Source: an optimization exercise on an open RTL-to-GDS flow (aim: small area and a short achievable clock period). Production flows keep margins and buffers that such runs may drop.
RTL that was checked went through simulation tests only; none was proved equivalent to the original.
The series may have gaps, and a smaller design here may also do less where the tests do not look.
For runs 9 and 12, only the layout was checked, not whether the RTL still works.

## design/flow/design.v

```verilog
module matrix_multiplier (
    input clk,
    input reset,
    input start,
    input [7:0] in,
    output reg [15:0] o,
    output reg done
);
    reg        busy;
    reg [4:0]  cnt;           
    reg [7:0] ra [0:8];       
    reg [7:0] r0 [0:2];       
    reg [7:0] r1 [0:2];
    reg [7:0] r2 [0:2];
    wire load_a  = busy && cnt >= 5'd1  && cnt <= 5'd9;
    wire load_b0 = busy && cnt >= 5'd10 && cnt <= 5'd12;
    wire load_b1 = busy && cnt >= 5'd13 && cnt <= 5'd15;
    wire load_b2 = busy && cnt >= 5'd16 && cnt <= 5'd18;
    wire valid   = busy && cnt >= 5'd21 && cnt <= 5'd29;
    wire [7:0] in_n = ~in;    
    integer p;
    always @(posedge clk) begin
        ra[0] <= load_a ? in_n : ra[8];
        for (p = 1; p < 9; p = p + 1) ra[p] <= ra[p-1];
        r0[0] <= load_b0 ? in_n : r0[2];
        r1[0] <= load_b1 ? in_n : r1[2];
        r2[0] <= load_b2 ? in_n : r2[2];
        for (p = 1; p < 3; p = p + 1) begin
            r0[p] <= r0[p-1];
            r1[p] <= r1[p-1];
            r2[p] <= r2[p-1];
        end
    end
    reg [7:0] ha0;
    always @(posedge clk)
        if (busy && (cnt == 5'd17 || cnt == 5'd20 || cnt == 5'd23)) ha0 <= ra[6];
    wire [7:0] b0 = r0[1];    
    reg [7:0] ha1;
    always @(posedge clk)
        if (busy && (cnt == 5'd18 || cnt == 5'd21 || cnt == 5'd24)) ha1 <= ra[6];
    wire [7:0] b1 = r1[2];    
    reg [7:0] ha2;
    always @(posedge clk)
        if (busy && (cnt == 5'd19 || cnt == 5'd22 || cnt == 5'd25)) ha2 <= ra[6];
    wire [7:0] b2 = r2[0];    
    reg ha1e;
    always @(posedge clk)
        if (busy && (cnt == 5'd17 || cnt == 5'd20 || cnt == 5'd23)) ha1e <= ra[5][7];
    wire b1e = r1[1][0];
    wire s0_1 = ~(ha0[0] | b0[6]) ^ ~(ha0[1] | b0[5]);
    wire s0_2 = ~(ha0[0] | b0[6]) & ~(ha0[1] | b0[5]);
    wire s0_3, s0_4;
    fadd u_s0_3 (~(ha0[0] | b0[7]), ~(ha0[1] | b0[6]), ~(ha0[2] | b0[5]), s0_3, s0_4);
    wire s0_5, s0_6;
    fadd u_s0_5 (~(ha0[3] | b0[4]), ~(ha0[4] | b0[3]), ~(ha0[5] | b0[2]), s0_5, s0_6);
    wire s0_7, s0_8;
    fadd u_s0_7 (~(ha0[1] | b0[7]), ~(ha0[2] | b0[6]), ~(ha0[3] | b0[5]), s0_7, s0_8);
    wire s0_9 = ~(ha0[4] | b0[4]) ^ ~(ha0[5] | b0[3]);
    wire s0_10 = ~(ha0[4] | b0[4]) & ~(ha0[5] | b0[3]);
    wire s0_11, s0_12;
    fadd u_s0_11 (~(ha0[2] | b0[7]), ~(ha0[3] | b0[6]), ~(ha0[4] | b0[5]), s0_11, s0_12);
    wire s0_13 = ~(ha0[0] | b0[4]) ^ ~(ha0[1] | b0[3]);
    wire s0_14 = ~(ha0[0] | b0[4]) & ~(ha0[1] | b0[3]);
    wire s0_15, s0_16;
    fadd u_s0_15 (~(ha0[0] | b0[5]), ~(ha0[1] | b0[4]), ~(ha0[2] | b0[3]), s0_15, s0_16);
    wire s0_17 = ~(ha0[3] | b0[2]) ^ ~(ha0[4] | b0[1]);
    wire s0_18 = ~(ha0[3] | b0[2]) & ~(ha0[4] | b0[1]);
    wire s0_19, s0_20;
    fadd u_s0_19 (s0_1, ~(ha0[2] | b0[4]), ~(ha0[3] | b0[3]), s0_19, s0_20);
    wire s0_21, s0_22;
    fadd u_s0_21 (~(ha0[4] | b0[2]), ~(ha0[5] | b0[1]), ~(ha0[6] | b0[0]), s0_21, s0_22);
    wire s0_23, s0_24;
    fadd u_s0_23 (s0_2, s0_3, s0_5, s0_23, s0_24);
    wire s0_25, s0_26;
    fadd u_s0_25 (~(ha0[6] | b0[1]), ~(ha0[7] | b0[0]), ~(ha1e | b1e), s0_25, s0_26);
    wire s0_27, s0_28;
    fadd u_s0_27 (s0_4, s0_6, s0_7, s0_27, s0_28);
    wire s0_29, s0_30;
    fadd u_s0_29 (s0_9, ~(ha0[6] | b0[2]), ~(ha0[7] | b0[1]), s0_29, s0_30);
    wire s0_31, s0_32;
    fadd u_s0_31 (s0_8, s0_10, s0_11, s0_31, s0_32);
    wire s0_33, s0_34;
    fadd u_s0_33 (~(ha0[5] | b0[4]), ~(ha0[6] | b0[3]), ~(ha0[7] | b0[2]), s0_33, s0_34);
    wire s0_35, s0_36;
    fadd u_s0_35 (s0_12, ~(ha0[3] | b0[7]), ~(ha0[4] | b0[6]), s0_35, s0_36);
    wire s0_37, s0_38;
    fadd u_s0_37 (~(ha0[5] | b0[5]), ~(ha0[6] | b0[4]), ~(ha0[7] | b0[3]), s0_37, s0_38);
    wire s0_39, s0_40;
    fadd u_s0_39 (~(ha0[4] | b0[7]), ~(ha0[5] | b0[6]), ~(ha0[6] | b0[5]), s0_39, s0_40);
    wire s0_41 = ~(ha0[0] | b0[3]) ^ ~(ha0[1] | b0[2]);
    wire s0_42 = ~(ha0[0] | b0[3]) & ~(ha0[1] | b0[2]);
    wire s0_43, s0_44;
    fadd u_s0_43 (s0_13, ~(ha0[2] | b0[2]), ~(ha0[3] | b0[1]), s0_43, s0_44);
    wire s0_45, s0_46;
    fadd u_s0_45 (s0_14, s0_15, s0_17, s0_45, s0_46);
    wire s0_47, s0_48;
    fadd u_s0_47 (s0_16, s0_18, s0_19, s0_47, s0_48);
    wire s0_49, s0_50;
    fadd u_s0_49 (s0_20, s0_22, s0_23, s0_49, s0_50);
    wire s0_51, s0_52;
    fadd u_s0_51 (s0_24, s0_26, s0_27, s0_51, s0_52);
    wire s0_53, s0_54;
    fadd u_s0_53 (s0_28, s0_30, s0_31, s0_53, s0_54);
    wire s0_55, s0_56;
    fadd u_s0_55 (s0_32, s0_34, s0_35, s0_55, s0_56);
    wire s0_57, s0_58;
    fadd u_s0_57 (s0_36, s0_38, s0_39, s0_57, s0_58);
    wire s0_59, s0_60;
    fadd u_s0_59 (s0_40, ~(ha0[5] | b0[7]), ~(ha0[6] | b0[6]), s0_59, s0_60);
    wire s0_61 = ~(ha0[0] | b0[2]) ^ ~(ha0[1] | b0[1]);
    wire s0_62 = ~(ha0[0] | b0[2]) & ~(ha0[1] | b0[1]);
    wire s0_63, s0_64;
    fadd u_s0_63 (s0_41, ~(ha0[2] | b0[1]), ~(ha0[3] | b0[0]), s0_63, s0_64);
    wire s0_65, s0_66;
    fadd u_s0_65 (s0_42, s0_43, ~(ha0[4] | b0[0]), s0_65, s0_66);
    wire s0_67, s0_68;
    fadd u_s0_67 (s0_44, s0_45, ~(ha0[5] | b0[0]), s0_67, s0_68);
    wire s0_69, s0_70;
    fadd u_s0_69 (s0_46, s0_47, s0_21, s0_69, s0_70);
    wire s0_71, s0_72;
    fadd u_s0_71 (s0_48, s0_49, s0_25, s0_71, s0_72);
    wire s0_73, s0_74;
    fadd u_s0_73 (s0_50, s0_51, s0_29, s0_73, s0_74);
    wire s0_75, s0_76;
    fadd u_s0_75 (s0_52, s0_53, s0_33, s0_75, s0_76);
    wire s0_77, s0_78;
    fadd u_s0_77 (s0_54, s0_55, s0_37, s0_77, s0_78);
    wire s0_79, s0_80;
    fadd u_s0_79 (s0_56, s0_57, ~(ha0[7] | b0[4]), s0_79, s0_80);
    wire s0_81, s0_82;
    fadd u_s0_81 (s0_58, s0_59, ~(ha0[7] | b0[5]), s0_81, s0_82);
    wire s0_83, s0_84;
    fadd u_s0_83 (s0_60, ~(ha0[6] | b0[7]), ~(ha0[7] | b0[6]), s0_83, s0_84);
    reg q0_s0, q0_s1, q0_c1, q0_s2, q0_c2, q0_s3, q0_c3, q0_s4, q0_c4, q0_s5, q0_c5, q0_s6, q0_c6, q0_s7, q0_c7, q0_s8, q0_c8, q0_s9, q0_c9, q0_s10, q0_c10, q0_s11, q0_c11, q0_s12, q0_c12, q0_s13, q0_c13, q0_s14, q0_c14;
    always @(posedge clk) begin
        q0_s0 <= ~(ha0[0] | b0[0]);
        q0_s1 <= ~(ha0[0] | b0[1]);
        q0_c1 <= ~(ha0[1] | b0[0]);
        q0_s2 <= s0_61;
        q0_c2 <= ~(ha0[2] | b0[0]);
        q0_s3 <= s0_62;
        q0_c3 <= s0_63;
        q0_s4 <= s0_64;
        q0_c4 <= s0_65;
        q0_s5 <= s0_66;
        q0_c5 <= s0_67;
        q0_s6 <= s0_68;
        q0_c6 <= s0_69;
        q0_s7 <= s0_70;
        q0_c7 <= s0_71;
        q0_s8 <= s0_72;
        q0_c8 <= s0_73;
        q0_s9 <= s0_74;
        q0_c9 <= s0_75;
        q0_s10 <= s0_76;
        q0_c10 <= s0_77;
        q0_s11 <= s0_78;
        q0_c11 <= s0_79;
        q0_s12 <= s0_80;
        q0_c12 <= s0_81;
        q0_s13 <= s0_82;
        q0_c13 <= s0_83;
        q0_s14 <= s0_84;
        q0_c14 <= ~(ha0[7] | b0[7]);
    end
    wire s1_1 = ~(ha1[0] | b1[4]) ^ ~(ha1[1] | b1[3]);
    wire s1_2 = ~(ha1[0] | b1[4]) & ~(ha1[1] | b1[3]);
    wire s1_3, s1_4;
    fadd u_s1_3 (~(ha1[0] | b1[5]), ~(ha1[1] | b1[4]), ~(ha1[2] | b1[3]), s1_3, s1_4);
    wire s1_5 = ~(ha1[3] | b1[2]) ^ ~(ha1[4] | b1[1]);
    wire s1_6 = ~(ha1[3] | b1[2]) & ~(ha1[4] | b1[1]);
    wire s1_7, s1_8;
    fadd u_s1_7 (~(ha1[0] | b1[6]), ~(ha1[1] | b1[5]), ~(ha1[2] | b1[4]), s1_7, s1_8);
    wire s1_9, s1_10;
    fadd u_s1_9 (~(ha1[3] | b1[3]), ~(ha1[4] | b1[2]), ~(ha1[5] | b1[1]), s1_9, s1_10);
    wire s1_11 = ~(ha1[6] | b1[0]) ^ q0_s6;
    wire s1_12 = ~(ha1[6] | b1[0]) & q0_s6;
    wire s1_13, s1_14;
    fadd u_s1_13 (~(ha1[0] | b1[7]), ~(ha1[1] | b1[6]), ~(ha1[2] | b1[5]), s1_13, s1_14);
    wire s1_15, s1_16;
    fadd u_s1_15 (~(ha1[3] | b1[4]), ~(ha1[4] | b1[3]), ~(ha1[5] | b1[2]), s1_15, s1_16);
    wire s1_17, s1_18;
    fadd u_s1_17 (~(ha1[6] | b1[1]), q0_s7, q0_c7, s1_17, s1_18);
    wire s1_19, s1_20;
    fadd u_s1_19 (~(ha1[1] | b1[7]), ~(ha1[2] | b1[6]), ~(ha1[3] | b1[5]), s1_19, s1_20);
    wire s1_21, s1_22;
    fadd u_s1_21 (~(ha1[4] | b1[4]), ~(ha1[5] | b1[3]), ~(ha1[6] | b1[2]), s1_21, s1_22);
    wire s1_23, s1_24;
    fadd u_s1_23 (~(ha1[7] | b1[1]), q0_s8, q0_c8, s1_23, s1_24);
    wire s1_25, s1_26;
    fadd u_s1_25 (~(ha1[2] | b1[7]), ~(ha1[3] | b1[6]), ~(ha1[4] | b1[5]), s1_25, s1_26);
    wire s1_27, s1_28;
    fadd u_s1_27 (~(ha1[5] | b1[4]), ~(ha1[6] | b1[3]), ~(ha1[7] | b1[2]), s1_27, s1_28);
    wire s1_29 = q0_s9 ^ q0_c9;
    wire s1_30 = q0_s9 & q0_c9;
    wire s1_31, s1_32;
    fadd u_s1_31 (~(ha1[3] | b1[7]), ~(ha1[4] | b1[6]), ~(ha1[5] | b1[5]), s1_31, s1_32);
    wire s1_33, s1_34;
    fadd u_s1_33 (~(ha1[6] | b1[4]), ~(ha1[7] | b1[3]), q0_s10, s1_33, s1_34);
    wire s1_35, s1_36;
    fadd u_s1_35 (~(ha1[4] | b1[7]), ~(ha1[5] | b1[6]), ~(ha1[6] | b1[5]), s1_35, s1_36);
    wire s1_37 = ~(ha1[0] | b1[2]) ^ ~(ha1[1] | b1[1]);
    wire s1_38 = ~(ha1[0] | b1[2]) & ~(ha1[1] | b1[1]);
    wire s1_39, s1_40;
    fadd u_s1_39 (~(ha1[0] | b1[3]), ~(ha1[1] | b1[2]), ~(ha1[2] | b1[1]), s1_39, s1_40);
    wire s1_41 = ~(ha1[3] | b1[0]) ^ q0_s3;
    wire s1_42 = ~(ha1[3] | b1[0]) & q0_s3;
    wire s1_43, s1_44;
    fadd u_s1_43 (s1_1, ~(ha1[2] | b1[2]), ~(ha1[3] | b1[1]), s1_43, s1_44);
    wire s1_45, s1_46;
    fadd u_s1_45 (~(ha1[4] | b1[0]), q0_s4, q0_c4, s1_45, s1_46);
    wire s1_47, s1_48;
    fadd u_s1_47 (s1_2, s1_3, s1_5, s1_47, s1_48);
    wire s1_49, s1_50;
    fadd u_s1_49 (~(ha1[5] | b1[0]), q0_s5, q0_c5, s1_49, s1_50);
    wire s1_51, s1_52;
    fadd u_s1_51 (s1_4, s1_6, s1_7, s1_51, s1_52);
    wire s1_53, s1_54;
    fadd u_s1_53 (s1_9, s1_11, q0_c6, s1_53, s1_54);
    wire s1_55, s1_56;
    fadd u_s1_55 (s1_8, s1_10, s1_12, s1_55, s1_56);
    wire s1_57, s1_58;
    fadd u_s1_57 (s1_13, s1_15, s1_17, s1_57, s1_58);
    wire s1_59, s1_60;
    fadd u_s1_59 (s1_14, s1_16, s1_18, s1_59, s1_60);
    wire s1_61, s1_62;
    fadd u_s1_61 (s1_19, s1_21, s1_23, s1_61, s1_62);
    wire s1_63, s1_64;
    fadd u_s1_63 (s1_20, s1_22, s1_24, s1_63, s1_64);
    wire s1_65, s1_66;
    fadd u_s1_65 (s1_25, s1_27, s1_29, s1_65, s1_66);
    wire s1_67, s1_68;
    fadd u_s1_67 (s1_26, s1_28, s1_30, s1_67, s1_68);
    wire s1_69, s1_70;
    fadd u_s1_69 (s1_31, s1_33, q0_c10, s1_69, s1_70);
    wire s1_71, s1_72;
    fadd u_s1_71 (s1_32, s1_34, s1_35, s1_71, s1_72);
    wire s1_73, s1_74;
    fadd u_s1_73 (~(ha1[7] | b1[4]), q0_s11, q0_c11, s1_73, s1_74);
    wire s1_75, s1_76;
    fadd u_s1_75 (s1_36, ~(ha1[5] | b1[7]), ~(ha1[6] | b1[6]), s1_75, s1_76);
    wire s1_77, s1_78;
    fadd u_s1_77 (~(ha1[7] | b1[5]), q0_s12, q0_c12, s1_77, s1_78);
    wire s1_79, s1_80;
    fadd u_s1_79 (~(ha1[6] | b1[7]), ~(ha1[7] | b1[6]), q0_s13, s1_79, s1_80);
    wire s1_81 = ~(ha1[0] | b1[1]) ^ ~(ha1[1] | b1[0]);
    wire s1_82 = ~(ha1[0] | b1[1]) & ~(ha1[1] | b1[0]);
    wire s1_83, s1_84;
    fadd u_s1_83 (s1_37, ~(ha1[2] | b1[0]), q0_s2, s1_83, s1_84);
    wire s1_85, s1_86;
    fadd u_s1_85 (s1_38, s1_39, s1_41, s1_85, s1_86);
    wire s1_87, s1_88;
    fadd u_s1_87 (s1_40, s1_42, s1_43, s1_87, s1_88);
    wire s1_89, s1_90;
    fadd u_s1_89 (s1_44, s1_46, s1_47, s1_89, s1_90);
    wire s1_91, s1_92;
    fadd u_s1_91 (s1_48, s1_50, s1_51, s1_91, s1_92);
    wire s1_93, s1_94;
    fadd u_s1_93 (s1_52, s1_54, s1_55, s1_93, s1_94);
    wire s1_95, s1_96;
    fadd u_s1_95 (s1_56, s1_58, s1_59, s1_95, s1_96);
    wire s1_97, s1_98;
    fadd u_s1_97 (s1_60, s1_62, s1_63, s1_97, s1_98);
    wire s1_99, s1_100;
    fadd u_s1_99 (s1_64, s1_66, s1_67, s1_99, s1_100);
    wire s1_101, s1_102;
    fadd u_s1_101 (s1_68, s1_70, s1_71, s1_101, s1_102);
    wire s1_103, s1_104;
    fadd u_s1_103 (s1_72, s1_74, s1_75, s1_103, s1_104);
    wire s1_105, s1_106;
    fadd u_s1_105 (s1_76, s1_78, s1_79, s1_105, s1_106);
    wire s1_107, s1_108;
    fadd u_s1_107 (s1_80, ~(ha1[7] | b1[7]), q0_s14, s1_107, s1_108);
    wire s1_109 = s1_81 ^ q0_s1;
    wire s1_110 = s1_81 & q0_s1;
    wire s1_111, s1_112;
    fadd u_s1_111 (s1_82, s1_83, q0_c2, s1_111, s1_112);
    wire s1_113, s1_114;
    fadd u_s1_113 (s1_84, s1_85, q0_c3, s1_113, s1_114);
    wire s1_115, s1_116;
    fadd u_s1_115 (s1_86, s1_87, s1_45, s1_115, s1_116);
    wire s1_117, s1_118;
    fadd u_s1_117 (s1_88, s1_89, s1_49, s1_117, s1_118);
    wire s1_119, s1_120;
    fadd u_s1_119 (s1_90, s1_91, s1_53, s1_119, s1_120);
    wire s1_121, s1_122;
    fadd u_s1_121 (s1_92, s1_93, s1_57, s1_121, s1_122);
    wire s1_123, s1_124;
    fadd u_s1_123 (s1_94, s1_95, s1_61, s1_123, s1_124);
    wire s1_125, s1_126;
    fadd u_s1_125 (s1_96, s1_97, s1_65, s1_125, s1_126);
    wire s1_127, s1_128;
    fadd u_s1_127 (s1_98, s1_99, s1_69, s1_127, s1_128);
    wire s1_129, s1_130;
    fadd u_s1_129 (s1_100, s1_101, s1_73, s1_129, s1_130);
    wire s1_131, s1_132;
    fadd u_s1_131 (s1_102, s1_103, s1_77, s1_131, s1_132);
    wire s1_133, s1_134;
    fadd u_s1_133 (s1_104, s1_105, q0_c13, s1_133, s1_134);
    wire s1_135, s1_136;
    fadd u_s1_135 (s1_106, s1_107, q0_c14, s1_135, s1_136);
    reg q1_s0, q1_c0, q1_s1, q1_c1, q1_s2, q1_c2, q1_s3, q1_c3, q1_s4, q1_c4, q1_s5, q1_c5, q1_s6, q1_c6, q1_s7, q1_c7, q1_s8, q1_c8, q1_s9, q1_c9, q1_s10, q1_c10, q1_s11, q1_c11, q1_s12, q1_c12, q1_s13, q1_c13, q1_s14, q1_c14, q1_s15, q1_c15;
    always @(posedge clk) begin
        q1_s0 <= ~(ha1[0] | b1[0]);
        q1_c0 <= q0_s0;
        q1_s1 <= s1_109;
        q1_c1 <= q0_c1;
        q1_s2 <= s1_110;
        q1_c2 <= s1_111;
        q1_s3 <= s1_112;
        q1_c3 <= s1_113;
        q1_s4 <= s1_114;
        q1_c4 <= s1_115;
        q1_s5 <= s1_116;
        q1_c5 <= s1_117;
        q1_s6 <= s1_118;
        q1_c6 <= s1_119;
        q1_s7 <= s1_120;
        q1_c7 <= s1_121;
        q1_s8 <= s1_122;
        q1_c8 <= s1_123;
        q1_s9 <= s1_124;
        q1_c9 <= s1_125;
        q1_s10 <= s1_126;
        q1_c10 <= s1_127;
        q1_s11 <= s1_128;
        q1_c11 <= s1_129;
        q1_s12 <= s1_130;
        q1_c12 <= s1_131;
        q1_s13 <= s1_132;
        q1_c13 <= s1_133;
        q1_s14 <= s1_134;
        q1_c14 <= s1_135;
        q1_s15 <= s1_136;
        q1_c15 <= s1_108;
    end
    wire s2_1 = ~(ha2[0] | b2[4]) ^ ~(ha2[1] | b2[3]);
    wire s2_2 = ~(ha2[0] | b2[4]) & ~(ha2[1] | b2[3]);
    wire s2_3, s2_4;
    fadd u_s2_3 (~(ha2[0] | b2[5]), ~(ha2[1] | b2[4]), ~(ha2[2] | b2[3]), s2_3, s2_4);
    wire s2_5 = ~(ha2[3] | b2[2]) ^ ~(ha2[4] | b2[1]);
    wire s2_6 = ~(ha2[3] | b2[2]) & ~(ha2[4] | b2[1]);
    wire s2_7, s2_8;
    fadd u_s2_7 (~(ha2[0] | b2[6]), ~(ha2[1] | b2[5]), ~(ha2[2] | b2[4]), s2_7, s2_8);
    wire s2_9, s2_10;
    fadd u_s2_9 (~(ha2[3] | b2[3]), ~(ha2[4] | b2[2]), ~(ha2[5] | b2[1]), s2_9, s2_10);
    wire s2_11 = ~(ha2[6] | b2[0]) ^ q1_s6;
    wire s2_12 = ~(ha2[6] | b2[0]) & q1_s6;
    wire s2_13, s2_14;
    fadd u_s2_13 (~(ha2[0] | b2[7]), ~(ha2[1] | b2[6]), ~(ha2[2] | b2[5]), s2_13, s2_14);
    wire s2_15, s2_16;
    fadd u_s2_15 (~(ha2[3] | b2[4]), ~(ha2[4] | b2[3]), ~(ha2[5] | b2[2]), s2_15, s2_16);
    wire s2_17, s2_18;
    fadd u_s2_17 (~(ha2[6] | b2[1]), q1_s7, q1_c7, s2_17, s2_18);
    wire s2_19, s2_20;
    fadd u_s2_19 (~(ha2[1] | b2[7]), ~(ha2[2] | b2[6]), ~(ha2[3] | b2[5]), s2_19, s2_20);
    wire s2_21, s2_22;
    fadd u_s2_21 (~(ha2[4] | b2[4]), ~(ha2[5] | b2[3]), ~(ha2[6] | b2[2]), s2_21, s2_22);
    wire s2_23, s2_24;
    fadd u_s2_23 (~(ha2[7] | b2[1]), q1_s8, q1_c8, s2_23, s2_24);
    wire s2_25, s2_26;
    fadd u_s2_25 (~(ha2[2] | b2[7]), ~(ha2[3] | b2[6]), ~(ha2[4] | b2[5]), s2_25, s2_26);
    wire s2_27, s2_28;
    fadd u_s2_27 (~(ha2[5] | b2[4]), ~(ha2[6] | b2[3]), ~(ha2[7] | b2[2]), s2_27, s2_28);
    wire s2_29 = q1_s9 ^ q1_c9;
    wire s2_30 = q1_s9 & q1_c9;
    wire s2_31, s2_32;
    fadd u_s2_31 (~(ha2[3] | b2[7]), ~(ha2[4] | b2[6]), ~(ha2[5] | b2[5]), s2_31, s2_32);
    wire s2_33, s2_34;
    fadd u_s2_33 (~(ha2[6] | b2[4]), ~(ha2[7] | b2[3]), q1_s10, s2_33, s2_34);
    wire s2_35, s2_36;
    fadd u_s2_35 (~(ha2[4] | b2[7]), ~(ha2[5] | b2[6]), ~(ha2[6] | b2[5]), s2_35, s2_36);
    wire s2_37 = ~(ha2[0] | b2[2]) ^ ~(ha2[1] | b2[1]);
    wire s2_38 = ~(ha2[0] | b2[2]) & ~(ha2[1] | b2[1]);
    wire s2_39, s2_40;
    fadd u_s2_39 (~(ha2[0] | b2[3]), ~(ha2[1] | b2[2]), ~(ha2[2] | b2[1]), s2_39, s2_40);
    wire s2_41 = ~(ha2[3] | b2[0]) ^ q1_s3;
    wire s2_42 = ~(ha2[3] | b2[0]) & q1_s3;
    wire s2_43, s2_44;
    fadd u_s2_43 (s2_1, ~(ha2[2] | b2[2]), ~(ha2[3] | b2[1]), s2_43, s2_44);
    wire s2_45, s2_46;
    fadd u_s2_45 (~(ha2[4] | b2[0]), q1_s4, q1_c4, s2_45, s2_46);
    wire s2_47, s2_48;
    fadd u_s2_47 (s2_2, s2_3, s2_5, s2_47, s2_48);
    wire s2_49, s2_50;
    fadd u_s2_49 (~(ha2[5] | b2[0]), q1_s5, q1_c5, s2_49, s2_50);
    wire s2_51, s2_52;
    fadd u_s2_51 (s2_4, s2_6, s2_7, s2_51, s2_52);
    wire s2_53, s2_54;
    fadd u_s2_53 (s2_9, s2_11, q1_c6, s2_53, s2_54);
    wire s2_55, s2_56;
    fadd u_s2_55 (s2_8, s2_10, s2_12, s2_55, s2_56);
    wire s2_57, s2_58;
    fadd u_s2_57 (s2_13, s2_15, s2_17, s2_57, s2_58);
    wire s2_59, s2_60;
    fadd u_s2_59 (s2_14, s2_16, s2_18, s2_59, s2_60);
    wire s2_61, s2_62;
    fadd u_s2_61 (s2_19, s2_21, s2_23, s2_61, s2_62);
    wire s2_63, s2_64;
    fadd u_s2_63 (s2_20, s2_22, s2_24, s2_63, s2_64);
    wire s2_65, s2_66;
    fadd u_s2_65 (s2_25, s2_27, s2_29, s2_65, s2_66);
    wire s2_67, s2_68;
    fadd u_s2_67 (s2_26, s2_28, s2_30, s2_67, s2_68);
    wire s2_69, s2_70;
    fadd u_s2_69 (s2_31, s2_33, q1_c10, s2_69, s2_70);
    wire s2_71, s2_72;
    fadd u_s2_71 (s2_32, s2_34, s2_35, s2_71, s2_72);
    wire s2_73, s2_74;
    fadd u_s2_73 (~(ha2[7] | b2[4]), q1_s11, q1_c11, s2_73, s2_74);
    wire s2_75, s2_76;
    fadd u_s2_75 (s2_36, ~(ha2[5] | b2[7]), ~(ha2[6] | b2[6]), s2_75, s2_76);
    wire s2_77, s2_78;
    fadd u_s2_77 (~(ha2[7] | b2[5]), q1_s12, q1_c12, s2_77, s2_78);
    wire s2_79, s2_80;
    fadd u_s2_79 (~(ha2[6] | b2[7]), ~(ha2[7] | b2[6]), q1_s13, s2_79, s2_80);
    wire s2_81 = ~(ha2[0] | b2[1]) ^ ~(ha2[1] | b2[0]);
    wire s2_82 = ~(ha2[0] | b2[1]) & ~(ha2[1] | b2[0]);
    wire s2_83, s2_84;
    fadd u_s2_83 (s2_37, ~(ha2[2] | b2[0]), q1_s2, s2_83, s2_84);
    wire s2_85, s2_86;
    fadd u_s2_85 (s2_38, s2_39, s2_41, s2_85, s2_86);
    wire s2_87, s2_88;
    fadd u_s2_87 (s2_40, s2_42, s2_43, s2_87, s2_88);
    wire s2_89, s2_90;
    fadd u_s2_89 (s2_44, s2_46, s2_47, s2_89, s2_90);
    wire s2_91, s2_92;
    fadd u_s2_91 (s2_48, s2_50, s2_51, s2_91, s2_92);
    wire s2_93, s2_94;
    fadd u_s2_93 (s2_52, s2_54, s2_55, s2_93, s2_94);
    wire s2_95, s2_96;
    fadd u_s2_95 (s2_56, s2_58, s2_59, s2_95, s2_96);
    wire s2_97, s2_98;
    fadd u_s2_97 (s2_60, s2_62, s2_63, s2_97, s2_98);
    wire s2_99, s2_100;
    fadd u_s2_99 (s2_64, s2_66, s2_67, s2_99, s2_100);
    wire s2_101, s2_102;
    fadd u_s2_101 (s2_68, s2_70, s2_71, s2_101, s2_102);
    wire s2_103, s2_104;
    fadd u_s2_103 (s2_72, s2_74, s2_75, s2_103, s2_104);
    wire s2_105, s2_106;
    fadd u_s2_105 (s2_76, s2_78, s2_79, s2_105, s2_106);
    wire s2_107, s2_108;
    fadd u_s2_107 (s2_80, ~(ha2[7] | b2[7]), q1_s14, s2_107, s2_108);
    wire s2_109 = ~(ha2[0] | b2[0]) ^ q1_s0;
    wire s2_110 = ~(ha2[0] | b2[0]) & q1_s0;
    wire s2_111, s2_112;
    fadd u_s2_111 (s2_81, q1_s1, q1_c1, s2_111, s2_112);
    wire s2_113, s2_114;
    fadd u_s2_113 (s2_82, s2_83, q1_c2, s2_113, s2_114);
    wire s2_115, s2_116;
    fadd u_s2_115 (s2_84, s2_85, q1_c3, s2_115, s2_116);
    wire s2_117, s2_118;
    fadd u_s2_117 (s2_86, s2_87, s2_45, s2_117, s2_118);
    wire s2_119, s2_120;
    fadd u_s2_119 (s2_88, s2_89, s2_49, s2_119, s2_120);
    wire s2_121, s2_122;
    fadd u_s2_121 (s2_90, s2_91, s2_53, s2_121, s2_122);
    wire s2_123, s2_124;
    fadd u_s2_123 (s2_92, s2_93, s2_57, s2_123, s2_124);
    wire s2_125, s2_126;
    fadd u_s2_125 (s2_94, s2_95, s2_61, s2_125, s2_126);
    wire s2_127, s2_128;
    fadd u_s2_127 (s2_96, s2_97, s2_65, s2_127, s2_128);
    wire s2_129, s2_130;
    fadd u_s2_129 (s2_98, s2_99, s2_69, s2_129, s2_130);
    wire s2_131, s2_132;
    fadd u_s2_131 (s2_100, s2_101, s2_73, s2_131, s2_132);
    wire s2_133, s2_134;
    fadd u_s2_133 (s2_102, s2_103, s2_77, s2_133, s2_134);
    wire s2_135, s2_136;
    fadd u_s2_135 (s2_104, s2_105, q1_c13, s2_135, s2_136);
    wire s2_137, s2_138;
    fadd u_s2_137 (s2_106, s2_107, q1_c14, s2_137, s2_138);
    wire s2_139, s2_140;
    fadd u_s2_139 (s2_108, q1_s15, q1_c15, s2_139, s2_140);
    reg q2_s0, q2_c0, q2_s1, q2_c1, q2_s2, q2_c2, q2_s3, q2_c3, q2_s4, q2_c4, q2_s5, q2_c5, q2_s6, q2_c6, q2_s7, q2_c7, q2_s8, q2_c8, q2_s9, q2_c9, q2_s10, q2_c10, q2_s11, q2_c11, q2_s12, q2_c12, q2_s13, q2_c13, q2_s14, q2_c14, q2_s15, q2_c15, q2_x7;
    always @(posedge clk) begin
        q2_s0 <= s2_109;
        q2_c0 <= q1_c0;
        q2_s1 <= s2_110;
        q2_c1 <= s2_111;
        q2_s2 <= s2_112;
        q2_c2 <= s2_113;
        q2_s3 <= s2_114;
        q2_c3 <= s2_115;
        q2_s4 <= s2_116;
        q2_c4 <= s2_117;
        q2_s5 <= s2_118;
        q2_c5 <= s2_119;
        q2_s6 <= s2_120;
        q2_c6 <= s2_121;
        q2_s7 <= s2_122;
        q2_c7 <= s2_123;
        q2_s8 <= s2_124;
        q2_c8 <= s2_125;
        q2_s9 <= s2_126;
        q2_c9 <= s2_127;
        q2_s10 <= s2_128;
        q2_c10 <= s2_129;
        q2_s11 <= s2_130;
        q2_c11 <= s2_131;
        q2_s12 <= s2_132;
        q2_c12 <= s2_133;
        q2_s13 <= s2_134;
        q2_c13 <= s2_135;
        q2_s14 <= s2_136;
        q2_c14 <= s2_137;
        q2_s15 <= s2_138;
        q2_c15 <= s2_139;
        q2_x7 <= ~(ha2[7] | b2[0]);
    end
    wire [15:0] sum_s = {q2_s15, q2_s14, q2_s13, q2_s12, q2_s11, q2_s10, q2_s9, q2_s8, q2_s7, q2_s6, q2_s5, q2_s4, q2_s3, q2_s2, q2_s1, q2_s0};
    wire [15:0] sum_c = {q2_c15, q2_c14, q2_c13, q2_c12, q2_c11, q2_c10, q2_c9, q2_c8, q2_c7, q2_c6, q2_c5, q2_c4, q2_c3, q2_c2, q2_c1, q2_c0};
    wire [15:0] sum = sum_s + sum_c + {8'd0, q2_x7, 7'd0};
    always @(posedge clk or posedge reset) begin
        if (reset) begin
            busy <= 1'b0;
            cnt  <= 5'd0;
            o    <= 16'd0;
            done <= 1'b0;
        end else begin
            o    <= valid ? sum : 16'd0;
            done <= busy && (cnt == 5'd29 || cnt == 5'd30);
            if (busy) begin
                cnt <= cnt + 5'd1;
                if (cnt == 5'd30) busy <= 1'b0;
            end else if (start) begin
                busy <= 1'b1;
                cnt  <= 5'd1;
            end
        end
    end
endmodule
module fadd (input a, input b, input c, output s, output co);
    assign s  = a ^ b ^ c;
    assign co = (a & b) | (a & c) | (b & c);
endmodule
```

## design/flow/run.sh

```bash
#!/bin/bash
# synth_recipe.tcl (not shown) runs the flow's synth.tcl, then flattens the netlist and writes it again
# the make line also repeats each setting of config.mk as NAME=value (left out here)
make -C /OpenROAD-flow-scripts/flow DESIGN_CONFIG=/design/flow/config.mk WORK_HOME=/design/flow/orfs CLKGATE_MAP_FILE= SYNTH_SCRIPT=/design/flow/synth_recipe.tcl finish
```

## design/flow/config.mk

```make
export PLATFORM = sky130hd
export DESIGN_NAME = matrix_multiplier
export DESIGN_NICKNAME = matrix_multiplier
export VERILOG_FILES = /design/flow/design.v
export SDC_FILE = /design/flow/constraint.sdc
export NUM_CORES = 4
export LEC_CHECK = 0
export CAP_MARGIN = 20
export CORE_MARGIN = 2
export CORE_UTILIZATION = 60
export CTS_BUF_LIST = sky130_fd_sc_hd__clkbuf_8
export CTS_CLUSTER_DIAMETER = 60
export CTS_CLUSTER_SIZE = 20
export SETUP_SLACK_MARGIN = 5
export SLEW_MARGIN = 20
export SYNTH_HIERARCHICAL = 1
export SYNTH_MINIMUM_KEEP_SIZE = 0
```

## design/flow/constraint.sdc

```tcl
create_clock -name core_clock -period 8.0 [get_ports {clk}]
set_input_delay 1.6000 -clock core_clock [delete_from_list [all_inputs] [get_ports {clk}]]
set_output_delay 1.6000 -clock core_clock [all_outputs]
set_load 0.01 [all_outputs]
```

==> metrics.md, run 1 <==
| Metric | Value |
|---|---|
| Run status | complete, no violations |
| # IOs | 28 |
| Non-clk bufs | 27 |
| Share of the yosys chip area belonging to registers | 50.0% |
| CP endpoint kind | flip-flop |
| Setup Total Neg Slack | 0 ps |
| GR Util All Layers | a little over a fifth |
| Routing usage on met2 | between 30 and 40% |
| Met3 Routed Length | a little over 900 um |
| Adder-Cell Fraction of Synth Area | 31.9% |
| Compound-cell area share of the yosys netlist | approximately 4.6% |
| ClkCell Share | 3.45% |
| Post-synth EDFFs | 25 |
| Cell Area, Synth | approximately 12000 um2 |
| Largest family of logic cells by synthesized area | adder cells |
| Sequential cell area share | between 40% and 50% |
| DIE WIDTH | between 100 and 150 um |
| WHS Path Cells | 0 |
| Post-synthesis net count | between 1000 and 1500 |
| First-pass GRT wire length | approximately 37 mm |
| Final Skew | between 30 and 40 ps |
| Top reg by flops | ra |
| Max FFs per register | 72 |
| Netlist cell types | 50 |
| FF-to-FF path depth | 5 |
| Design area | 13000 um2 |
| Most common flop cell mapped by yosys | dfxtp_1 |
| FF-to-FF End | q2_c11 |
| #MultiIn Comb | 602 |
| # diodes | 0 |
| CP Capture Point | q2_c11 |
| WHS Endpoint | ra[5][6] |
| Fillers | 1532 |
| Simple-Gate Fraction of Synth Area | 9.51% |
| Worst-path clk slew | about 110 ps |
| Top post-synthesis cells by count | 238 x dfxtp_1, 211 x nor2_1, 160 x fa_1, 55 x ha_1, 48 x clkbuf_1 |
| Detailed-route via count | approximately 6500 |
| Seq_cells | 286 |
| Share of layout cells above drive strength 1 | under 10% |
| Drt pass-1 iters | 4 |
| Worst setup path start | r2[0][4] |
| Number of global-route vias before repair | between 7000 and 8000 |
| Most common cell after layout, fill and taps aside | dfxtp_1 |
| Met2 WL | roughly 11 mm |
| Setup bufs post-CTS | 0 |
| Die Area | about 21000 um2 |
| Setup ws final | between 5000 and 6000 ps |
| Top Metal Used | met4 |
| Die Span Y | 147 um |
| CP Max Fanout | 9 |
| DRC | 0 |
| Mean Syn Cell Area | between 10 and 15 um2 |
| Measured slew at the worst slew-check pin | approximately 880 ps |
| WP depth | 5 |
| Starting density of the core | between 60 and 70% |
| HP Start | ra[4][6] |
| Tcrit/Tclk final | 35.9% |
| Hold_buf cts | 0 |
| Async set-reset flop share out of synthesis | under 10% |
| Register area | 6090 um2 |
| Multi-input combinational area share | approximately 45% |
| Final #Nets | roughly 1200 |
| Max Buffers Root-to-Sink | 3 |
**Run 1: cell sizes after repair**

Bar = 50 um.
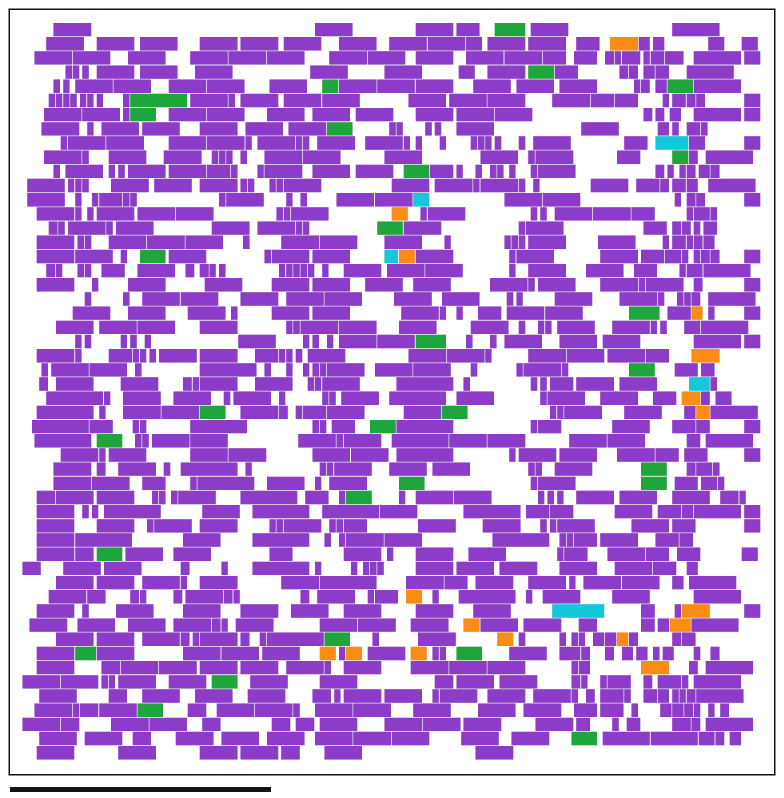
_6 and larger -> green  # cells 29, share 3.0%, most used clkbuf_8
_3 and _4 cells -> cyan  # cells 5, share 0.51%
_0 and _1 cells -> purple  # cells 921, share 95%, most used dfxtp_1
_2 cells -> orange  # cells 17, share 1.7%, most used o21ai_2

**Run 1: PDN straps and rails**

Bar = 50 um. Pins as bars on the die edge. Tap cells in grey.
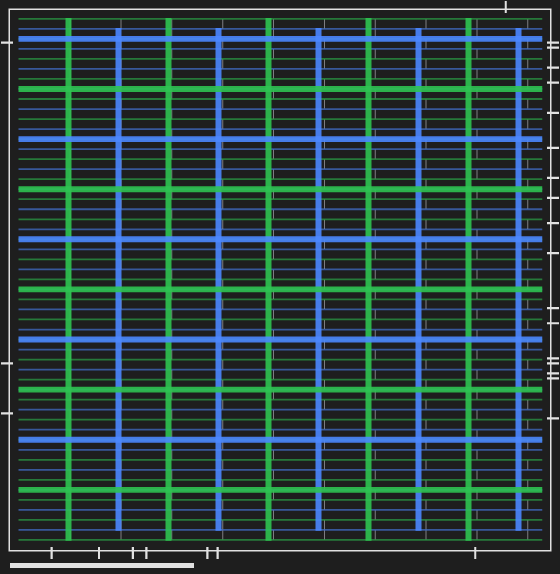
VSS -> green
VDD -> blue
met4 straps = 10
met1 rails = 53
rows = 52
signal pins = 28

**Run 1: where the registers sit**

Bar = 50 um. Other sequential cells in the stronger grey, the rest of the logic in the fainter grey.
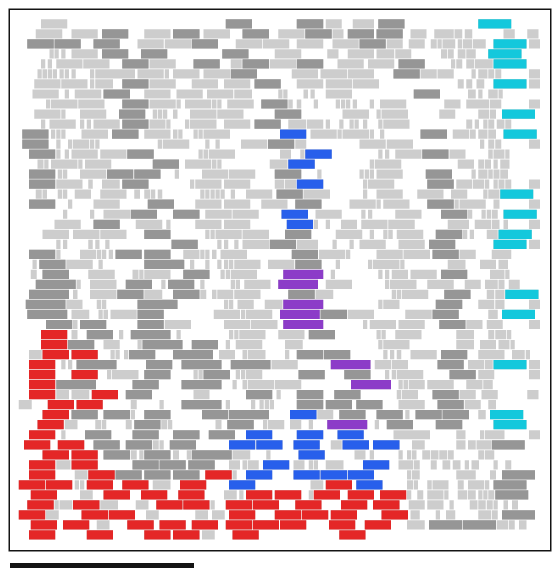
`ra` -> red  # sequential cells 72
`r2` -> blue  # sequential cells 24
`o` -> cyan  # sequential cells 16
`ha2` -> purple  # sequential cells 8, where centre
not coloured = 166

## Run 2: what changed since run 1
--- a/design/flow/config.mk
+++ b/design/flow/config.mk
@@ -9,3 +9,3 @@
 export CORE_MARGIN = 2
-export CORE_UTILIZATION = 60
+export CORE_UTILIZATION = 40
 export CTS_BUF_LIST = sky130_fd_sc_hd__clkbuf_8
**Run 2: PDN straps and rails**

Bar = 50 um. Pins as bars on the die edge. Tap cells in grey.
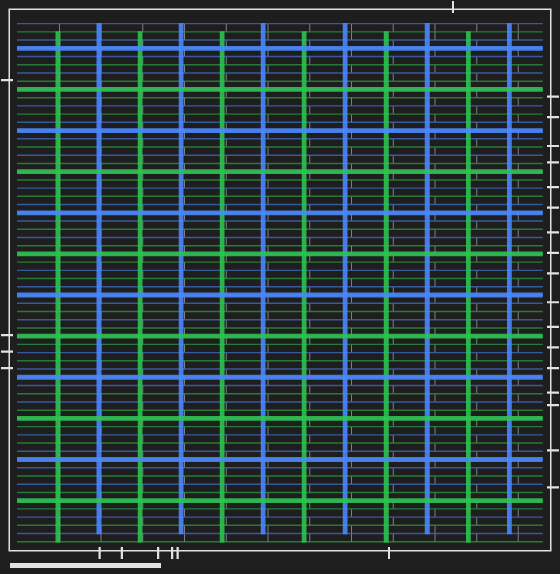
VSS -> green
VDD -> blue
met5 straps = 12
met4 straps = 12
met1 rails = 64
rows = 63

==> run 2 against run 1 <==
Effect of this change:
- hold slack got worse by 12 ps
- area after synthesis unchanged
- synthesized cell count unchanged
- global-route usage decreased by 7.5 points
- sequential share of layout area decreased by 0.87 points
- sequential cell count unchanged
- non-clock buffer count unchanged
- register-to-register slack improved by 60 ps
- largest cell class unchanged
- highest routed layer unchanged
==> metrics.md, run 2 <==
| Metric | Value |
|---|---|
| Seq_cells | 286 (unchanged) |
| Mean Syn Cell Area | 12.7 um2 (unchanged) |
| IO buf count | 27 (unchanged) |
| Fillers | 2705 (was 1532) |
| Async set-reset flop share out of synthesis | 8.04% (unchanged) |
| HP Start | ra[7][7] (was ra[4][6]) |
| Routing usage on met2 | 23.5% (was 37.5%) |
| Tcrit/Tclk final | 35.3% (was 35.9%) |
| Multi-input combinational area share | 43.9% (was 44.7%) |
| Number of global-route vias before repair | 6997 (was 7347) |
| Top Metal Used | met4 (unchanged) |
| DRT iter0 DRCs | 360 (was 323) |
| Non-clk bufs | 27 (unchanged) |
| Design area | 13300 um2 (was 13000 um2) |
| Max cap viols | 0 (unchanged) |
| Cell Area, Synth | 12200 um2 (unchanged) |
| DIE WIDTH | 179 um (was 147 um) |
| WP depth | 1 (was 5) |
| FF-to-FF path depth | 5 (unchanged) |
| Top reg by flops | ra (unchanged) |
| CP bufs+invs | 1 (was 0) |
| Starting density of the core | 40.9% (was 60.6%) |
| ClkCell Share | 4.12% (was 3.45%) |
| Setup ws final | 5180 ps (was 5130 ps) |
| Run status | complete, no violations (unchanged) |
| Drt pass-1 iters | 4 (unchanged) |
| Most frequent cell after synthesis | dfxtp_1 (unchanged) |
| Post-synthesis net count | 1189 (unchanged) |
| Measured slew at the worst slew-check pin | 870 ps (was 877 ps) |
| Detailed-route via count | 6489 (was 6539) |
| Worst setup path start | done (was r2[0][4]) |
| CP Capture Point | done (was q2_c11) |
| Final #Nets | 1187 (was 1184) |
| Share of the yosys chip area belonging to registers | 50.0% (unchanged) |
| RR Startpoint | r1[2][4] (was r2[0][4]) |
| Non-clk invs | 20 (unchanged) |
| Placed cells | 1325 (was 1205) |
| Top post-synthesis cells by count | 238 x dfxtp_1, 211 x nor2_1, 160 x fa_1, 55 x ha_1, 48 x clkbuf_1 (unchanged) |
| H-tree depth | 1 (unchanged) |
| FF-to-FF End | q1_c8 (was q2_c11) |
| Mux cell area share after synthesis | 0.903% (unchanged) |
| CP endpoint kind | primary output (was flip-flop) |
| Worst-path clk slew | 120 ps (was 110 ps) |
| Die Area | 31900 um2 (was 21500 um2) |
| Met3 usage | 2.17% (was 3.19%) |
| DRC | 0 (unchanged) |
| Compound-cell area share of the yosys netlist | 4.60% (unchanged) |
| Hold_buf cts | 0 (unchanged) |
| GR Util All Layers | 14.4% (was 22.0%) |
| Most common flop cell mapped by yosys | dfxtp_1 (unchanged) |
| Largest family of logic cells by synthesized area | adder cells (unchanged) |
| Met3 Routed Length | 859 um (was 923 um) |
| Share of layout cells above drive strength 1 | 6.13% (was 5.25%) |
| WHS Path Cells | 0 (unchanged) |
| Netlist cell types | 50 (unchanged) |
| Final Skew | 25.8 ps (was 30.6 ps) |
| Post-synth EDFFs | 25 (unchanged) |
| Adder-Cell Fraction of Synth Area | 31.9% (unchanged) |
| Max Buffers Root-to-Sink | 3 (unchanged) |
| Simple-Gate Fraction of Synth Area | 9.51% (unchanged) |
| Sequential cell area share | 45.9% (was 46.8%) |
| Core Footprint | 29800 um2 (was 20100 um2) |
| Register area | 6090 um2 (unchanged) |
| Setup bufs post-CTS | 0 (unchanged) |
| #MultiIn Comb | 602 (unchanged) |
| Buffer share of cell area | 1.88% (was 1.91%) |
| Max FFs per register | 72 (unchanged) |
| First-pass GRT wire length | 35.9 mm (was 37.2 mm) |
| # IOs | 28 (unchanged) |
| WHS Endpoint | ra[8][7] (was ra[5][6]) |
**Run 2: full-chip view from the flow's report step**

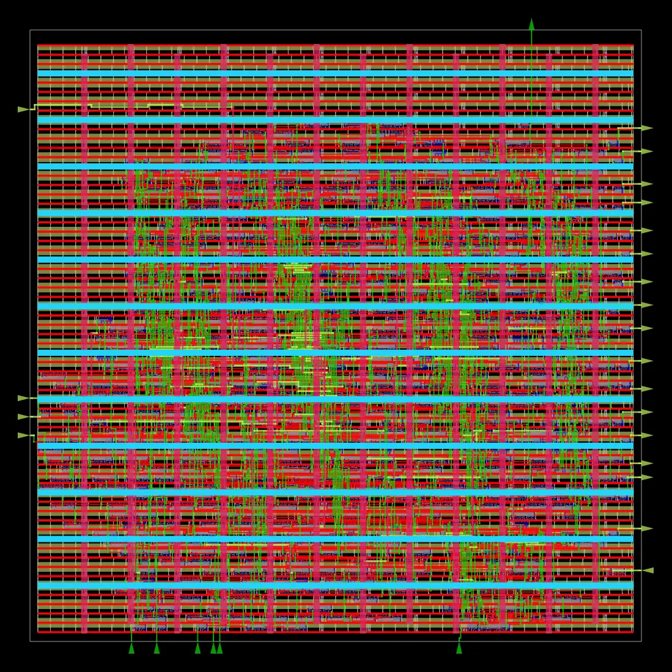
Die Span Y: 179 um
FP Rows: 63
final wirelength: 21.6 mm

## Run 3: what changed since run 2
==> design/flow/flow/run.sh (new file) <==
#!/bin/bash
set -euo pipefail
bash standard.sh SETUP_SLACK_MARGIN=${MARGIN:-5.5} finish > standard.log 2>&1
==> design/flow/standard.sh (new file) <==
#!/bin/bash
# synth_recipe.tcl (not shown) runs the flow's synth.tcl, then flattens the netlist and writes it again
# the make line also repeats each setting of config.mk as NAME=value (left out here)
make -C /OpenROAD-flow-scripts/flow DESIGN_CONFIG=/design/flow/config.mk WORK_HOME=/design/flow/orfs CLKGATE_MAP_FILE= SYNTH_SCRIPT=/design/flow/synth_recipe.tcl "${@:-finish}"
--- a/design/flow/config.mk
+++ b/design/flow/config.mk
@@ -13,3 +13,2 @@
 export CTS_CLUSTER_SIZE = 20
-export SETUP_SLACK_MARGIN = 5
 export SLEW_MARGIN = 20
removed: design/flow/run.sh
**Run 3: cell sizes after repair**

Bar = 50 um.
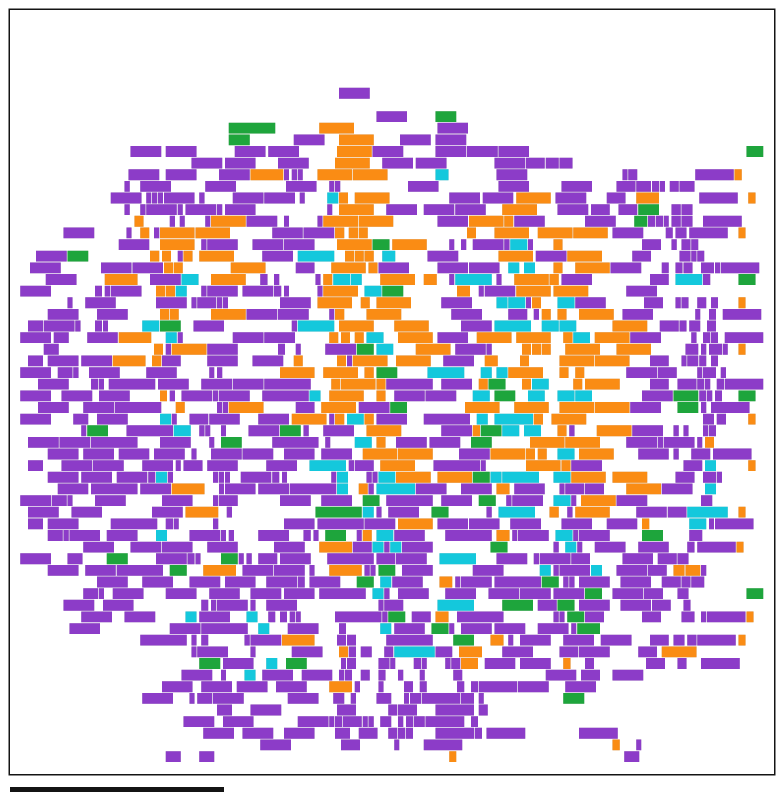
_2 cells -> orange  # cells 193, share 19%, most used fa_2
_6 and larger -> green  # cells 50, share 4.9%, most used buf_6
_3 and _4 cells -> cyan  # cells 79, share 7.7%, most used buf_4
_0 and _1 cells -> purple  # cells 701, share 69%, most used dfxtp_1

==> run 3 against run 2 <==
Effect of this change:
- still clean
- maximum frequency grew 2.9%
- area after synthesis is the same
- critical path type is now flip-flop to flip-flop
- highest routed layer unchanged
==> metrics.md, run 3 <==
| Metric | Value |
|---|---|
| Netlist cell types | 50 (unchanged) |
| WHS Path Cells | 0 (unchanged) |
| DRC | 0 (unchanged) |
| First-pass GRT wire length | 37.6 mm (was 35.9 mm) |
| Worst Hold Slack | 320 ps (was 316 ps) |
| Setup Total Neg Slack | 0 ps (unchanged) |
| Non-clk invs | 20 (unchanged) |
| Met2 WL | 10.7 mm (was 9.82 mm) |
| YS warnings | 11 (unchanged) |
| #MultiIn Comb | 602 (unchanged) |
| HP Start | r0[0][6] (was ra[7][7]) |
| RR Startpoint | ha1[5] (was r1[2][4]) |
| Core Footprint | 29800 um2 (unchanged) |
| Top post-synthesis cells by count | 238 x dfxtp_1, 211 x nor2_1, 160 x fa_1, 55 x ha_1, 48 x clkbuf_1 (unchanged) |
| Compound-cell area share of the yosys netlist | 4.60% (unchanged) |
| Run status | complete, no violations (unchanged) |
| WHS Endpoint | r0[1][6] (was ra[8][7]) |
| Drt pass-1 iters | 4 (unchanged) |
| Cell Area, Synth | 12200 um2 (unchanged) |
| Setup ws final | 5260 ps (was 5180 ps) |
| Adder-Cell Fraction of Synth Area | 31.9% (unchanged) |
| M1 GR Usage | 20.8% (was 19.8%) |
| Most Used Layer, Global Route | met2 (unchanged) |
| Largest family of logic cells by synthesized area | adder cells (unchanged) |
| Routing usage on met2 | 25.1% (was 23.5%) |
| CP Capture Point | q1_c10 (was done) |
| Starting density of the core | 40.9% (unchanged) |
| WP depth | 6 (was 1) |
| Most common flop cell mapped by yosys | dfxtp_1 (unchanged) |
| Buffer share of cell area | 4.95% (was 1.88%) |
| Non-clk bufs | 81 (was 27) |
| Placed cells | 1326 (was 1325) |
| Top reg by flops | ra (unchanged) |
| Design area | 14300 um2 (was 13300 um2) |
| Max cap viols | 0 (unchanged) |
| Sequential cell area share | 43.0% (was 45.9%) |
| Measured slew at the worst slew-check pin | 894 ps (was 870 ps) |
| # diodes | 0 (unchanged) |
| Final wirelength | 22.7 mm (was 21.6 mm) |
| Tcrit/Tclk final | 34.2% (was 35.3%) |
| Post-CTS sizing | 169 (was 17) |
| Worst setup path start | ha1[5] (was done) |
| Share of the yosys chip area belonging to registers | 50.0% (unchanged) |
| Async set-reset flop share out of synthesis | 8.04% (unchanged) |
| F_max | 365 MHz (was 355 MHz) |
| Die Area | 31900 um2 (unchanged) |
| Most frequent cell after synthesis | dfxtp_1 (unchanged) |
| DRT iter0 DRCs | 265 (was 360) |
| GR Util All Layers | 15.1% (was 14.4%) |
| Detailed-route via count | 6644 (was 6489) |
| Met3 usage | 2.41% (was 2.17%) |
| CP bufs+invs | 1 (unchanged) |
| CTS Sinks | 286 (unchanged) |
| Multi-input combinational area share | 45.1% (was 43.9%) |
| # IOs | 28 (unchanged) |
| Post-synthesis net count | 1189 (unchanged) |
| Share of layout cells above drive strength 1 | 31.5% (was 6.13%) |
| Wire per inst | 16.1 um (was 15.8 um) |
| Mean Syn Cell Area | 12.7 um2 (unchanged) |
| Most common cell after layout, fill and taps aside | dfxtp_1 (unchanged) |
| CP endpoint kind | flip-flop (was primary output) |
| Worst-path clk slew | 120 ps (about the same) |
| Hold_buf cts | 0 (unchanged) |
| IO buf count | 27 (unchanged) |
| Finished Core Util | 47.9% (was 44.5%) |
| Final Skew | 18.7 ps (was 25.8 ps) |
| Max Buffers Root-to-Sink | 3 (unchanged) |
| FF-to-FF End | q1_c10 (was q1_c8) |
| Seq_cells | 286 (unchanged) |
| Max FFs per register | 72 (unchanged) |
| H-tree depth | 1 (unchanged) |
| Synthesized-area fraction occupied by xor and xnor cells | 0.646% (unchanged) |
| CTS Buf Count | 20 (was 24) |
| FP Rows | 63 (unchanged) |
| Setup bufs post-CTS | 44 (was 0) |
| ClkCell Share | 2.96% (was 4.12%) |
| Top Metal Used | met4 (unchanged) |
| Fillers | 2652 (was 2705) |
| FF-to-FF path depth | 6 (was 5) |
| CP Max Fanout | 8 (was 1) |
| Number of global-route vias before repair | 6995 (was 6997) |
| Die Span Y | 179 um (unchanged) |
| Final #Nets | 1237 (was 1187) |
| Register area | 6140 um2 (was 6090 um2) |
| Post-synth EDFFs | 25 (unchanged) |
| Met3 Routed Length | 753 um (was 859 um) |
| Commonest cells after routing, fill and taps aside | 218 x dfxtp_1, 120 x nor2_1, 87 x fa_2, 73 x fa_1, 63 x nor2_2 (was 238 x dfxtp_1, 211 x nor2_1, 160 x fa_1, 55 x ha_1, 38 x nand2_1) |
| Cells after synthesis | 963 (unchanged) |
| Simple-Gate Fraction of Synth Area | 9.51% (unchanged) |
| Root Driver | clkbuf_8 (unchanged) |
| Mux cell area share after synthesis | 0.903% (unchanged) |
| DIE WIDTH | 179 um (unchanged) |
| Vias per cell | 4.70 (was 4.74) |
**Run 3: where the registers sit**

Bar = 50 um. Other sequential cells in the stronger grey, the rest of the logic in the fainter grey.
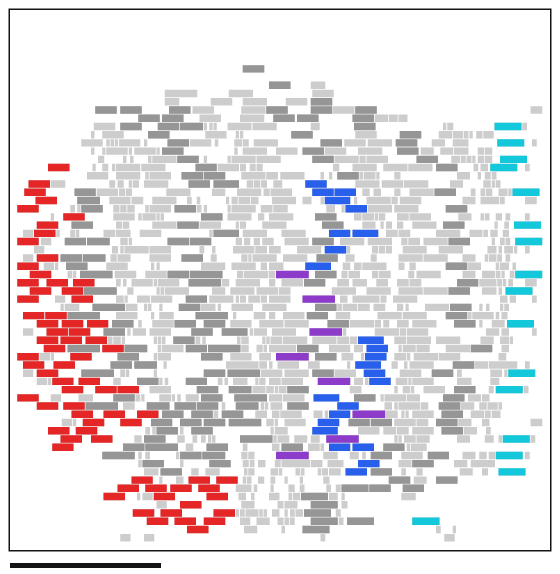
`r2` -> blue  # sequential cells 24
`o` -> cyan  # sequential cells 16
`ha2` -> purple  # sequential cells 8
`ra` -> red  # sequential cells 72

## Run 4: what changed since run 3
==> design/flow/flow/run.sh (replaced) <==
#!/bin/bash
set -euo pipefail
bash standard.sh SETUP_SLACK_MARGIN=${MARGIN:-6.0} finish > standard.log 2>&1
**Run 4: gate families picked out**

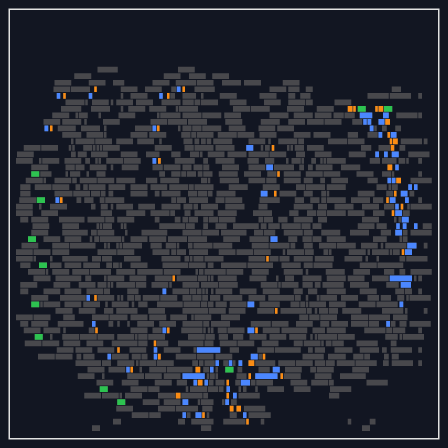
inverting AOI/OAI gates -> blue  # cells 73, most used o21ai_0, where widely spread
NAND gates -> orange  # cells 51, most used nand2_1, where widely spread
multiplexers -> green  # cells 11, most used mux2i_1, where widely spread

==> run 4 against run 3 <==
Effect of this change:
- still clean
- hold slack worse by 1.5 ps
- clock skew up 28 ps
- non-clock buffer count rose by 18
- critical endpoint is now q1_c6
==> metrics.md, run 4 <==
| Metric | Value |
|---|---|
| CP Max Fanout | 6 (was 8) |
| Met3 usage | 2.45% (was 2.41%) |
| WHS Endpoint | r1[1][2] (was r0[1][6]) |
| Routing usage on met2 | 25.5% (was 25.1%) |
| Most common flop cell mapped by yosys | dfxtp_1 (unchanged) |
| Top reg by flops | ra (unchanged) |
| Run status | complete, no violations (unchanged) |
| Mean Syn Cell Area | 12.7 um2 (unchanged) |
| Cells after synthesis | 963 (unchanged) |
| CTS Buf Count | 23 (was 20) |
| Setup bufs post-CTS | 56 (was 44) |
| Tcrit/Tclk final | 34.5% (was 34.2%) |
| Wire per inst | 16.6 um (was 16.1 um) |
| FF-to-FF path depth | 6 (unchanged) |
| Largest family of logic cells by synthesized area | adder cells (unchanged) |
| Commonest cells after routing, fill and taps aside | 215 x dfxtp_1, 102 x nor2_1, 93 x fa_2, 67 x fa_1, 59 x nor2_4 (was 218 x dfxtp_1, 120 x nor2_1, 87 x fa_2, 73 x fa_1, 63 x nor2_2) |
| Max cap viols | 0 (unchanged) |
| #MultiIn Comb | 602 (unchanged) |
| Final wirelength | 23.9 mm (was 22.7 mm) |
| Detailed-route via count | 6751 (was 6644) |
| Seq_cells | 286 (unchanged) |
| Setup Total Neg Slack | 0 ps (unchanged) |
| # IOs | 28 (unchanged) |
| Root Driver | clkbuf_8 (unchanged) |
| Met3 Routed Length | 877 um (was 753 um) |
| H-tree depth | 1 (unchanged) |
| # diodes | 0 (unchanged) |
| Simple-Gate Fraction of Synth Area | 9.51% (unchanged) |
| Design area | 15200 um2 (was 14300 um2) |
| Share of the yosys chip area belonging to registers | 50.0% (unchanged) |
| M1 GR Usage | 21.9% (was 20.8%) |
| Starting density of the core | 40.9% (unchanged) |
| F_max | 363 MHz (was 365 MHz) |
| Most common cell after layout, fill and taps aside | dfxtp_1 (unchanged) |
| Most Used Layer, Global Route | met2 (unchanged) |
| ClkCell Share | 3.54% (was 2.96%) |
| Max Buffers Root-to-Sink | 3 (unchanged) |
| Die Area | 31900 um2 (unchanged) |
| DRT iter0 DRCs | 294 (was 265) |
| WHS Path Cells | 0 (unchanged) |
| Most frequent cell after synthesis | dfxtp_1 (unchanged) |
| Finished Core Util | 50.9% (was 47.9%) |
| Fillers | 2520 (was 2652) |
| DIE WIDTH | 179 um (unchanged) |
| Cell Area, Synth | 12200 um2 (unchanged) |
**Run 4: cell sizes after repair**

Bar = 50 um.
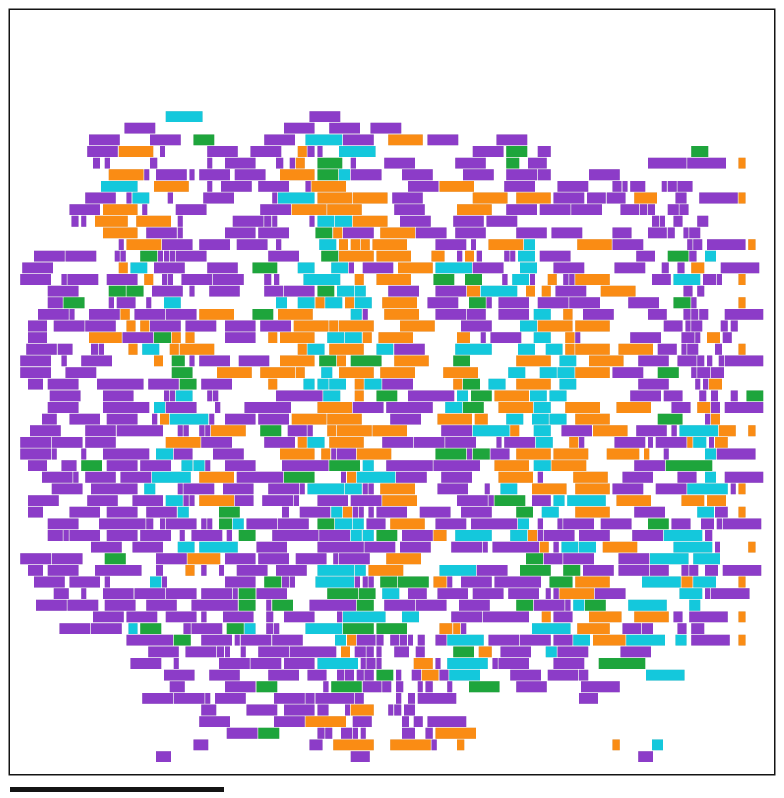
_6 and larger -> green  # cells 77, share 7.3%, most used buf_6
_2 cells -> orange  # cells 194, share 18%, most used fa_2
_3 and _4 cells -> cyan  # cells 136, share 13%, most used nor2_4
_0 and _1 cells -> purple  # cells 642, share 61%, most used dfxtp_1

## Run 5: what changed since run 4
==> design/flow/flow/run.sh (replaced) <==
#!/bin/bash
set -euo pipefail
bash standard.sh SETUP_SLACK_MARGIN=5.25 TNS_END_PERCENT=5 \
    "BUFFER_PORTS_ARGS=-buffer_cell sky130_fd_sc_hd__buf_2" finish > standard.log 2>&1
**Run 5: gate families picked out**

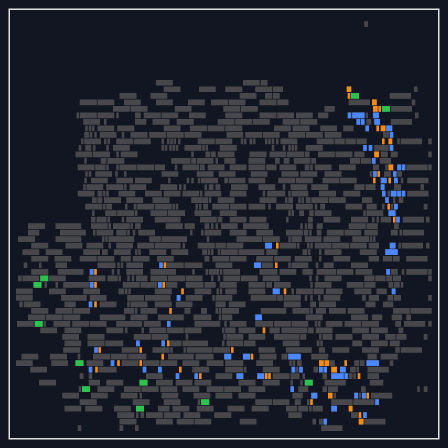
inverting AOI/OAI gates -> blue  # cells 73, most used o21ai_0
NAND gates -> orange  # cells 51, most used nand2_1, where widely spread
multiplexers -> green  # cells 11, most used mux2i_1, where widely spread

==> run 5 against run 4 <==
Effect of this change:
- core utilization down 6.3 points
- register-to-register slack lost 30 ps
- still clean
- non-clock buffer count decreased by 56
- final area shrank 12%
- critical path depth is the same
- sequential cell count stayed put
- setup slack got worse by 31 ps
- sequential share of layout area is 5.3 points higher
- first-iteration DRC count grew 18%
==> metrics.md, run 5 <==
| Metric | Value |
|---|---|
| Run status | complete, no violations (unchanged) |
| Buffer share of cell area | 1.92% (was 6.59%) |
| Commonest cells after routing, fill and taps aside | 225 x dfxtp_1, 181 x nor2_1, 158 x fa_1, 55 x ha_1, 38 x nand2_1 (was 215 x dfxtp_1, 102 x nor2_1, 93 x fa_2, 67 x fa_1, 59 x nor2_4) |
| Top post-synthesis cells by count | 238 x dfxtp_1, 211 x nor2_1, 160 x fa_1, 55 x ha_1, 48 x clkbuf_1 (unchanged) |
| Final #Nets | 1201 (was 1258) |
| Met2 WL | 9.97 mm (was 11.2 mm) |
| H-tree depth | 1 (unchanged) |
| Sequential cell area share | 45.9% (was 40.6%) |
| Vias per cell | 4.68 (was 4.69) |
| FF-to-FF End | q0_c10 (was q1_c6) |
| Placed cells | 1326 (was 1325) |
| Max cap viols | 0 (unchanged) |
| DRC | 0 (unchanged) |
| Mean Syn Cell Area | 12.7 um2 (unchanged) |
| Wire per inst | 15.8 um (was 16.6 um) |
| F_max | 358 MHz (was 363 MHz) |
| Final Skew | 29.2 ps (was 47.2 ps) |
| Share of the yosys chip area belonging to registers | 50.0% (unchanged) |
| DRT iter0 DRCs | 346 (was 294) |
| RR Startpoint | ha0[4] (was ha1[2]) |
| Starting density of the core | 40.9% (unchanged) |
| WHS Path Cells | 0 (unchanged) |
| DIE WIDTH | 179 um (unchanged) |
| Setup bufs post-CTS | 4 (was 56) |
| Most common cell after layout, fill and taps aside | dfxtp_1 (unchanged) |
| Compound-cell area share of the yosys netlist | 4.60% (unchanged) |
| Finished Core Util | 44.7% (was 50.9%) |
| Async set-reset flop share out of synthesis | 8.04% (unchanged) |
| Final wirelength | 21.8 mm (was 23.9 mm) |
| Worst-path clk slew | 120 ps (about the same) |
| WP depth | 6 (unchanged) |
| Setup ws final | 5210 ps (was 5240 ps) |
| # IOs | 28 (unchanged) |
| #MultiIn Comb | 602 (unchanged) |
| Post-CTS sizing | 11 (was 212) |
| IO buf count | 27 (unchanged) |
| Worst Hold Slack | 303 ps (was 318 ps) |
| Detailed-route via count | 6452 (was 6751) |
| Measured slew at the worst slew-check pin | 869 ps (was 541 ps) |
| CP bufs+invs | 1 (unchanged) |
| FF-to-FF path depth | 6 (unchanged) |
| Setup Total Neg Slack | 0 ps (unchanged) |
| Die Area | 31900 um2 (unchanged) |
| Largest family of logic cells by synthesized area | adder cells (unchanged) |
| Most common flop cell mapped by yosys | dfxtp_1 (unchanged) |
| # diodes | 0 (unchanged) |
| ClkCell Share | 3.79% (was 3.54%) |
| Max FFs per register | 72 (unchanged) |
| GR Util All Layers | 14.7% (was 15.7%) |
| Design area | 13300 um2 (was 15200 um2) |
| First-pass GRT wire length | 36.7 mm (was 38.8 mm) |
| Netlist cell types | 50 (unchanged) |
**Run 5: where the registers sit**

Bar = 50 um. Other sequential cells in the stronger grey, the rest of the logic in the fainter grey.
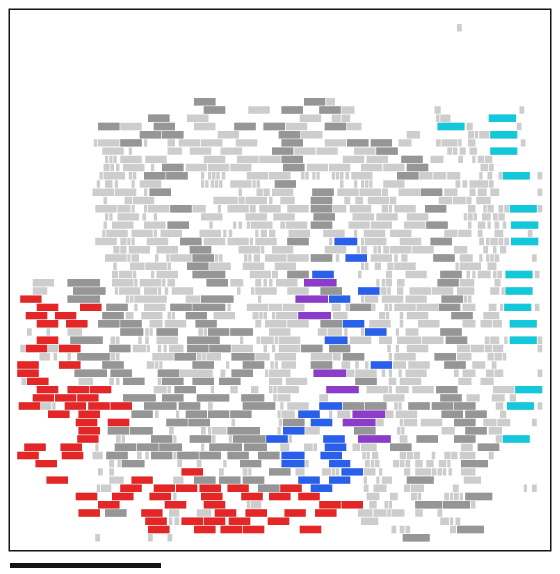
`ha2` -> purple  # sequential cells 8
`o` -> cyan  # sequential cells 16
`ra` -> red  # sequential cells 72, where south-west
`r2` -> blue  # sequential cells 24
not coloured = 166

## Run 6: what changed since run 5
==> design/flow/flow/run.sh (replaced) <==
#!/bin/bash
set -euo pipefail
bash standard.sh SETUP_SLACK_MARGIN=5.25 TNS_END_PERCENT=5 MATCH_CELL_FOOTPRINT=0 \
    "BUFFER_PORTS_ARGS=-buffer_cell sky130_fd_sc_hd__buf_2" finish > standard.log 2>&1
**Run 6: PDN straps and rails**

Bar = 50 um. Pins as bars on the die edge. Tap cells in grey.
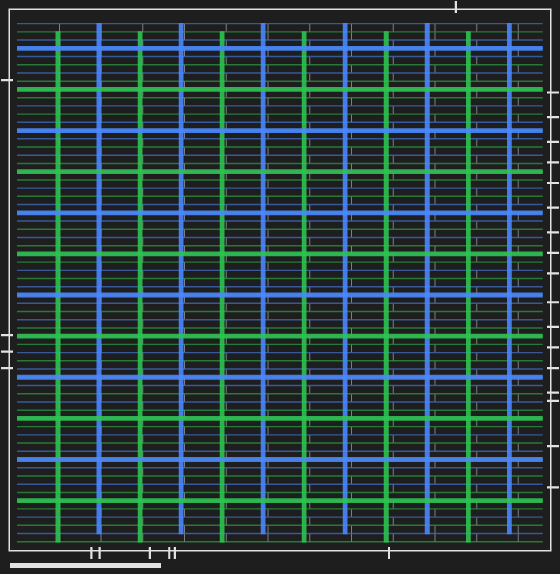
VSS -> green
VDD -> blue
met4 straps = 12
signal pins = 28
tap cells = 390
rows = 63

==> run 6 against run 5 <==
Effect of this change:
- count of clock-buffer cells in the layout unchanged
- largest cell class unchanged
- still clean on timing, DRC and antenna
- synthesized cell count unchanged
==> metrics.md, run 6 <==
| Metric | Value |
|---|---|
| Post-synthesis net count | 1189 (unchanged) |
| Commonest cells after routing, fill and taps aside | 225 x dfxtp_1, 181 x nor2_1, 158 x fa_1, 55 x ha_1, 38 x nand2_1 (unchanged) |
| Die Span Y | 179 um (unchanged) |
| Synthesized-area fraction occupied by xor and xnor cells | 0.646% (unchanged) |
| Routing usage on met2 | 23.6% (unchanged) |
| Async set-reset flop share out of synthesis | 8.04% (unchanged) |
| Top Metal Used | met4 (unchanged) |
| H-tree depth | 1 (unchanged) |
| DRC | 0 (unchanged) |
| Setup bufs post-CTS | 4 (unchanged) |
| Multi-input combinational area share | 44.2% (unchanged) |
| Tcrit/Tclk final | 34.9% (unchanged) |
| HP Start | r1[1][7] (unchanged) |
| Max Buffers Root-to-Sink | 3 (unchanged) |
| Wire per inst | 15.8 um (unchanged) |
| Top reg by flops | ra (unchanged) |
| # IOs | 28 (unchanged) |
| Netlist cell types | 50 (unchanged) |
| Cells after synthesis | 963 (unchanged) |
| Cell Area, Synth | 12200 um2 (unchanged) |
| Hold_buf cts | 0 (unchanged) |
| Post-CTS sizing | 11 (unchanged) |
| Finished Core Util | 44.7% (unchanged) |
| CP Capture Point | q0_c10 (unchanged) |
| FF-to-FF End | q0_c10 (unchanged) |
| Final wirelength | 21.8 mm (unchanged) |
| Setup ws final | 5210 ps (unchanged) |
| IO buf count | 27 (unchanged) |
| F_max | 358 MHz (unchanged) |
| Worst setup path start | ha0[4] (unchanged) |
| Max cap viols | 0 (unchanged) |
| # diodes | 0 (unchanged) |
| Vias per cell | 4.68 (unchanged) |
| DIE WIDTH | 179 um (unchanged) |
| RR Startpoint | ha0[4] (unchanged) |
| Starting density of the core | 40.9% (unchanged) |
| DRT iter0 DRCs | 346 (unchanged) |
| Met3 usage | 2.07% (unchanged) |
| Mean Syn Cell Area | 12.7 um2 (unchanged) |
| First-pass GRT wire length | 36.7 mm (unchanged) |
| FP Rows | 63 (unchanged) |
| Non-clk invs | 20 (unchanged) |
| CP endpoint kind | flip-flop (unchanged) |
| Measured slew at the worst slew-check pin | 869 ps (unchanged) |
| Seq_cells | 286 (unchanged) |
| CP bufs+invs | 1 (unchanged) |
| Run status | complete, no violations (unchanged) |
| Number of global-route vias before repair | 7008 (unchanged) |
**Run 6: cell sizes after repair**

Bar = 50 um.
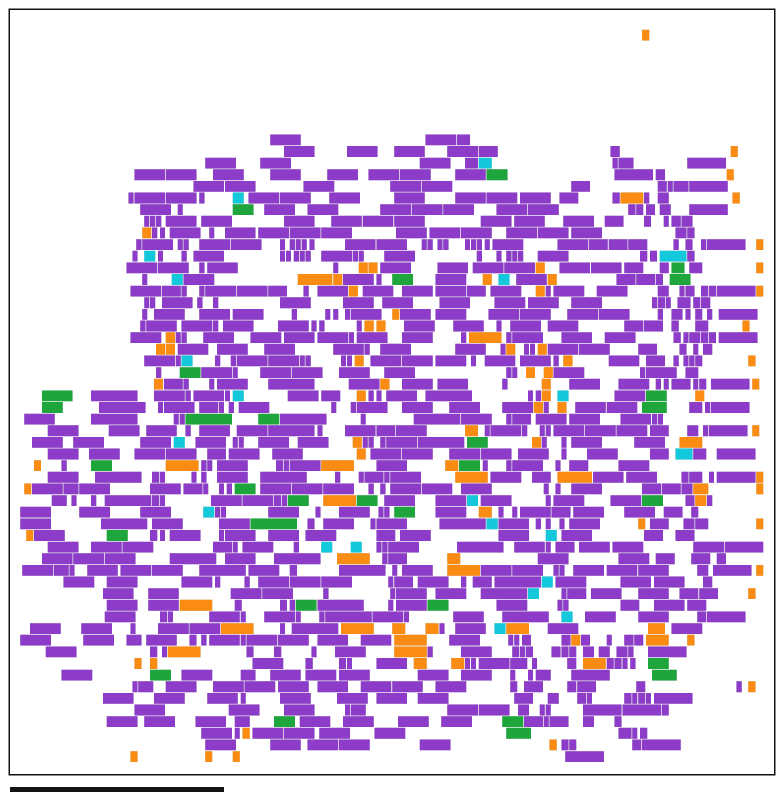
_2 cells -> orange  # cells 93, share 9.4%, most used nor2_2
_3 and _4 cells -> cyan  # cells 21, share 2.1%, most used buf_4
_0 and _1 cells -> purple  # cells 846, share 85%, most used dfxtp_1
_6 and larger -> green  # cells 30, share 3.0%, most used clkbuf_8

## Run 7: what changed since run 6
==> design/flow/flow/run.sh (replaced) <==
#!/bin/bash
set -euo pipefail
bash standard.sh SETUP_SLACK_MARGIN=5.4 TNS_END_PERCENT=5 MATCH_CELL_FOOTPRINT=0 \
    "BUFFER_PORTS_ARGS=-buffer_cell sky130_fd_sc_hd__buf_2" finish > standard.log 2>&1
**Run 7: full-chip view from the flow's report step**

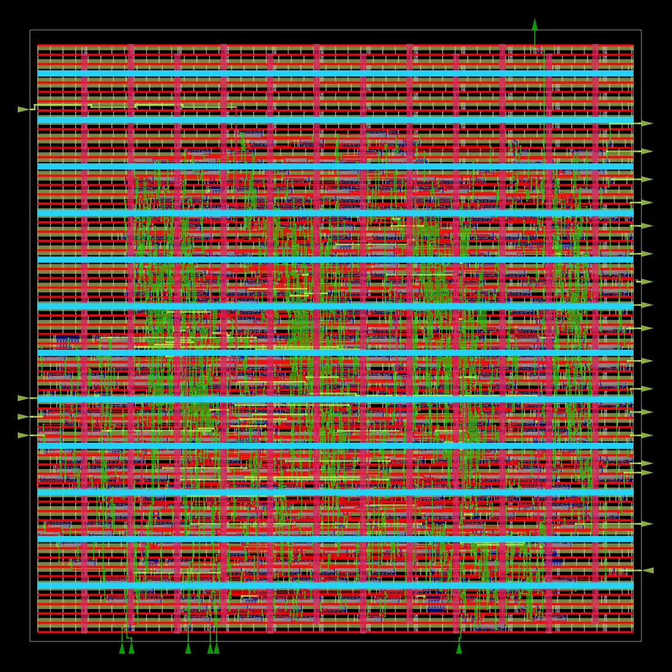
final wirelength: 22.1 mm
non-filler instance count after layout: 1384
DIE WIDTH: 179 um
design area: 13400 um2
Die Area: 31900 um2

==> run 7 against run 6 <==
Effect of this change:
- die area did not move
- register-to-register slack improved by 30 ps
- non-clock buffer count rose by 4
- first-iteration DRC count fell by 4.6%
- core utilization rose by 0.15 points
- area after synthesis did not move
- sequential cell count did not move
- sequential share of layout area fell by 0.15 points
- critical path type unchanged
- critical endpoint is now q2_c5
- largest cell class unchanged
==> metrics.md, run 7 <==
| Metric | Value |
|---|---|
| CP endpoint kind | flip-flop (unchanged) |
| Met3 usage | 2.28% (was 2.07%) |
| Share of the yosys chip area belonging to registers | 50.0% (unchanged) |
| Most common flop cell mapped by yosys | dfxtp_1 (unchanged) |
| YS warnings | 11 (unchanged) |
| Setup CP Type | flip-flop to flip-flop (unchanged) |
| Async set-reset flop share out of synthesis | 8.04% (unchanged) |
| Number of global-route vias before repair | 7073 (was 7008) |
| Detailed-route via count | 6474 (was 6452) |
| F_max | 362 MHz (was 358 MHz) |
| Hold_buf cts | 0 (unchanged) |
| Core Footprint | 29800 um2 (unchanged) |
| Setup bufs post-CTS | 16 (was 4) |
| H-tree depth | 1 (unchanged) |
| FP Rows | 63 (unchanged) |
| GP Congestion | 0.823 (unchanged) |
| Placed cells | 1326 (unchanged) |
| Finished Core Util | 44.8% (was 44.7%) |
| Met1 wire length | 10.3 mm (about the same) |
| Commonest cells after routing, fill and taps aside | 225 x dfxtp_1, 178 x nor2_1, 155 x fa_1, 55 x ha_1, 38 x nand2_1 (was 225 x dfxtp_1, 181 x nor2_1, 158 x fa_1, 55 x ha_1, 38 x nand2_1) |
| Top post-synthesis cells by count | 238 x dfxtp_1, 211 x nor2_1, 160 x fa_1, 55 x ha_1, 48 x clkbuf_1 (unchanged) |
| Top reg by flops | ra (unchanged) |
| Worst-path clk slew | 120 ps (about the same) |
| Wire per inst | 16.0 um (was 15.8 um) |
| Met2 WL | 10.2 mm (was 9.97 mm) |
| Register area | 6110 um2 (unchanged) |
| Adder-Cell Fraction of Synth Area | 31.9% (unchanged) |
| Synthesized-area fraction occupied by xor and xnor cells | 0.646% (unchanged) |
| Fillers | 2736 (was 2750) |
| Measured slew at the worst slew-check pin | 872 ps (was 869 ps) |
| Simple-Gate Fraction of Synth Area | 9.51% (unchanged) |
| CTS Buf Count | 22 (unchanged) |
| Final Skew | 30.5 ps (was 29.2 ps) |
| FF-to-FF path depth | 5 (was 6) |
| Drt pass-1 iters | 4 (unchanged) |
| Tcrit/Tclk final | 34.5% (was 34.9%) |
| Starting density of the core | 40.9% (unchanged) |
| Mean Syn Cell Area | 12.7 um2 (unchanged) |
| Multi-input combinational area share | 44.2% (about the same) |
| RSZ-0062 raised after global routing | true (unchanged) |
| Non-clk invs | 20 (unchanged) |
| Most frequent cell after synthesis | dfxtp_1 (unchanged) |
| Worst Hold Slack | 303 ps (about the same) |
| Non-clk bufs | 47 (was 43) |
| WHS Path Cells | 0 (unchanged) |
| Top Metal Used | met4 (unchanged) |
| Netlist cell types | 50 (unchanged) |
| HP Start | r1[1][7] (unchanged) |
| Cell Area, Synth | 12200 um2 (unchanged) |
| WHS Endpoint | r1[2][7] (unchanged) |
| Met3 Routed Length | 1.02 mm (was 914 um) |
| Run status | complete, no violations (unchanged) |
| Share of layout cells above drive strength 1 | 15.5% (was 14.5%) |
| GR Util All Layers | 14.9% (was 14.7%) |
| IO buf count | 27 (unchanged) |
| Sequential cell area share | 45.7% (was 45.9%) |
| FF-to-FF End | q2_c5 (was q0_c10) |
| Seq_cells | 286 (unchanged) |
| CTS Sinks | 286 (unchanged) |
| Most Used Layer, Global Route | met2 (unchanged) |
| Setup Total Neg Slack | 0 ps (unchanged) |
| Most common cell after layout, fill and taps aside | dfxtp_1 (unchanged) |
| Max Buffers Root-to-Sink | 3 (unchanged) |
| Routing usage on met2 | 24.3% (was 23.6%) |
| Setup ws final | 5240 ps (was 5210 ps) |
| Cells after synthesis | 963 (unchanged) |
| CP Capture Point | q2_c5 (was q0_c10) |
| Final #Nets | 1205 (was 1201) |
| CP bufs+invs | 0 (was 1) |
| Post-synth EDFFs | 25 (unchanged) |
| DRT iter0 DRCs | 330 (was 346) |
| Vias per cell | 4.68 (about the same) |
| M1 GR Usage | 20.6% (was 20.5%) |
| # diodes | 0 (unchanged) |
| #MultiIn Comb | 602 (unchanged) |
| ClkCell Share | 3.77% (was 3.79%) |
| Root Driver | clkbuf_8 (unchanged) |
| Max FFs per register | 72 (unchanged) |
| Post-synthesis net count | 1189 (unchanged) |
| Buffer share of cell area | 2.14% (was 1.92%) |
| CP Max Fanout | 6 (was 4) |
| # IOs | 28 (unchanged) |
| Compound-cell area share of the yosys netlist | 4.60% (unchanged) |
| WP depth | 5 (was 6) |
**Run 7: gate families picked out**

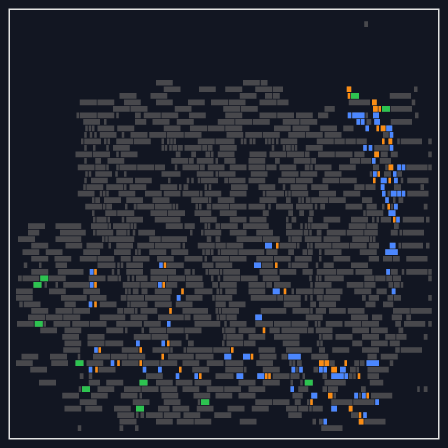
inverting AOI/OAI gates -> blue  # cells 73, most used o21ai_0
NAND gates -> orange  # cells 51, most used nand2_1, where widely spread
multiplexers -> green  # cells 11, most used mux2i_1, where widely spread

## Run 8: what changed since run 7
==> design/flow/flow/run.sh (replaced) <==
#!/bin/bash
# The standard layout flow with one change in how the layout is made (the
# clock period and the constraints stay the design's): the ports are buffered
# with buf_2 cells. The make output goes to standard.log; each ORFS step keeps
# its own log under orfs/logs.
set -euo pipefail
bash standard.sh SETUP_SLACK_MARGIN=5 \
    "BUFFER_PORTS_ARGS=-buffer_cell sky130_fd_sc_hd__buf_2" finish > standard.log 2>&1
**Run 8: where the registers sit**

Bar = 50 um. Other sequential cells in the stronger grey, the rest of the logic in the fainter grey.
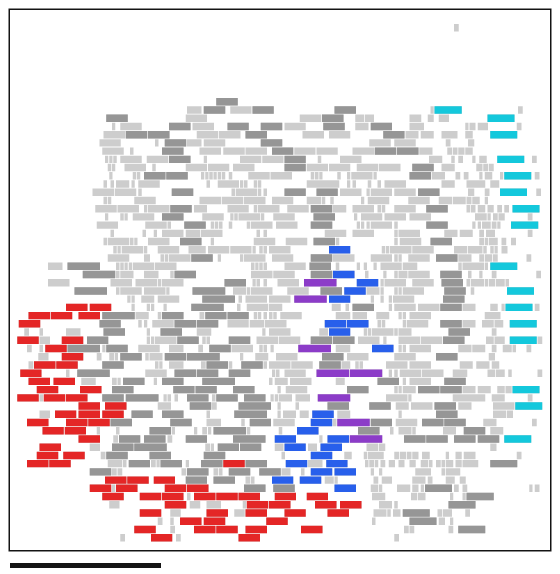
`ha2` -> purple  # sequential cells 8
`o` -> cyan  # sequential cells 16
`ra` -> red  # sequential cells 72
`r2` -> blue  # sequential cells 24, where south
not coloured = 166

==> run 8 against run 7 <==
Effect of this change:
- final cell count shrank 1.4%
- core utilization is 0.83 points lower
- critical path depth stayed put
- critical endpoint is now q1_c5
==> metrics.md, run 8 <==
| Metric | Value |
|---|---|
| Max FFs per register | 72 (unchanged) |
| Sequential cell area share | 46.4% (was 45.7%) |
| DRC | 0 (unchanged) |
| ClkCell Share | 3.90% (was 3.77%) |
| Setup Total Neg Slack | 0 ps (unchanged) |
| Worst setup path start | r1[2][5] (was ha2[2]) |
| Top Metal Used | met4 (unchanged) |
| Post-synth EDFFs | 25 (unchanged) |
| Post-synthesis net count | 1189 (unchanged) |
| Setup bufs post-CTS | 0 (was 16) |
| Number of global-route vias before repair | 7111 (was 7073) |
| M1 GR Usage | 20.2% (was 20.6%) |
| Commonest cells after routing, fill and taps aside | 238 x dfxtp_1, 211 x nor2_1, 160 x fa_1, 55 x ha_1, 38 x nand2_1 (was 225 x dfxtp_1, 178 x nor2_1, 155 x fa_1, 55 x ha_1, 38 x nand2_1) |
| Top post-synthesis cells by count | 238 x dfxtp_1, 211 x nor2_1, 160 x fa_1, 55 x ha_1, 48 x clkbuf_1 (unchanged) |
| Placed cells | 1326 (unchanged) |
| Netlist cell types | 50 (unchanged) |
| CP endpoint kind | flip-flop (unchanged) |
| Buffer share of cell area | 1.09% (was 2.14%) |
| Detailed-route via count | 6454 (was 6474) |
| Most common flop cell mapped by yosys | dfxtp_1 (unchanged) |
| #MultiIn Comb | 602 (unchanged) |
| Worst Hold Slack | 314 ps (was 303 ps) |
| CTS Sinks | 286 (unchanged) |
| Max Buffers Root-to-Sink | 3 (unchanged) |
| Design area | 13100 um2 (was 13400 um2) |
| Post-CTS sizing | 0 (was 21) |
| Starting density of the core | 40.9% (unchanged) |
| Wire per inst | 15.8 um (was 16.0 um) |
| Final #Nets | 1186 (was 1205) |
| Setup CP Type | flip-flop to flip-flop (unchanged) |
| FP Rows | 63 (unchanged) |
| Cells after synthesis | 963 (unchanged) |
| FF-to-FF path depth | 5 (unchanged) |
| Multi-input combinational area share | 44.3% (was 44.2%) |
| DRT iter0 DRCs | 331 (was 330) |
| F_max | 354 MHz (was 362 MHz) |
| Top reg by flops | ra (unchanged) |
| Max cap viols | 0 (unchanged) |
| Adder-Cell Fraction of Synth Area | 31.9% (unchanged) |
| Final wirelength | 21.5 mm (was 22.1 mm) |
| Mean Syn Cell Area | 12.7 um2 (unchanged) |
| Worst-path clk slew | 120 ps (about the same) |
| Core Footprint | 29800 um2 (unchanged) |
| CTS Buf Count | 22 (unchanged) |
| YS warnings | 11 (unchanged) |
| FF-to-FF End | q1_c5 (was q2_c5) |
| Compound-cell area share of the yosys netlist | 4.60% (unchanged) |
| Met2 WL | 9.82 mm (was 10.2 mm) |
| Simple-Gate Fraction of Synth Area | 9.51% (unchanged) |
| Finished Core Util | 44.0% (was 44.8%) |
| DIE WIDTH | 179 um (unchanged) |
| Vias per cell | 4.73 (was 4.68) |
| Final Skew | 26.3 ps (was 30.5 ps) |
| RSZ-0062 raised after global routing | false (was true) |
| Met3 usage | 2.24% (was 2.28%) |
| Non-clk bufs | 28 (was 47) |
| Most frequent cell after synthesis | dfxtp_1 (unchanged) |
| GP Congestion | 0.831 (was 0.823) |
| Met3 Routed Length | 1.12 mm (was 1.02 mm) |
| Register area | 6090 um2 (was 6110 um2) |
| Run status | complete, no violations (unchanged) |
| WP depth | 5 (unchanged) |
| Non-clk invs | 20 (unchanged) |
| Root Driver | clkbuf_8 (unchanged) |
**Run 8: cell sizes after repair**

Bar = 50 um.
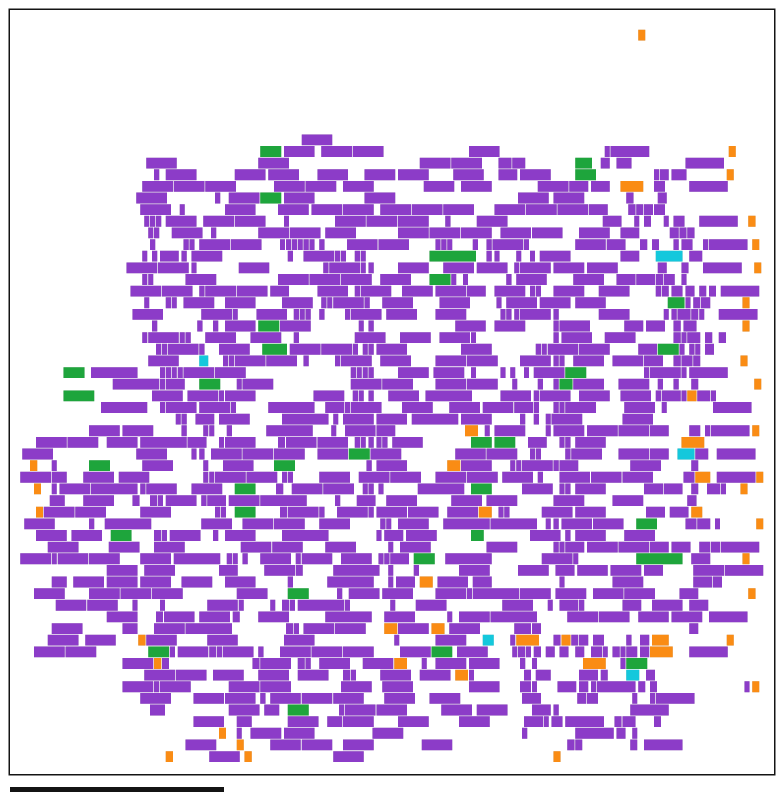
_2 cells -> orange  # cells 46, share 4.7%, most used buf_2
_0 and _1 cells -> purple  # cells 891, share 91%, most used dfxtp_1
_6 and larger -> green  # cells 33, share 3.4%, most used clkbuf_8
_3 and _4 cells -> cyan  # cells 5, share 0.51%

==> run 9: too many edits to list; what changed since run 8 <==
design/flow/design.v: 538 -> 535 lines; modules unchanged: 1
  matrix_multiplier: edited, 534 -> 531 lines
**Run 9: full-chip view from the flow's report step**

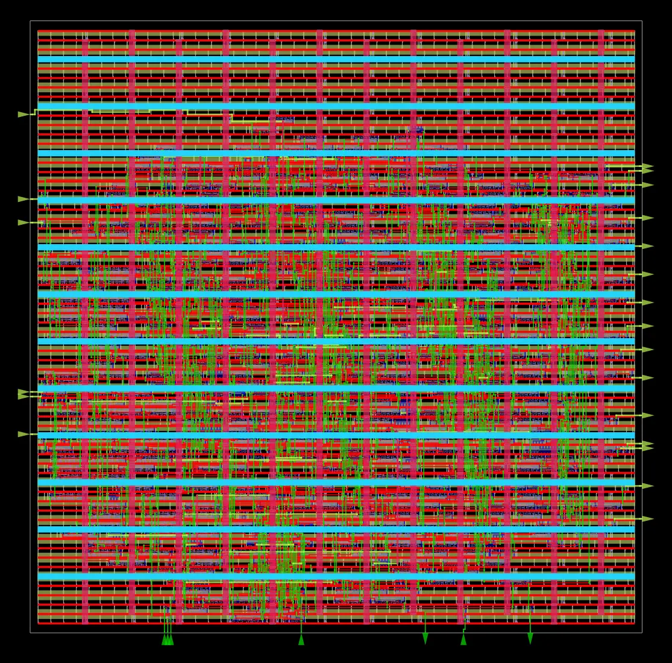
design area: 12900 um2
Die Span Y: 177 um
non-filler instance count after layout: 1323
Die Area: 31300 um2

==> run 9 against run 8 <==
Effect of this change:
- maximum frequency decreased by 0.35%
- sequential share of layout area increased by 0.26 points
- hold slack improved by 20 ps
==> metrics.md, run 9 <==
| Metric | Value |
|---|---|
| CP Max Fanout | 8 (was 9) |
| Mux cell area share after synthesis | 0.167% (was 0.903%) |
| Share of the yosys chip area belonging to registers | 50.4% (was 50.0%) |
| Hold_buf cts | 0 (unchanged) |
| Post-synthesis net count | 1150 (was 1189) |
| Top Metal Used | met4 (unchanged) |
| RR Startpoint | cnt[1] (was r1[2][5]) |
| Placed cells | 1283 (was 1326) |
| Final #Nets | 1144 (was 1186) |
| First-pass GRT wire length | 35.2 mm (was 36.8 mm) |
| Post-synth EDFFs | 72 (was 25) |
| Worst-path clk slew | 110 ps (was 120 ps) |
| DRC | 0 (unchanged) |
| #MultiIn Comb | 582 (was 602) |
| Seq_cells | 260 (was 286) |
| WHS Endpoint | r1[2][6] (was ra[2][7]) |
| CTS Sinks | 260 (was 286) |
| WP depth | 9 (was 5) |
| Wire per inst | 15.6 um (was 15.8 um) |
| CP bufs+invs | 1 (was 0) |
| Final wirelength | 20.7 mm (was 21.5 mm) |
| GP Congestion | 0.838 (was 0.831) |
| Cell Area, Synth | 12000 um2 (was 12200 um2) |
| Mean Syn Cell Area | 13.0 um2 (was 12.7 um2) |
| Setup Total Neg Slack | 0 ps (unchanged) |
| Max cap viols | 0 (unchanged) |
| Run status | complete, no violations (unchanged) |
| Finished Core Util | 43.8% (was 44.0%) |
| IO buf count | 27 (unchanged) |
| Most common flop cell mapped by yosys | dfxtp_1 (unchanged) |
| Met3 usage | 2.02% (was 2.24%) |
| Register area | 6040 um2 (was 6090 um2) |
| DRT iter0 DRCs | 377 (was 331) |
| Worst Hold Slack | 334 ps (was 314 ps) |
| Tcrit/Tclk final | 35.4% (was 35.3%) |
| Core Footprint | 29600 um2 (was 29800 um2) |
| F_max | 353 MHz (was 354 MHz) |
| Non-clk bufs | 32 (was 28) |
| Setup CP Type | flip-flop to flip-flop (unchanged) |
| ClkCell Share | 3.71% (was 3.90%) |
| HP Start | r1[1][6] (was ra[1][7]) |
| Setup bufs post-CTS | 1 (was 0) |
| Final Skew | 17.7 ps (was 26.3 ps) |
| Netlist cell types | 49 (was 50) |
| Share of layout cells above drive strength 1 | 8.80% (was 8.62%) |
| Top post-synthesis cells by count | 205 x nor2_1, 166 x dfxtp_1, 160 x fa_1, 72 x edfxtp_1, 58 x clkbuf_1 (was 238 x dfxtp_1, 211 x nor2_1, 160 x fa_1, 55 x ha_1, 48 x clkbuf_1) |
| YS warnings | 13 (was 11) |
| CP Capture Point | q0_c8 (was q1_c5) |
| WHS Path Cells | 0 (unchanged) |
| Async set-reset flop share out of synthesis | 8.46% (was 8.04%) |
| Detailed-route via count | 6228 (was 6454) |
| # IOs | 28 (unchanged) |
| Drt pass-1 iters | 6 (was 4) |
**Run 9: PDN straps and rails**

Bar = 50 um. Pins as bars on the die edge. Tap cells in grey.
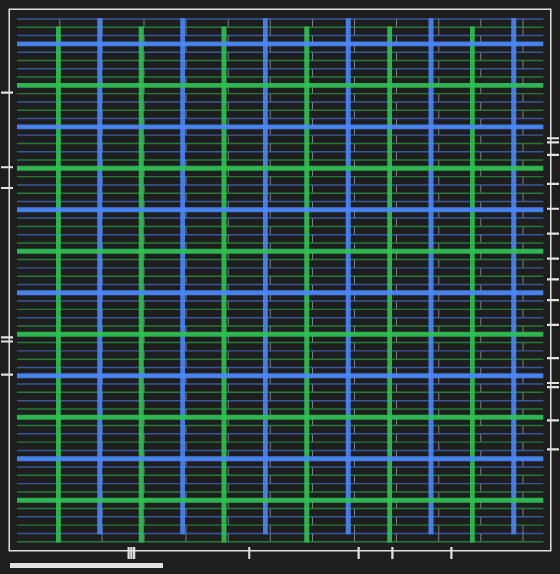
VSS -> green
VDD -> blue
met1 rails = 64
tap cells = 390
met5 straps = 12
rows = 63

## Run 10: what changed since run 9
--- a/design/flow/design.v
+++ b/design/flow/design.v
@@ -46,3 +46,4 @@
     wire [7:0] b2 = r2[0];            
-    wire a1e_next = cnt == 5'd21 || cnt == 5'd24;
+    reg a1e_next;
+    always @(posedge clk) a1e_next <= cnt == 5'd20 || cnt == 5'd23;
     wire ha1e = a1e_next ? a1[1][7] : a1[0][7];
**Run 10: cell sizes after repair**

Bar = 50 um.
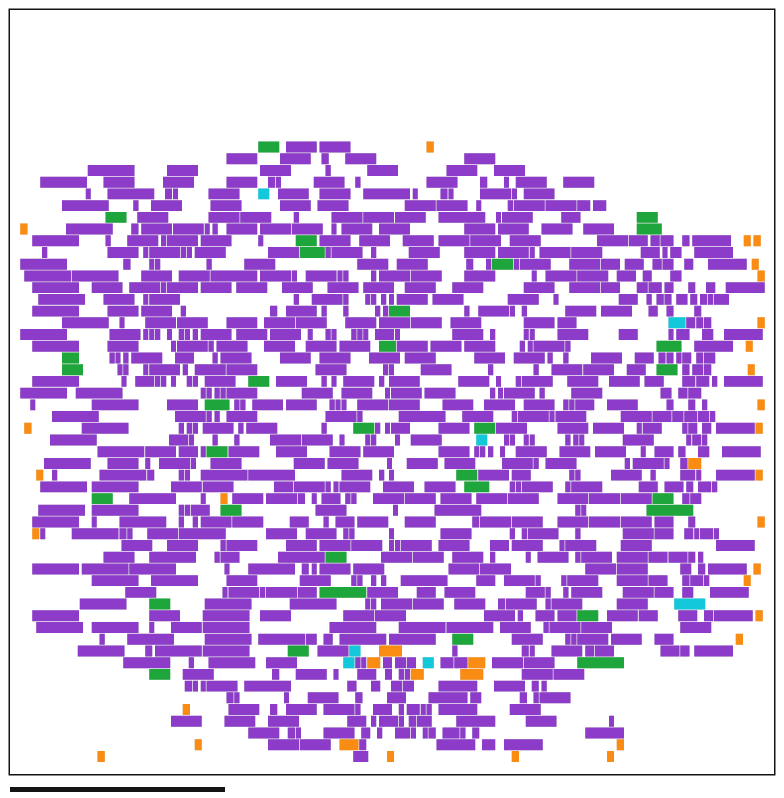
_3 and _4 cells -> cyan  # cells 7, share 0.75%, most used buf_4
_6 and larger -> green  # cells 32, share 3.4%, most used clkbuf_8
_0 and _1 cells -> purple  # cells 859, share 92%, most used nor2_1
_2 cells -> orange  # cells 35, share 3.8%, most used buf_2

==> run 10 against run 9 <==
Effect of this change:
- critical path depth decreased by 4
- die area increased by 0.35%
- global-route usage rose by 0.54 points
- setup slack improved by 35 ps
- highest routed layer unchanged
==> metrics.md, run 10 <==
| Metric | Value |
|---|---|
| GP Congestion | 0.845 (was 0.838) |
| Most Used Layer, Global Route | met2 (unchanged) |
| H-tree depth | 1 (unchanged) |
| # IOs | 28 (unchanged) |
| Worst-path cell chain | nor2_1, fa_1, fa_1, fa_1, fa_1 (was inv_1, ha_2, nand3b_1, o21ai_2, a21boi_1, a311oi_2, fa_2, fa_1, fa_1) |
| Met2 WL | 10.1 mm (was 9.44 mm) |
| Met3 usage | 2.12% (was 2.02%) |
| Setup CP Type | flip-flop to flip-flop (unchanged) |
| Final min period | 2800 ps (was 2830 ps) |
| Mean Syn Cell Area | 13.0 um2 (about the same) |
| Non-clk bufs | 30 (was 32) |
| Simple-Gate Fraction of Synth Area | 9.41% (was 9.35%) |
| Die Span Y | 177 um (about the same) |
| Setup ws final | 5200 ps (was 5170 ps) |
| Delay-heaviest family, CP | adder cells (unchanged) |
| Max cap viols | 0 (unchanged) |
| Met1 wire length | 10.3 mm (was 10.0 mm) |
| DIE WIDTH | 177 um (about the same) |
| ClkCell Share | 4.07% (was 3.71%) |
| Root Driver | clkbuf_8 (unchanged) |
| CP Max Fanout | 8 (unchanged) |
| Top post-synthesis cells by count | 208 x nor2_1, 167 x dfxtp_1, 160 x fa_1, 72 x edfxtp_1, 56 x clkbuf_1 (was 205 x nor2_1, 166 x dfxtp_1, 160 x fa_1, 72 x edfxtp_1, 58 x clkbuf_1) |
| Sequential cell area share | 46.7% (about the same) |
| Measured slew at the worst slew-check pin | 843 ps (was 915 ps) |
| Buffer share of cell area | 1.21% (was 1.34%) |
| Met3 Routed Length | 873 um (was 811 um) |
| Register area | 6060 um2 (was 6040 um2) |
| WHS Path Cells | 0 (unchanged) |
| #MultiIn Comb | 585 (was 582) |
| Max Buffers Root-to-Sink | 3 (unchanged) |
| DRT iter0 DRCs | 335 (was 377) |
| DRC | 0 (unchanged) |
| Multi-input combinational area share | 43.7% (was 43.8%) |
| Final #Nets | 1144 (unchanged) |
| Mux cell area share after synthesis | 0.0833% (was 0.167%) |
| Worst setup path start | a1[0][2] (was cnt[1]) |
| Slowest cell on the critical path | edfxtp_1 (was fa_1) |
| CTS Buf Count | 21 (unchanged) |
| Most common cell after layout, fill and taps aside | nor2_1 (unchanged) |
| Run status | complete, no violations (unchanged) |
| CP endpoint kind | flip-flop (unchanged) |
| Seq_cells | 261 (was 260) |
| Design area | 13000 um2 (was 12900 um2) |
| Worst-path clk slew | 110 ps (about the same) |
| F_max | 357 MHz (was 353 MHz) |
| Post-synth EDFFs | 72 (unchanged) |
| Non-filler instance count after layout | 1323 (unchanged) |
| Crit path largest cell delay | 570 ps (was 450 ps) |
| Tcrit/Tclk final | 35.0% (was 35.4%) |
| Routing usage on met2 | 24.0% (was 22.9%) |
| Post-CTS sizing | 0 (was 3) |
| FF-to-FF path depth | 5 (was 9) |
| Adder-Cell Fraction of Synth Area | 32.4% (was 32.5%) |
| Post-synthesis net count | 1150 (unchanged) |
| Die Area | 31400 um2 (was 31300 um2) |
| Most common flop cell mapped by yosys | dfxtp_1 (unchanged) |
| Finished Core Util | 43.8% (about the same) |
| Detailed-route via count | 6309 (was 6228) |
| Top Metal Used | met4 (unchanged) |
| Drt pass-1 iters | 4 (was 6) |
| RR Startpoint | a1[0][2] (was cnt[1]) |
| RSZ-0062 raised after global routing | false (unchanged) |
| GR Util All Layers | 14.7% (was 14.1%) |
| Largest family of logic cells by synthesized area | adder cells (unchanged) |
| CP bufs+invs | 0 (was 1) |
| Netlist cell types | 53 (was 49) |
| Number of global-route vias before repair | 6844 (was 6727) |
| # diodes | 0 (was 1) |
| Vias per cell | 4.77 (was 4.71) |
| Share of layout cells above drive strength 1 | 7.93% (was 8.80%) |
| CP Capture Point | q1_c7 (was q0_c8) |
| Cell Area, Synth | 12000 um2 (about the same) |
| Setup Total Neg Slack | 0 ps (unchanged) |
| Most frequent cell after synthesis | nor2_1 (unchanged) |
| Non-clk invs | 19 (was 21) |
| HP Start | r1[1][5] (was r1[1][6]) |
| Compound-cell area share of the yosys netlist | 4.60% (was 4.33%) |
| Share of the yosys chip area belonging to registers | 50.4% (about the same) |
| Setup bufs post-CTS | 0 (was 1) |
| Hold_buf cts | 0 (unchanged) |
| M1 GR Usage | 20.5% (was 20.1%) |
| CTS Sinks | 261 (was 260) |
| WHS Endpoint | r1[2][5] (was r1[2][6]) |
| FP Rows | 63 (unchanged) |
| IO buf count | 27 (unchanged) |
| Max-slew violation count | 0 (unchanged) |
| Cells after synthesis | 924 (unchanged) |
| Worst Hold Slack | 332 ps (was 334 ps) |
| Starting density of the core | 40.5% (about the same) |
| Core Footprint | 29600 um2 (about the same) |
| YS warnings | 13 (unchanged) |
| Final wirelength | 21.8 mm (was 20.7 mm) |
| Synthesized-area fraction occupied by xor and xnor cells | 0.656% (was 0.658%) |
| Async set-reset flop share out of synthesis | 8.43% (was 8.46%) |
**Run 10: gate families picked out**

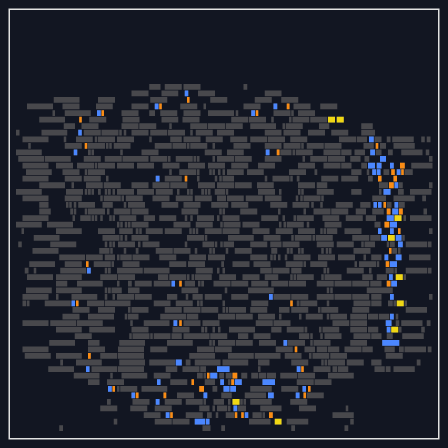
inverting AOI/OAI gates -> blue  # cells 70, most used o21ai_1
XOR/XNOR gates -> yellow  # cells 9, most used xor2_1
NAND gates -> orange  # cells 46, most used nand2_1, where widely spread

## Run 11: what changed since run 10
==> design/flow/run.sh (new file) <==
#!/bin/bash
# synth_recipe.tcl (not shown) runs the flow's synth.tcl, then flattens the netlist and writes it again
# the make line also repeats each setting of config.mk as NAME=value (left out here)
make -C /OpenROAD-flow-scripts/flow DESIGN_CONFIG=/design/flow/config.mk WORK_HOME=/design/flow/orfs CLKGATE_MAP_FILE= SYNTH_SCRIPT=/design/flow/synth_recipe.tcl finish
--- a/design/flow/config.mk
+++ b/design/flow/config.mk
@@ -13,2 +13,3 @@
 export CTS_CLUSTER_SIZE = 20
+export SETUP_SLACK_MARGIN = 5
 export SLEW_MARGIN = 20
removed: design/flow/flow/run.sh
removed: design/flow/standard.sh
**Run 11: full-chip view from the flow's report step**

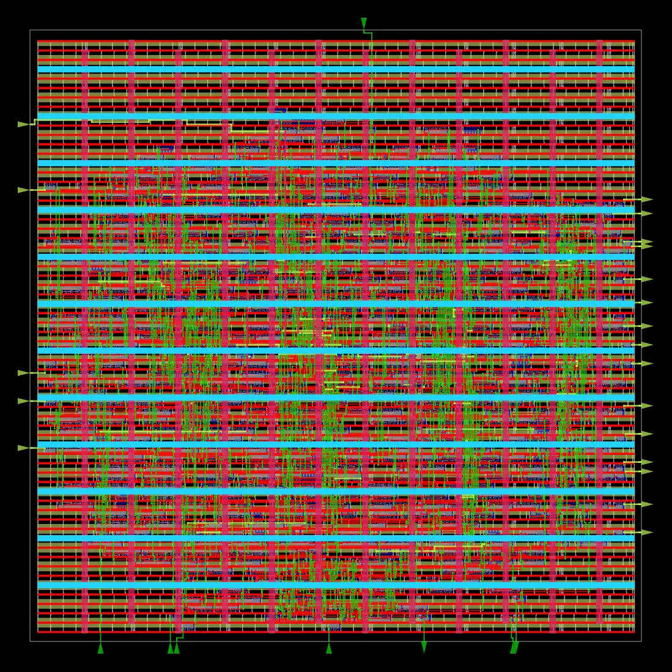
final wirelength: 21.2 mm
DIE WIDTH: 177 um
Die Span Y: 177 um

==> run 11 against run 10 <==
Effect of this change:
- final area grew 0.86%
- register-to-register slack hardly changed
- via count is 1.7% higher
- synthesized cell count unchanged
- maximum frequency fell by 0.36%
- setup slack worse by 10 ps
- critical path depth fell by 4
- first-iteration DRC count decreased by 10%
- sequential cell count did not move
- core utilization up 0.38 points
==> metrics.md, run 11 <==
| Metric | Value |
|---|---|
| Max-slew violation count | 0 (unchanged) |
| RSZ-0062 raised after global routing | false (unchanged) |
| FP Rows | 63 (unchanged) |
| Required time worst endpoint | 6400 ps (was 8420 ps) |
| Delay-heaviest family, CP | flip-flops (was adder cells) |
| Mux cell area share after synthesis | 0.0833% (unchanged) |
| # diodes | 0 (unchanged) |
| M1 GR Usage | 19.8% (was 20.5%) |
| Most Used Layer, Global Route | met2 (unchanged) |
| F_max | 356 MHz (was 357 MHz) |
| Post-synth EDFFs | 72 (unchanged) |
| Met1 wire length | 10.1 mm (was 10.3 mm) |
| Setup ws final | 5190 ps (was 5200 ps) |
| Share of the yosys chip area belonging to registers | 50.4% (unchanged) |
| Most common cell after layout, fill and taps aside | nor2_1 (unchanged) |
| ClkCell Share | 4.01% (was 4.07%) |
| Met2 WL | 9.94 mm (was 10.1 mm) |
| Vias per cell | 4.84 (was 4.77) |
| Drt pass-1 iters | 4 (unchanged) |
| Die Area | 31400 um2 (unchanged) |
| Core Footprint | 29600 um2 (unchanged) |
| CP Capture Point | done (was q1_c7) |
| GR Util All Layers | 14.4% (was 14.7%) |
| Detailed-route via count | 6415 (was 6309) |
| Adder-Cell Fraction of Synth Area | 32.4% (unchanged) |
| CTS Buf Count | 22 (was 21) |
| # IOs | 28 (unchanged) |
| HP Start | r1[0][4] (was r1[1][5]) |
| Commonest cells after routing, fill and taps aside | 208 x nor2_1, 167 x dfxtp_1, 160 x fa_1, 72 x edfxtp_1, 55 x ha_1 (unchanged) |
| Post-synthesis net count | 1150 (unchanged) |
| H-tree depth | 1 (unchanged) |
| Placed cells | 1285 (unchanged) |
| Most common flop cell mapped by yosys | dfxtp_1 (unchanged) |
| First-pass GRT wire length | 36.0 mm (was 36.3 mm) |
| Multi-input combinational area share | 43.4% (was 43.7%) |
| Starting density of the core | 40.5% (unchanged) |
| FF-to-FF End | q1_c7 (unchanged) |
| Fillers | 2747 (was 2765) |
| Final min period | 2810 ps (was 2800 ps) |
| Worst-path clk slew | 120 ps (was 110 ps) |
| DRT iter0 DRCs | 301 (was 335) |
| Netlist cell types | 53 (unchanged) |
| Number of global-route vias before repair | 6966 (was 6844) |
| Design area | 13100 um2 (was 13000 um2) |
| Setup CP Type | flip-flop to primary output (was flip-flop to flip-flop) |
| Run status | complete, no violations (unchanged) |
| Setup bufs post-CTS | 0 (unchanged) |
| Final Skew | 24.9 ps (was 20.5 ps) |
| WP depth | 1 (was 5) |
| Hold_buf cts | 0 (unchanged) |
| Wire per inst | 16.0 um (was 16.5 um) |
| Seq_cells | 261 (unchanged) |
| Cells after synthesis | 924 (unchanged) |
| WHS Endpoint | r1[1][4] (was r1[2][5]) |
| Non-clk bufs | 30 (unchanged) |
| Top Metal Used | met4 (unchanged) |
| Sequential cell area share | 46.3% (was 46.7%) |
| Final-report hold violation count | 0 (unchanged) |
| Worst setup path start | done (was a1[0][2]) |
| Compound-cell area share of the yosys netlist | 4.60% (unchanged) |
| Buffer share of cell area | 2.07% (was 1.21%) |
| Mean Syn Cell Area | 13.0 um2 (unchanged) |
| #MultiIn Comb | 585 (unchanged) |
| Most frequent cell after synthesis | nor2_1 (unchanged) |
| Worst Hold Slack | 332 ps (about the same) |
| Worst-path cell chain | dlygate4sd2_1 (was nor2_1, fa_1, fa_1, fa_1, fa_1) |
| CP bufs+invs | 1 (was 0) |
| Cell Area, Synth | 12000 um2 (unchanged) |
| CP Max Fanout | 1 (was 8) |
| Simple-Gate Fraction of Synth Area | 9.41% (unchanged) |
| Measured slew at the worst slew-check pin | 836 ps (was 843 ps) |
| Root Driver | clkbuf_8 (unchanged) |
| Tcrit/Tclk final | 35.1% (was 35.0%) |
| Finished Core Util | 44.2% (was 43.8%) |
| Top post-synthesis cells by count | 208 x nor2_1, 167 x dfxtp_1, 160 x fa_1, 72 x edfxtp_1, 56 x clkbuf_1 (unchanged) |
| IO buf count | 27 (unchanged) |
| GP Congestion | 0.831 (was 0.845) |
| Met3 usage | 2.25% (was 2.12%) |
| Crit path largest cell delay | 370 ps (was 570 ps) |
| Register area | 6060 um2 (unchanged) |
| Max Buffers Root-to-Sink | 3 (unchanged) |
| Routing usage on met2 | 23.5% (was 24.0%) |
| Met3 Routed Length | 691 um (was 873 um) |
| Share of layout cells above drive strength 1 | 5.13% (was 7.93%) |
| Post-CTS sizing | 17 (was 0) |
| Largest family of logic cells by synthesized area | adder cells (unchanged) |
| FF-to-FF path depth | 5 (unchanged) |
| Synthesized-area fraction occupied by xor and xnor cells | 0.656% (unchanged) |
| CP endpoint kind | primary output (was flip-flop) |
| RR Startpoint | r1[2][5] (was a1[0][2]) |
| Non-clk invs | 19 (unchanged) |
| Async set-reset flop share out of synthesis | 8.43% (unchanged) |
| Max cap viols | 0 (unchanged) |
| Slowest cell on the critical path | dfrtp_1 (was edfxtp_1) |
**Run 11: PDN straps and rails**

Bar = 50 um. Pins as bars on the die edge. Tap cells in grey.
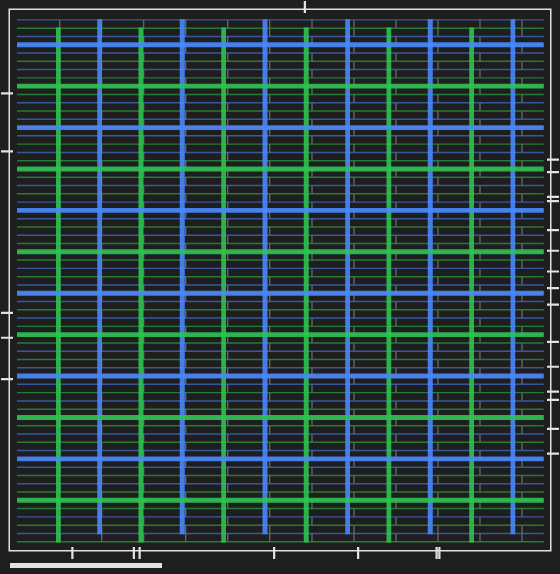
VDD -> blue
VSS -> green
signal pins = 28
met1 rails = 64
met5 straps = 12

## Run 12: what changed since run 11
--- a/design/flow/design.v
+++ b/design/flow/design.v
@@ -46,4 +46,3 @@
     wire [7:0] b2 = r2[0];            
-    reg a1e_next;
-    always @(posedge clk) a1e_next <= cnt == 5'd20 || cnt == 5'd23;
+    wire a1e_next = cnt == 5'd21 || cnt == 5'd24;
     wire ha1e = a1e_next ? a1[1][7] : a1[0][7];
**Run 12: full-chip view from the flow's report step**

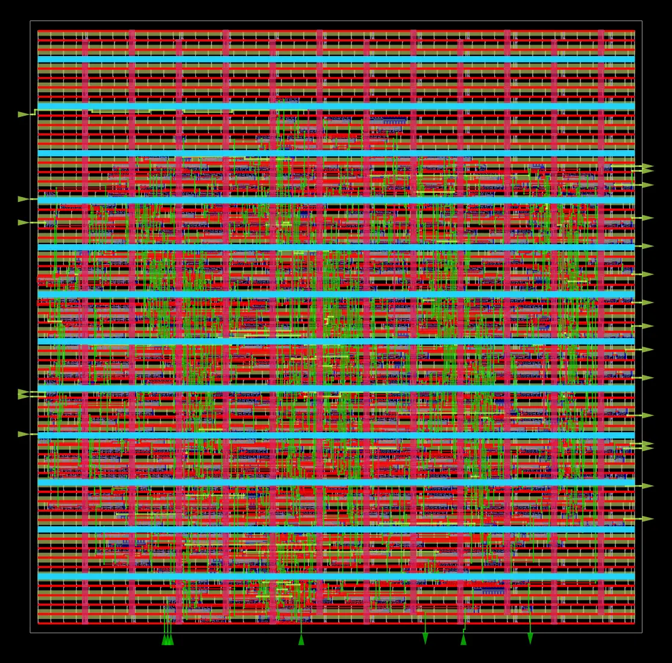
# IOs: 28
design area: 13100 um2

==> run 12 against run 11 <==
Effect of this change:
- critical endpoint is now q0_c8
- area after synthesis down 0.35%
- core utilization up 0.15 points
- wire length down 2.2%
- setup slack worse by 26 ps
- still clean
==> metrics.md, run 12 <==
| Metric | Value |
|---|---|
| Max Buffers Root-to-Sink | 3 (unchanged) |
| Worst setup path start | cnt[1] (was done) |
| Wire per inst | 15.7 um (was 16.0 um) |
| DRC | 0 (unchanged) |
| Setup CP Type | flip-flop to flip-flop (was flip-flop to primary output) |
| Slowest cell on the critical path | dfrtp_2 (was dfrtp_1) |
| CTS Sinks | 260 (was 261) |
| Adder-Cell Fraction of Synth Area | 32.5% (was 32.4%) |
| Compound-cell area share of the yosys netlist | 4.33% (was 4.60%) |
| Detailed-route via count | 6250 (was 6415) |
| Multi-input combinational area share | 43.3% (was 43.4%) |
| Number of global-route vias before repair | 6819 (was 6966) |
| CTS Buf Count | 22 (unchanged) |
| Setup bufs post-CTS | 0 (unchanged) |
| First-pass GRT wire length | 34.9 mm (was 36.0 mm) |
| Run status | complete, no violations (unchanged) |
| ClkCell Share | 4.02% (was 4.01%) |
| Worst-path clk slew | 100 ps (was 120 ps) |
| CP bufs+invs | 1 (unchanged) |
| Most Used Layer, Global Route | met2 (unchanged) |
| Die Span Y | 177 um (about the same) |
| WHS Endpoint | r0[1][7] (was r1[1][4]) |
| WHS Path Cells | 0 (unchanged) |
| RSZ-0062 raised after global routing | false (unchanged) |
| Delay-heaviest family, CP | adder cells (was flip-flops) |
| Max cap viols | 0 (unchanged) |
| M1 GR Usage | 19.4% (was 19.8%) |
| Non-clk invs | 21 (was 19) |
| FF-to-FF path depth | 9 (was 5) |
| Worst-path cell chain | inv_1, ha_2, nand3b_1, o21ai_2, a21boi_1, a311oi_2, fa_1, fa_1, fa_1 (was dlygate4sd2_1) |
| DIE WIDTH | 177 um (about the same) |
| Setup Total Neg Slack | 0 ps (unchanged) |
| Post-CTS sizing | 20 (was 17) |
| Non-filler instance count after layout | 1324 (was 1325) |
| IO buf count | 27 (unchanged) |
| Post-synthesis net count | 1150 (unchanged) |
| DRT iter0 DRCs | 256 (was 301) |
| Async set-reset flop share out of synthesis | 8.46% (was 8.43%) |
| Finished Core Util | 44.3% (was 44.2%) |
| H-tree depth | 1 (unchanged) |
| Core Footprint | 29600 um2 (about the same) |
| Sequential cell area share | 46.1% (was 46.3%) |
| Measured slew at the worst slew-check pin | 876 ps (was 836 ps) |
| GR Util All Layers | 14.1% (was 14.4%) |
| Share of layout cells above drive strength 1 | 6.21% (was 5.13%) |
| HP Start | r0[0][7] (was r1[0][4]) |
| Mean Syn Cell Area | 13.0 um2 (about the same) |
| FP Rows | 63 (unchanged) |
| F_max | 353 MHz (was 356 MHz) |
| Fillers | 2690 (was 2747) |
| # diodes | 0 (unchanged) |
| Worst Hold Slack | 335 ps (was 332 ps) |
| CP endpoint kind | flip-flop (was primary output) |
| Largest family of logic cells by synthesized area | adder cells (unchanged) |
| Most frequent cell after synthesis | nor2_1 (unchanged) |
**Run 12: gate families picked out**

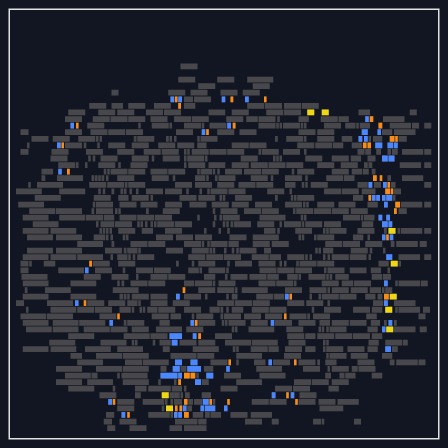
inverting AOI/OAI gates -> blue  # cells 69, most used o21ai_0, where widely spread
XOR/XNOR gates -> yellow  # cells 9, most used xor2_1
NAND gates -> orange  # cells 48, most used nand2_1, where widely spread

==> port drivers added, routing unchanged <==
The flow's constraints put no driver on any port. The routed layouts listed below were extracted and timed again, unchanged, in two steps. Step 1 assumes that a clkbuf_16 drives the clock port and a buf_2 every other input. Step 2 times the ports against the registers' clock, not the clock port: input delays grow and output delays shrink by t, the midpoint of the rising clock arrivals with the driver on. a / b / c = no drivers / after step 1 / after step 2; a / b = the first two.
run	shift t [ns]	slack for setup (ns)	latest minus earliest clock arrival (ns)	worst slew at a driven data input, ns
run 1	0.585	5.128 / 5.128 / 5.128	0.030 / 0.031	0.03
run 2	0.603	5.180 / 5.136 / 5.187	0.026 / 0.026	0.03
run 3	0.581	5.260 / 5.260 / 5.260	0.018 / 0.019	0.03
run 4	0.605	5.241 / 5.241 / 5.241	0.048 / 0.047	0.03
run 5	0.585	5.210 / 5.210 / 5.210	0.045 / 0.045	0.04
run 6	0.585	5.210 / 5.210 / 5.210	0.045 / 0.045	0.04
run 7	0.586	5.241 / 5.241 / 5.241	0.045 / 0.046	0.04
run 8	0.578	5.177 / 5.177 / 5.177	0.031 / 0.032	0.04
run 9	0.573	5.167 / 5.167 / 5.167	0.019 / 0.018	0.03
run 10	0.581	5.201 / 5.201 / 5.201	0.023 / 0.024	0.04
run 11	0.598	5.191 / 5.147 / 5.153	0.025 / 0.026	0.04
run 12	0.583	5.165 / 5.165 / 5.165	0.028 / 0.027	0.03
After both steps setup and hold are still met in every run listed. The setup slack of run 11, which loses most, moves by -0.044 ns with the drivers and by -0.038 ns with both steps.
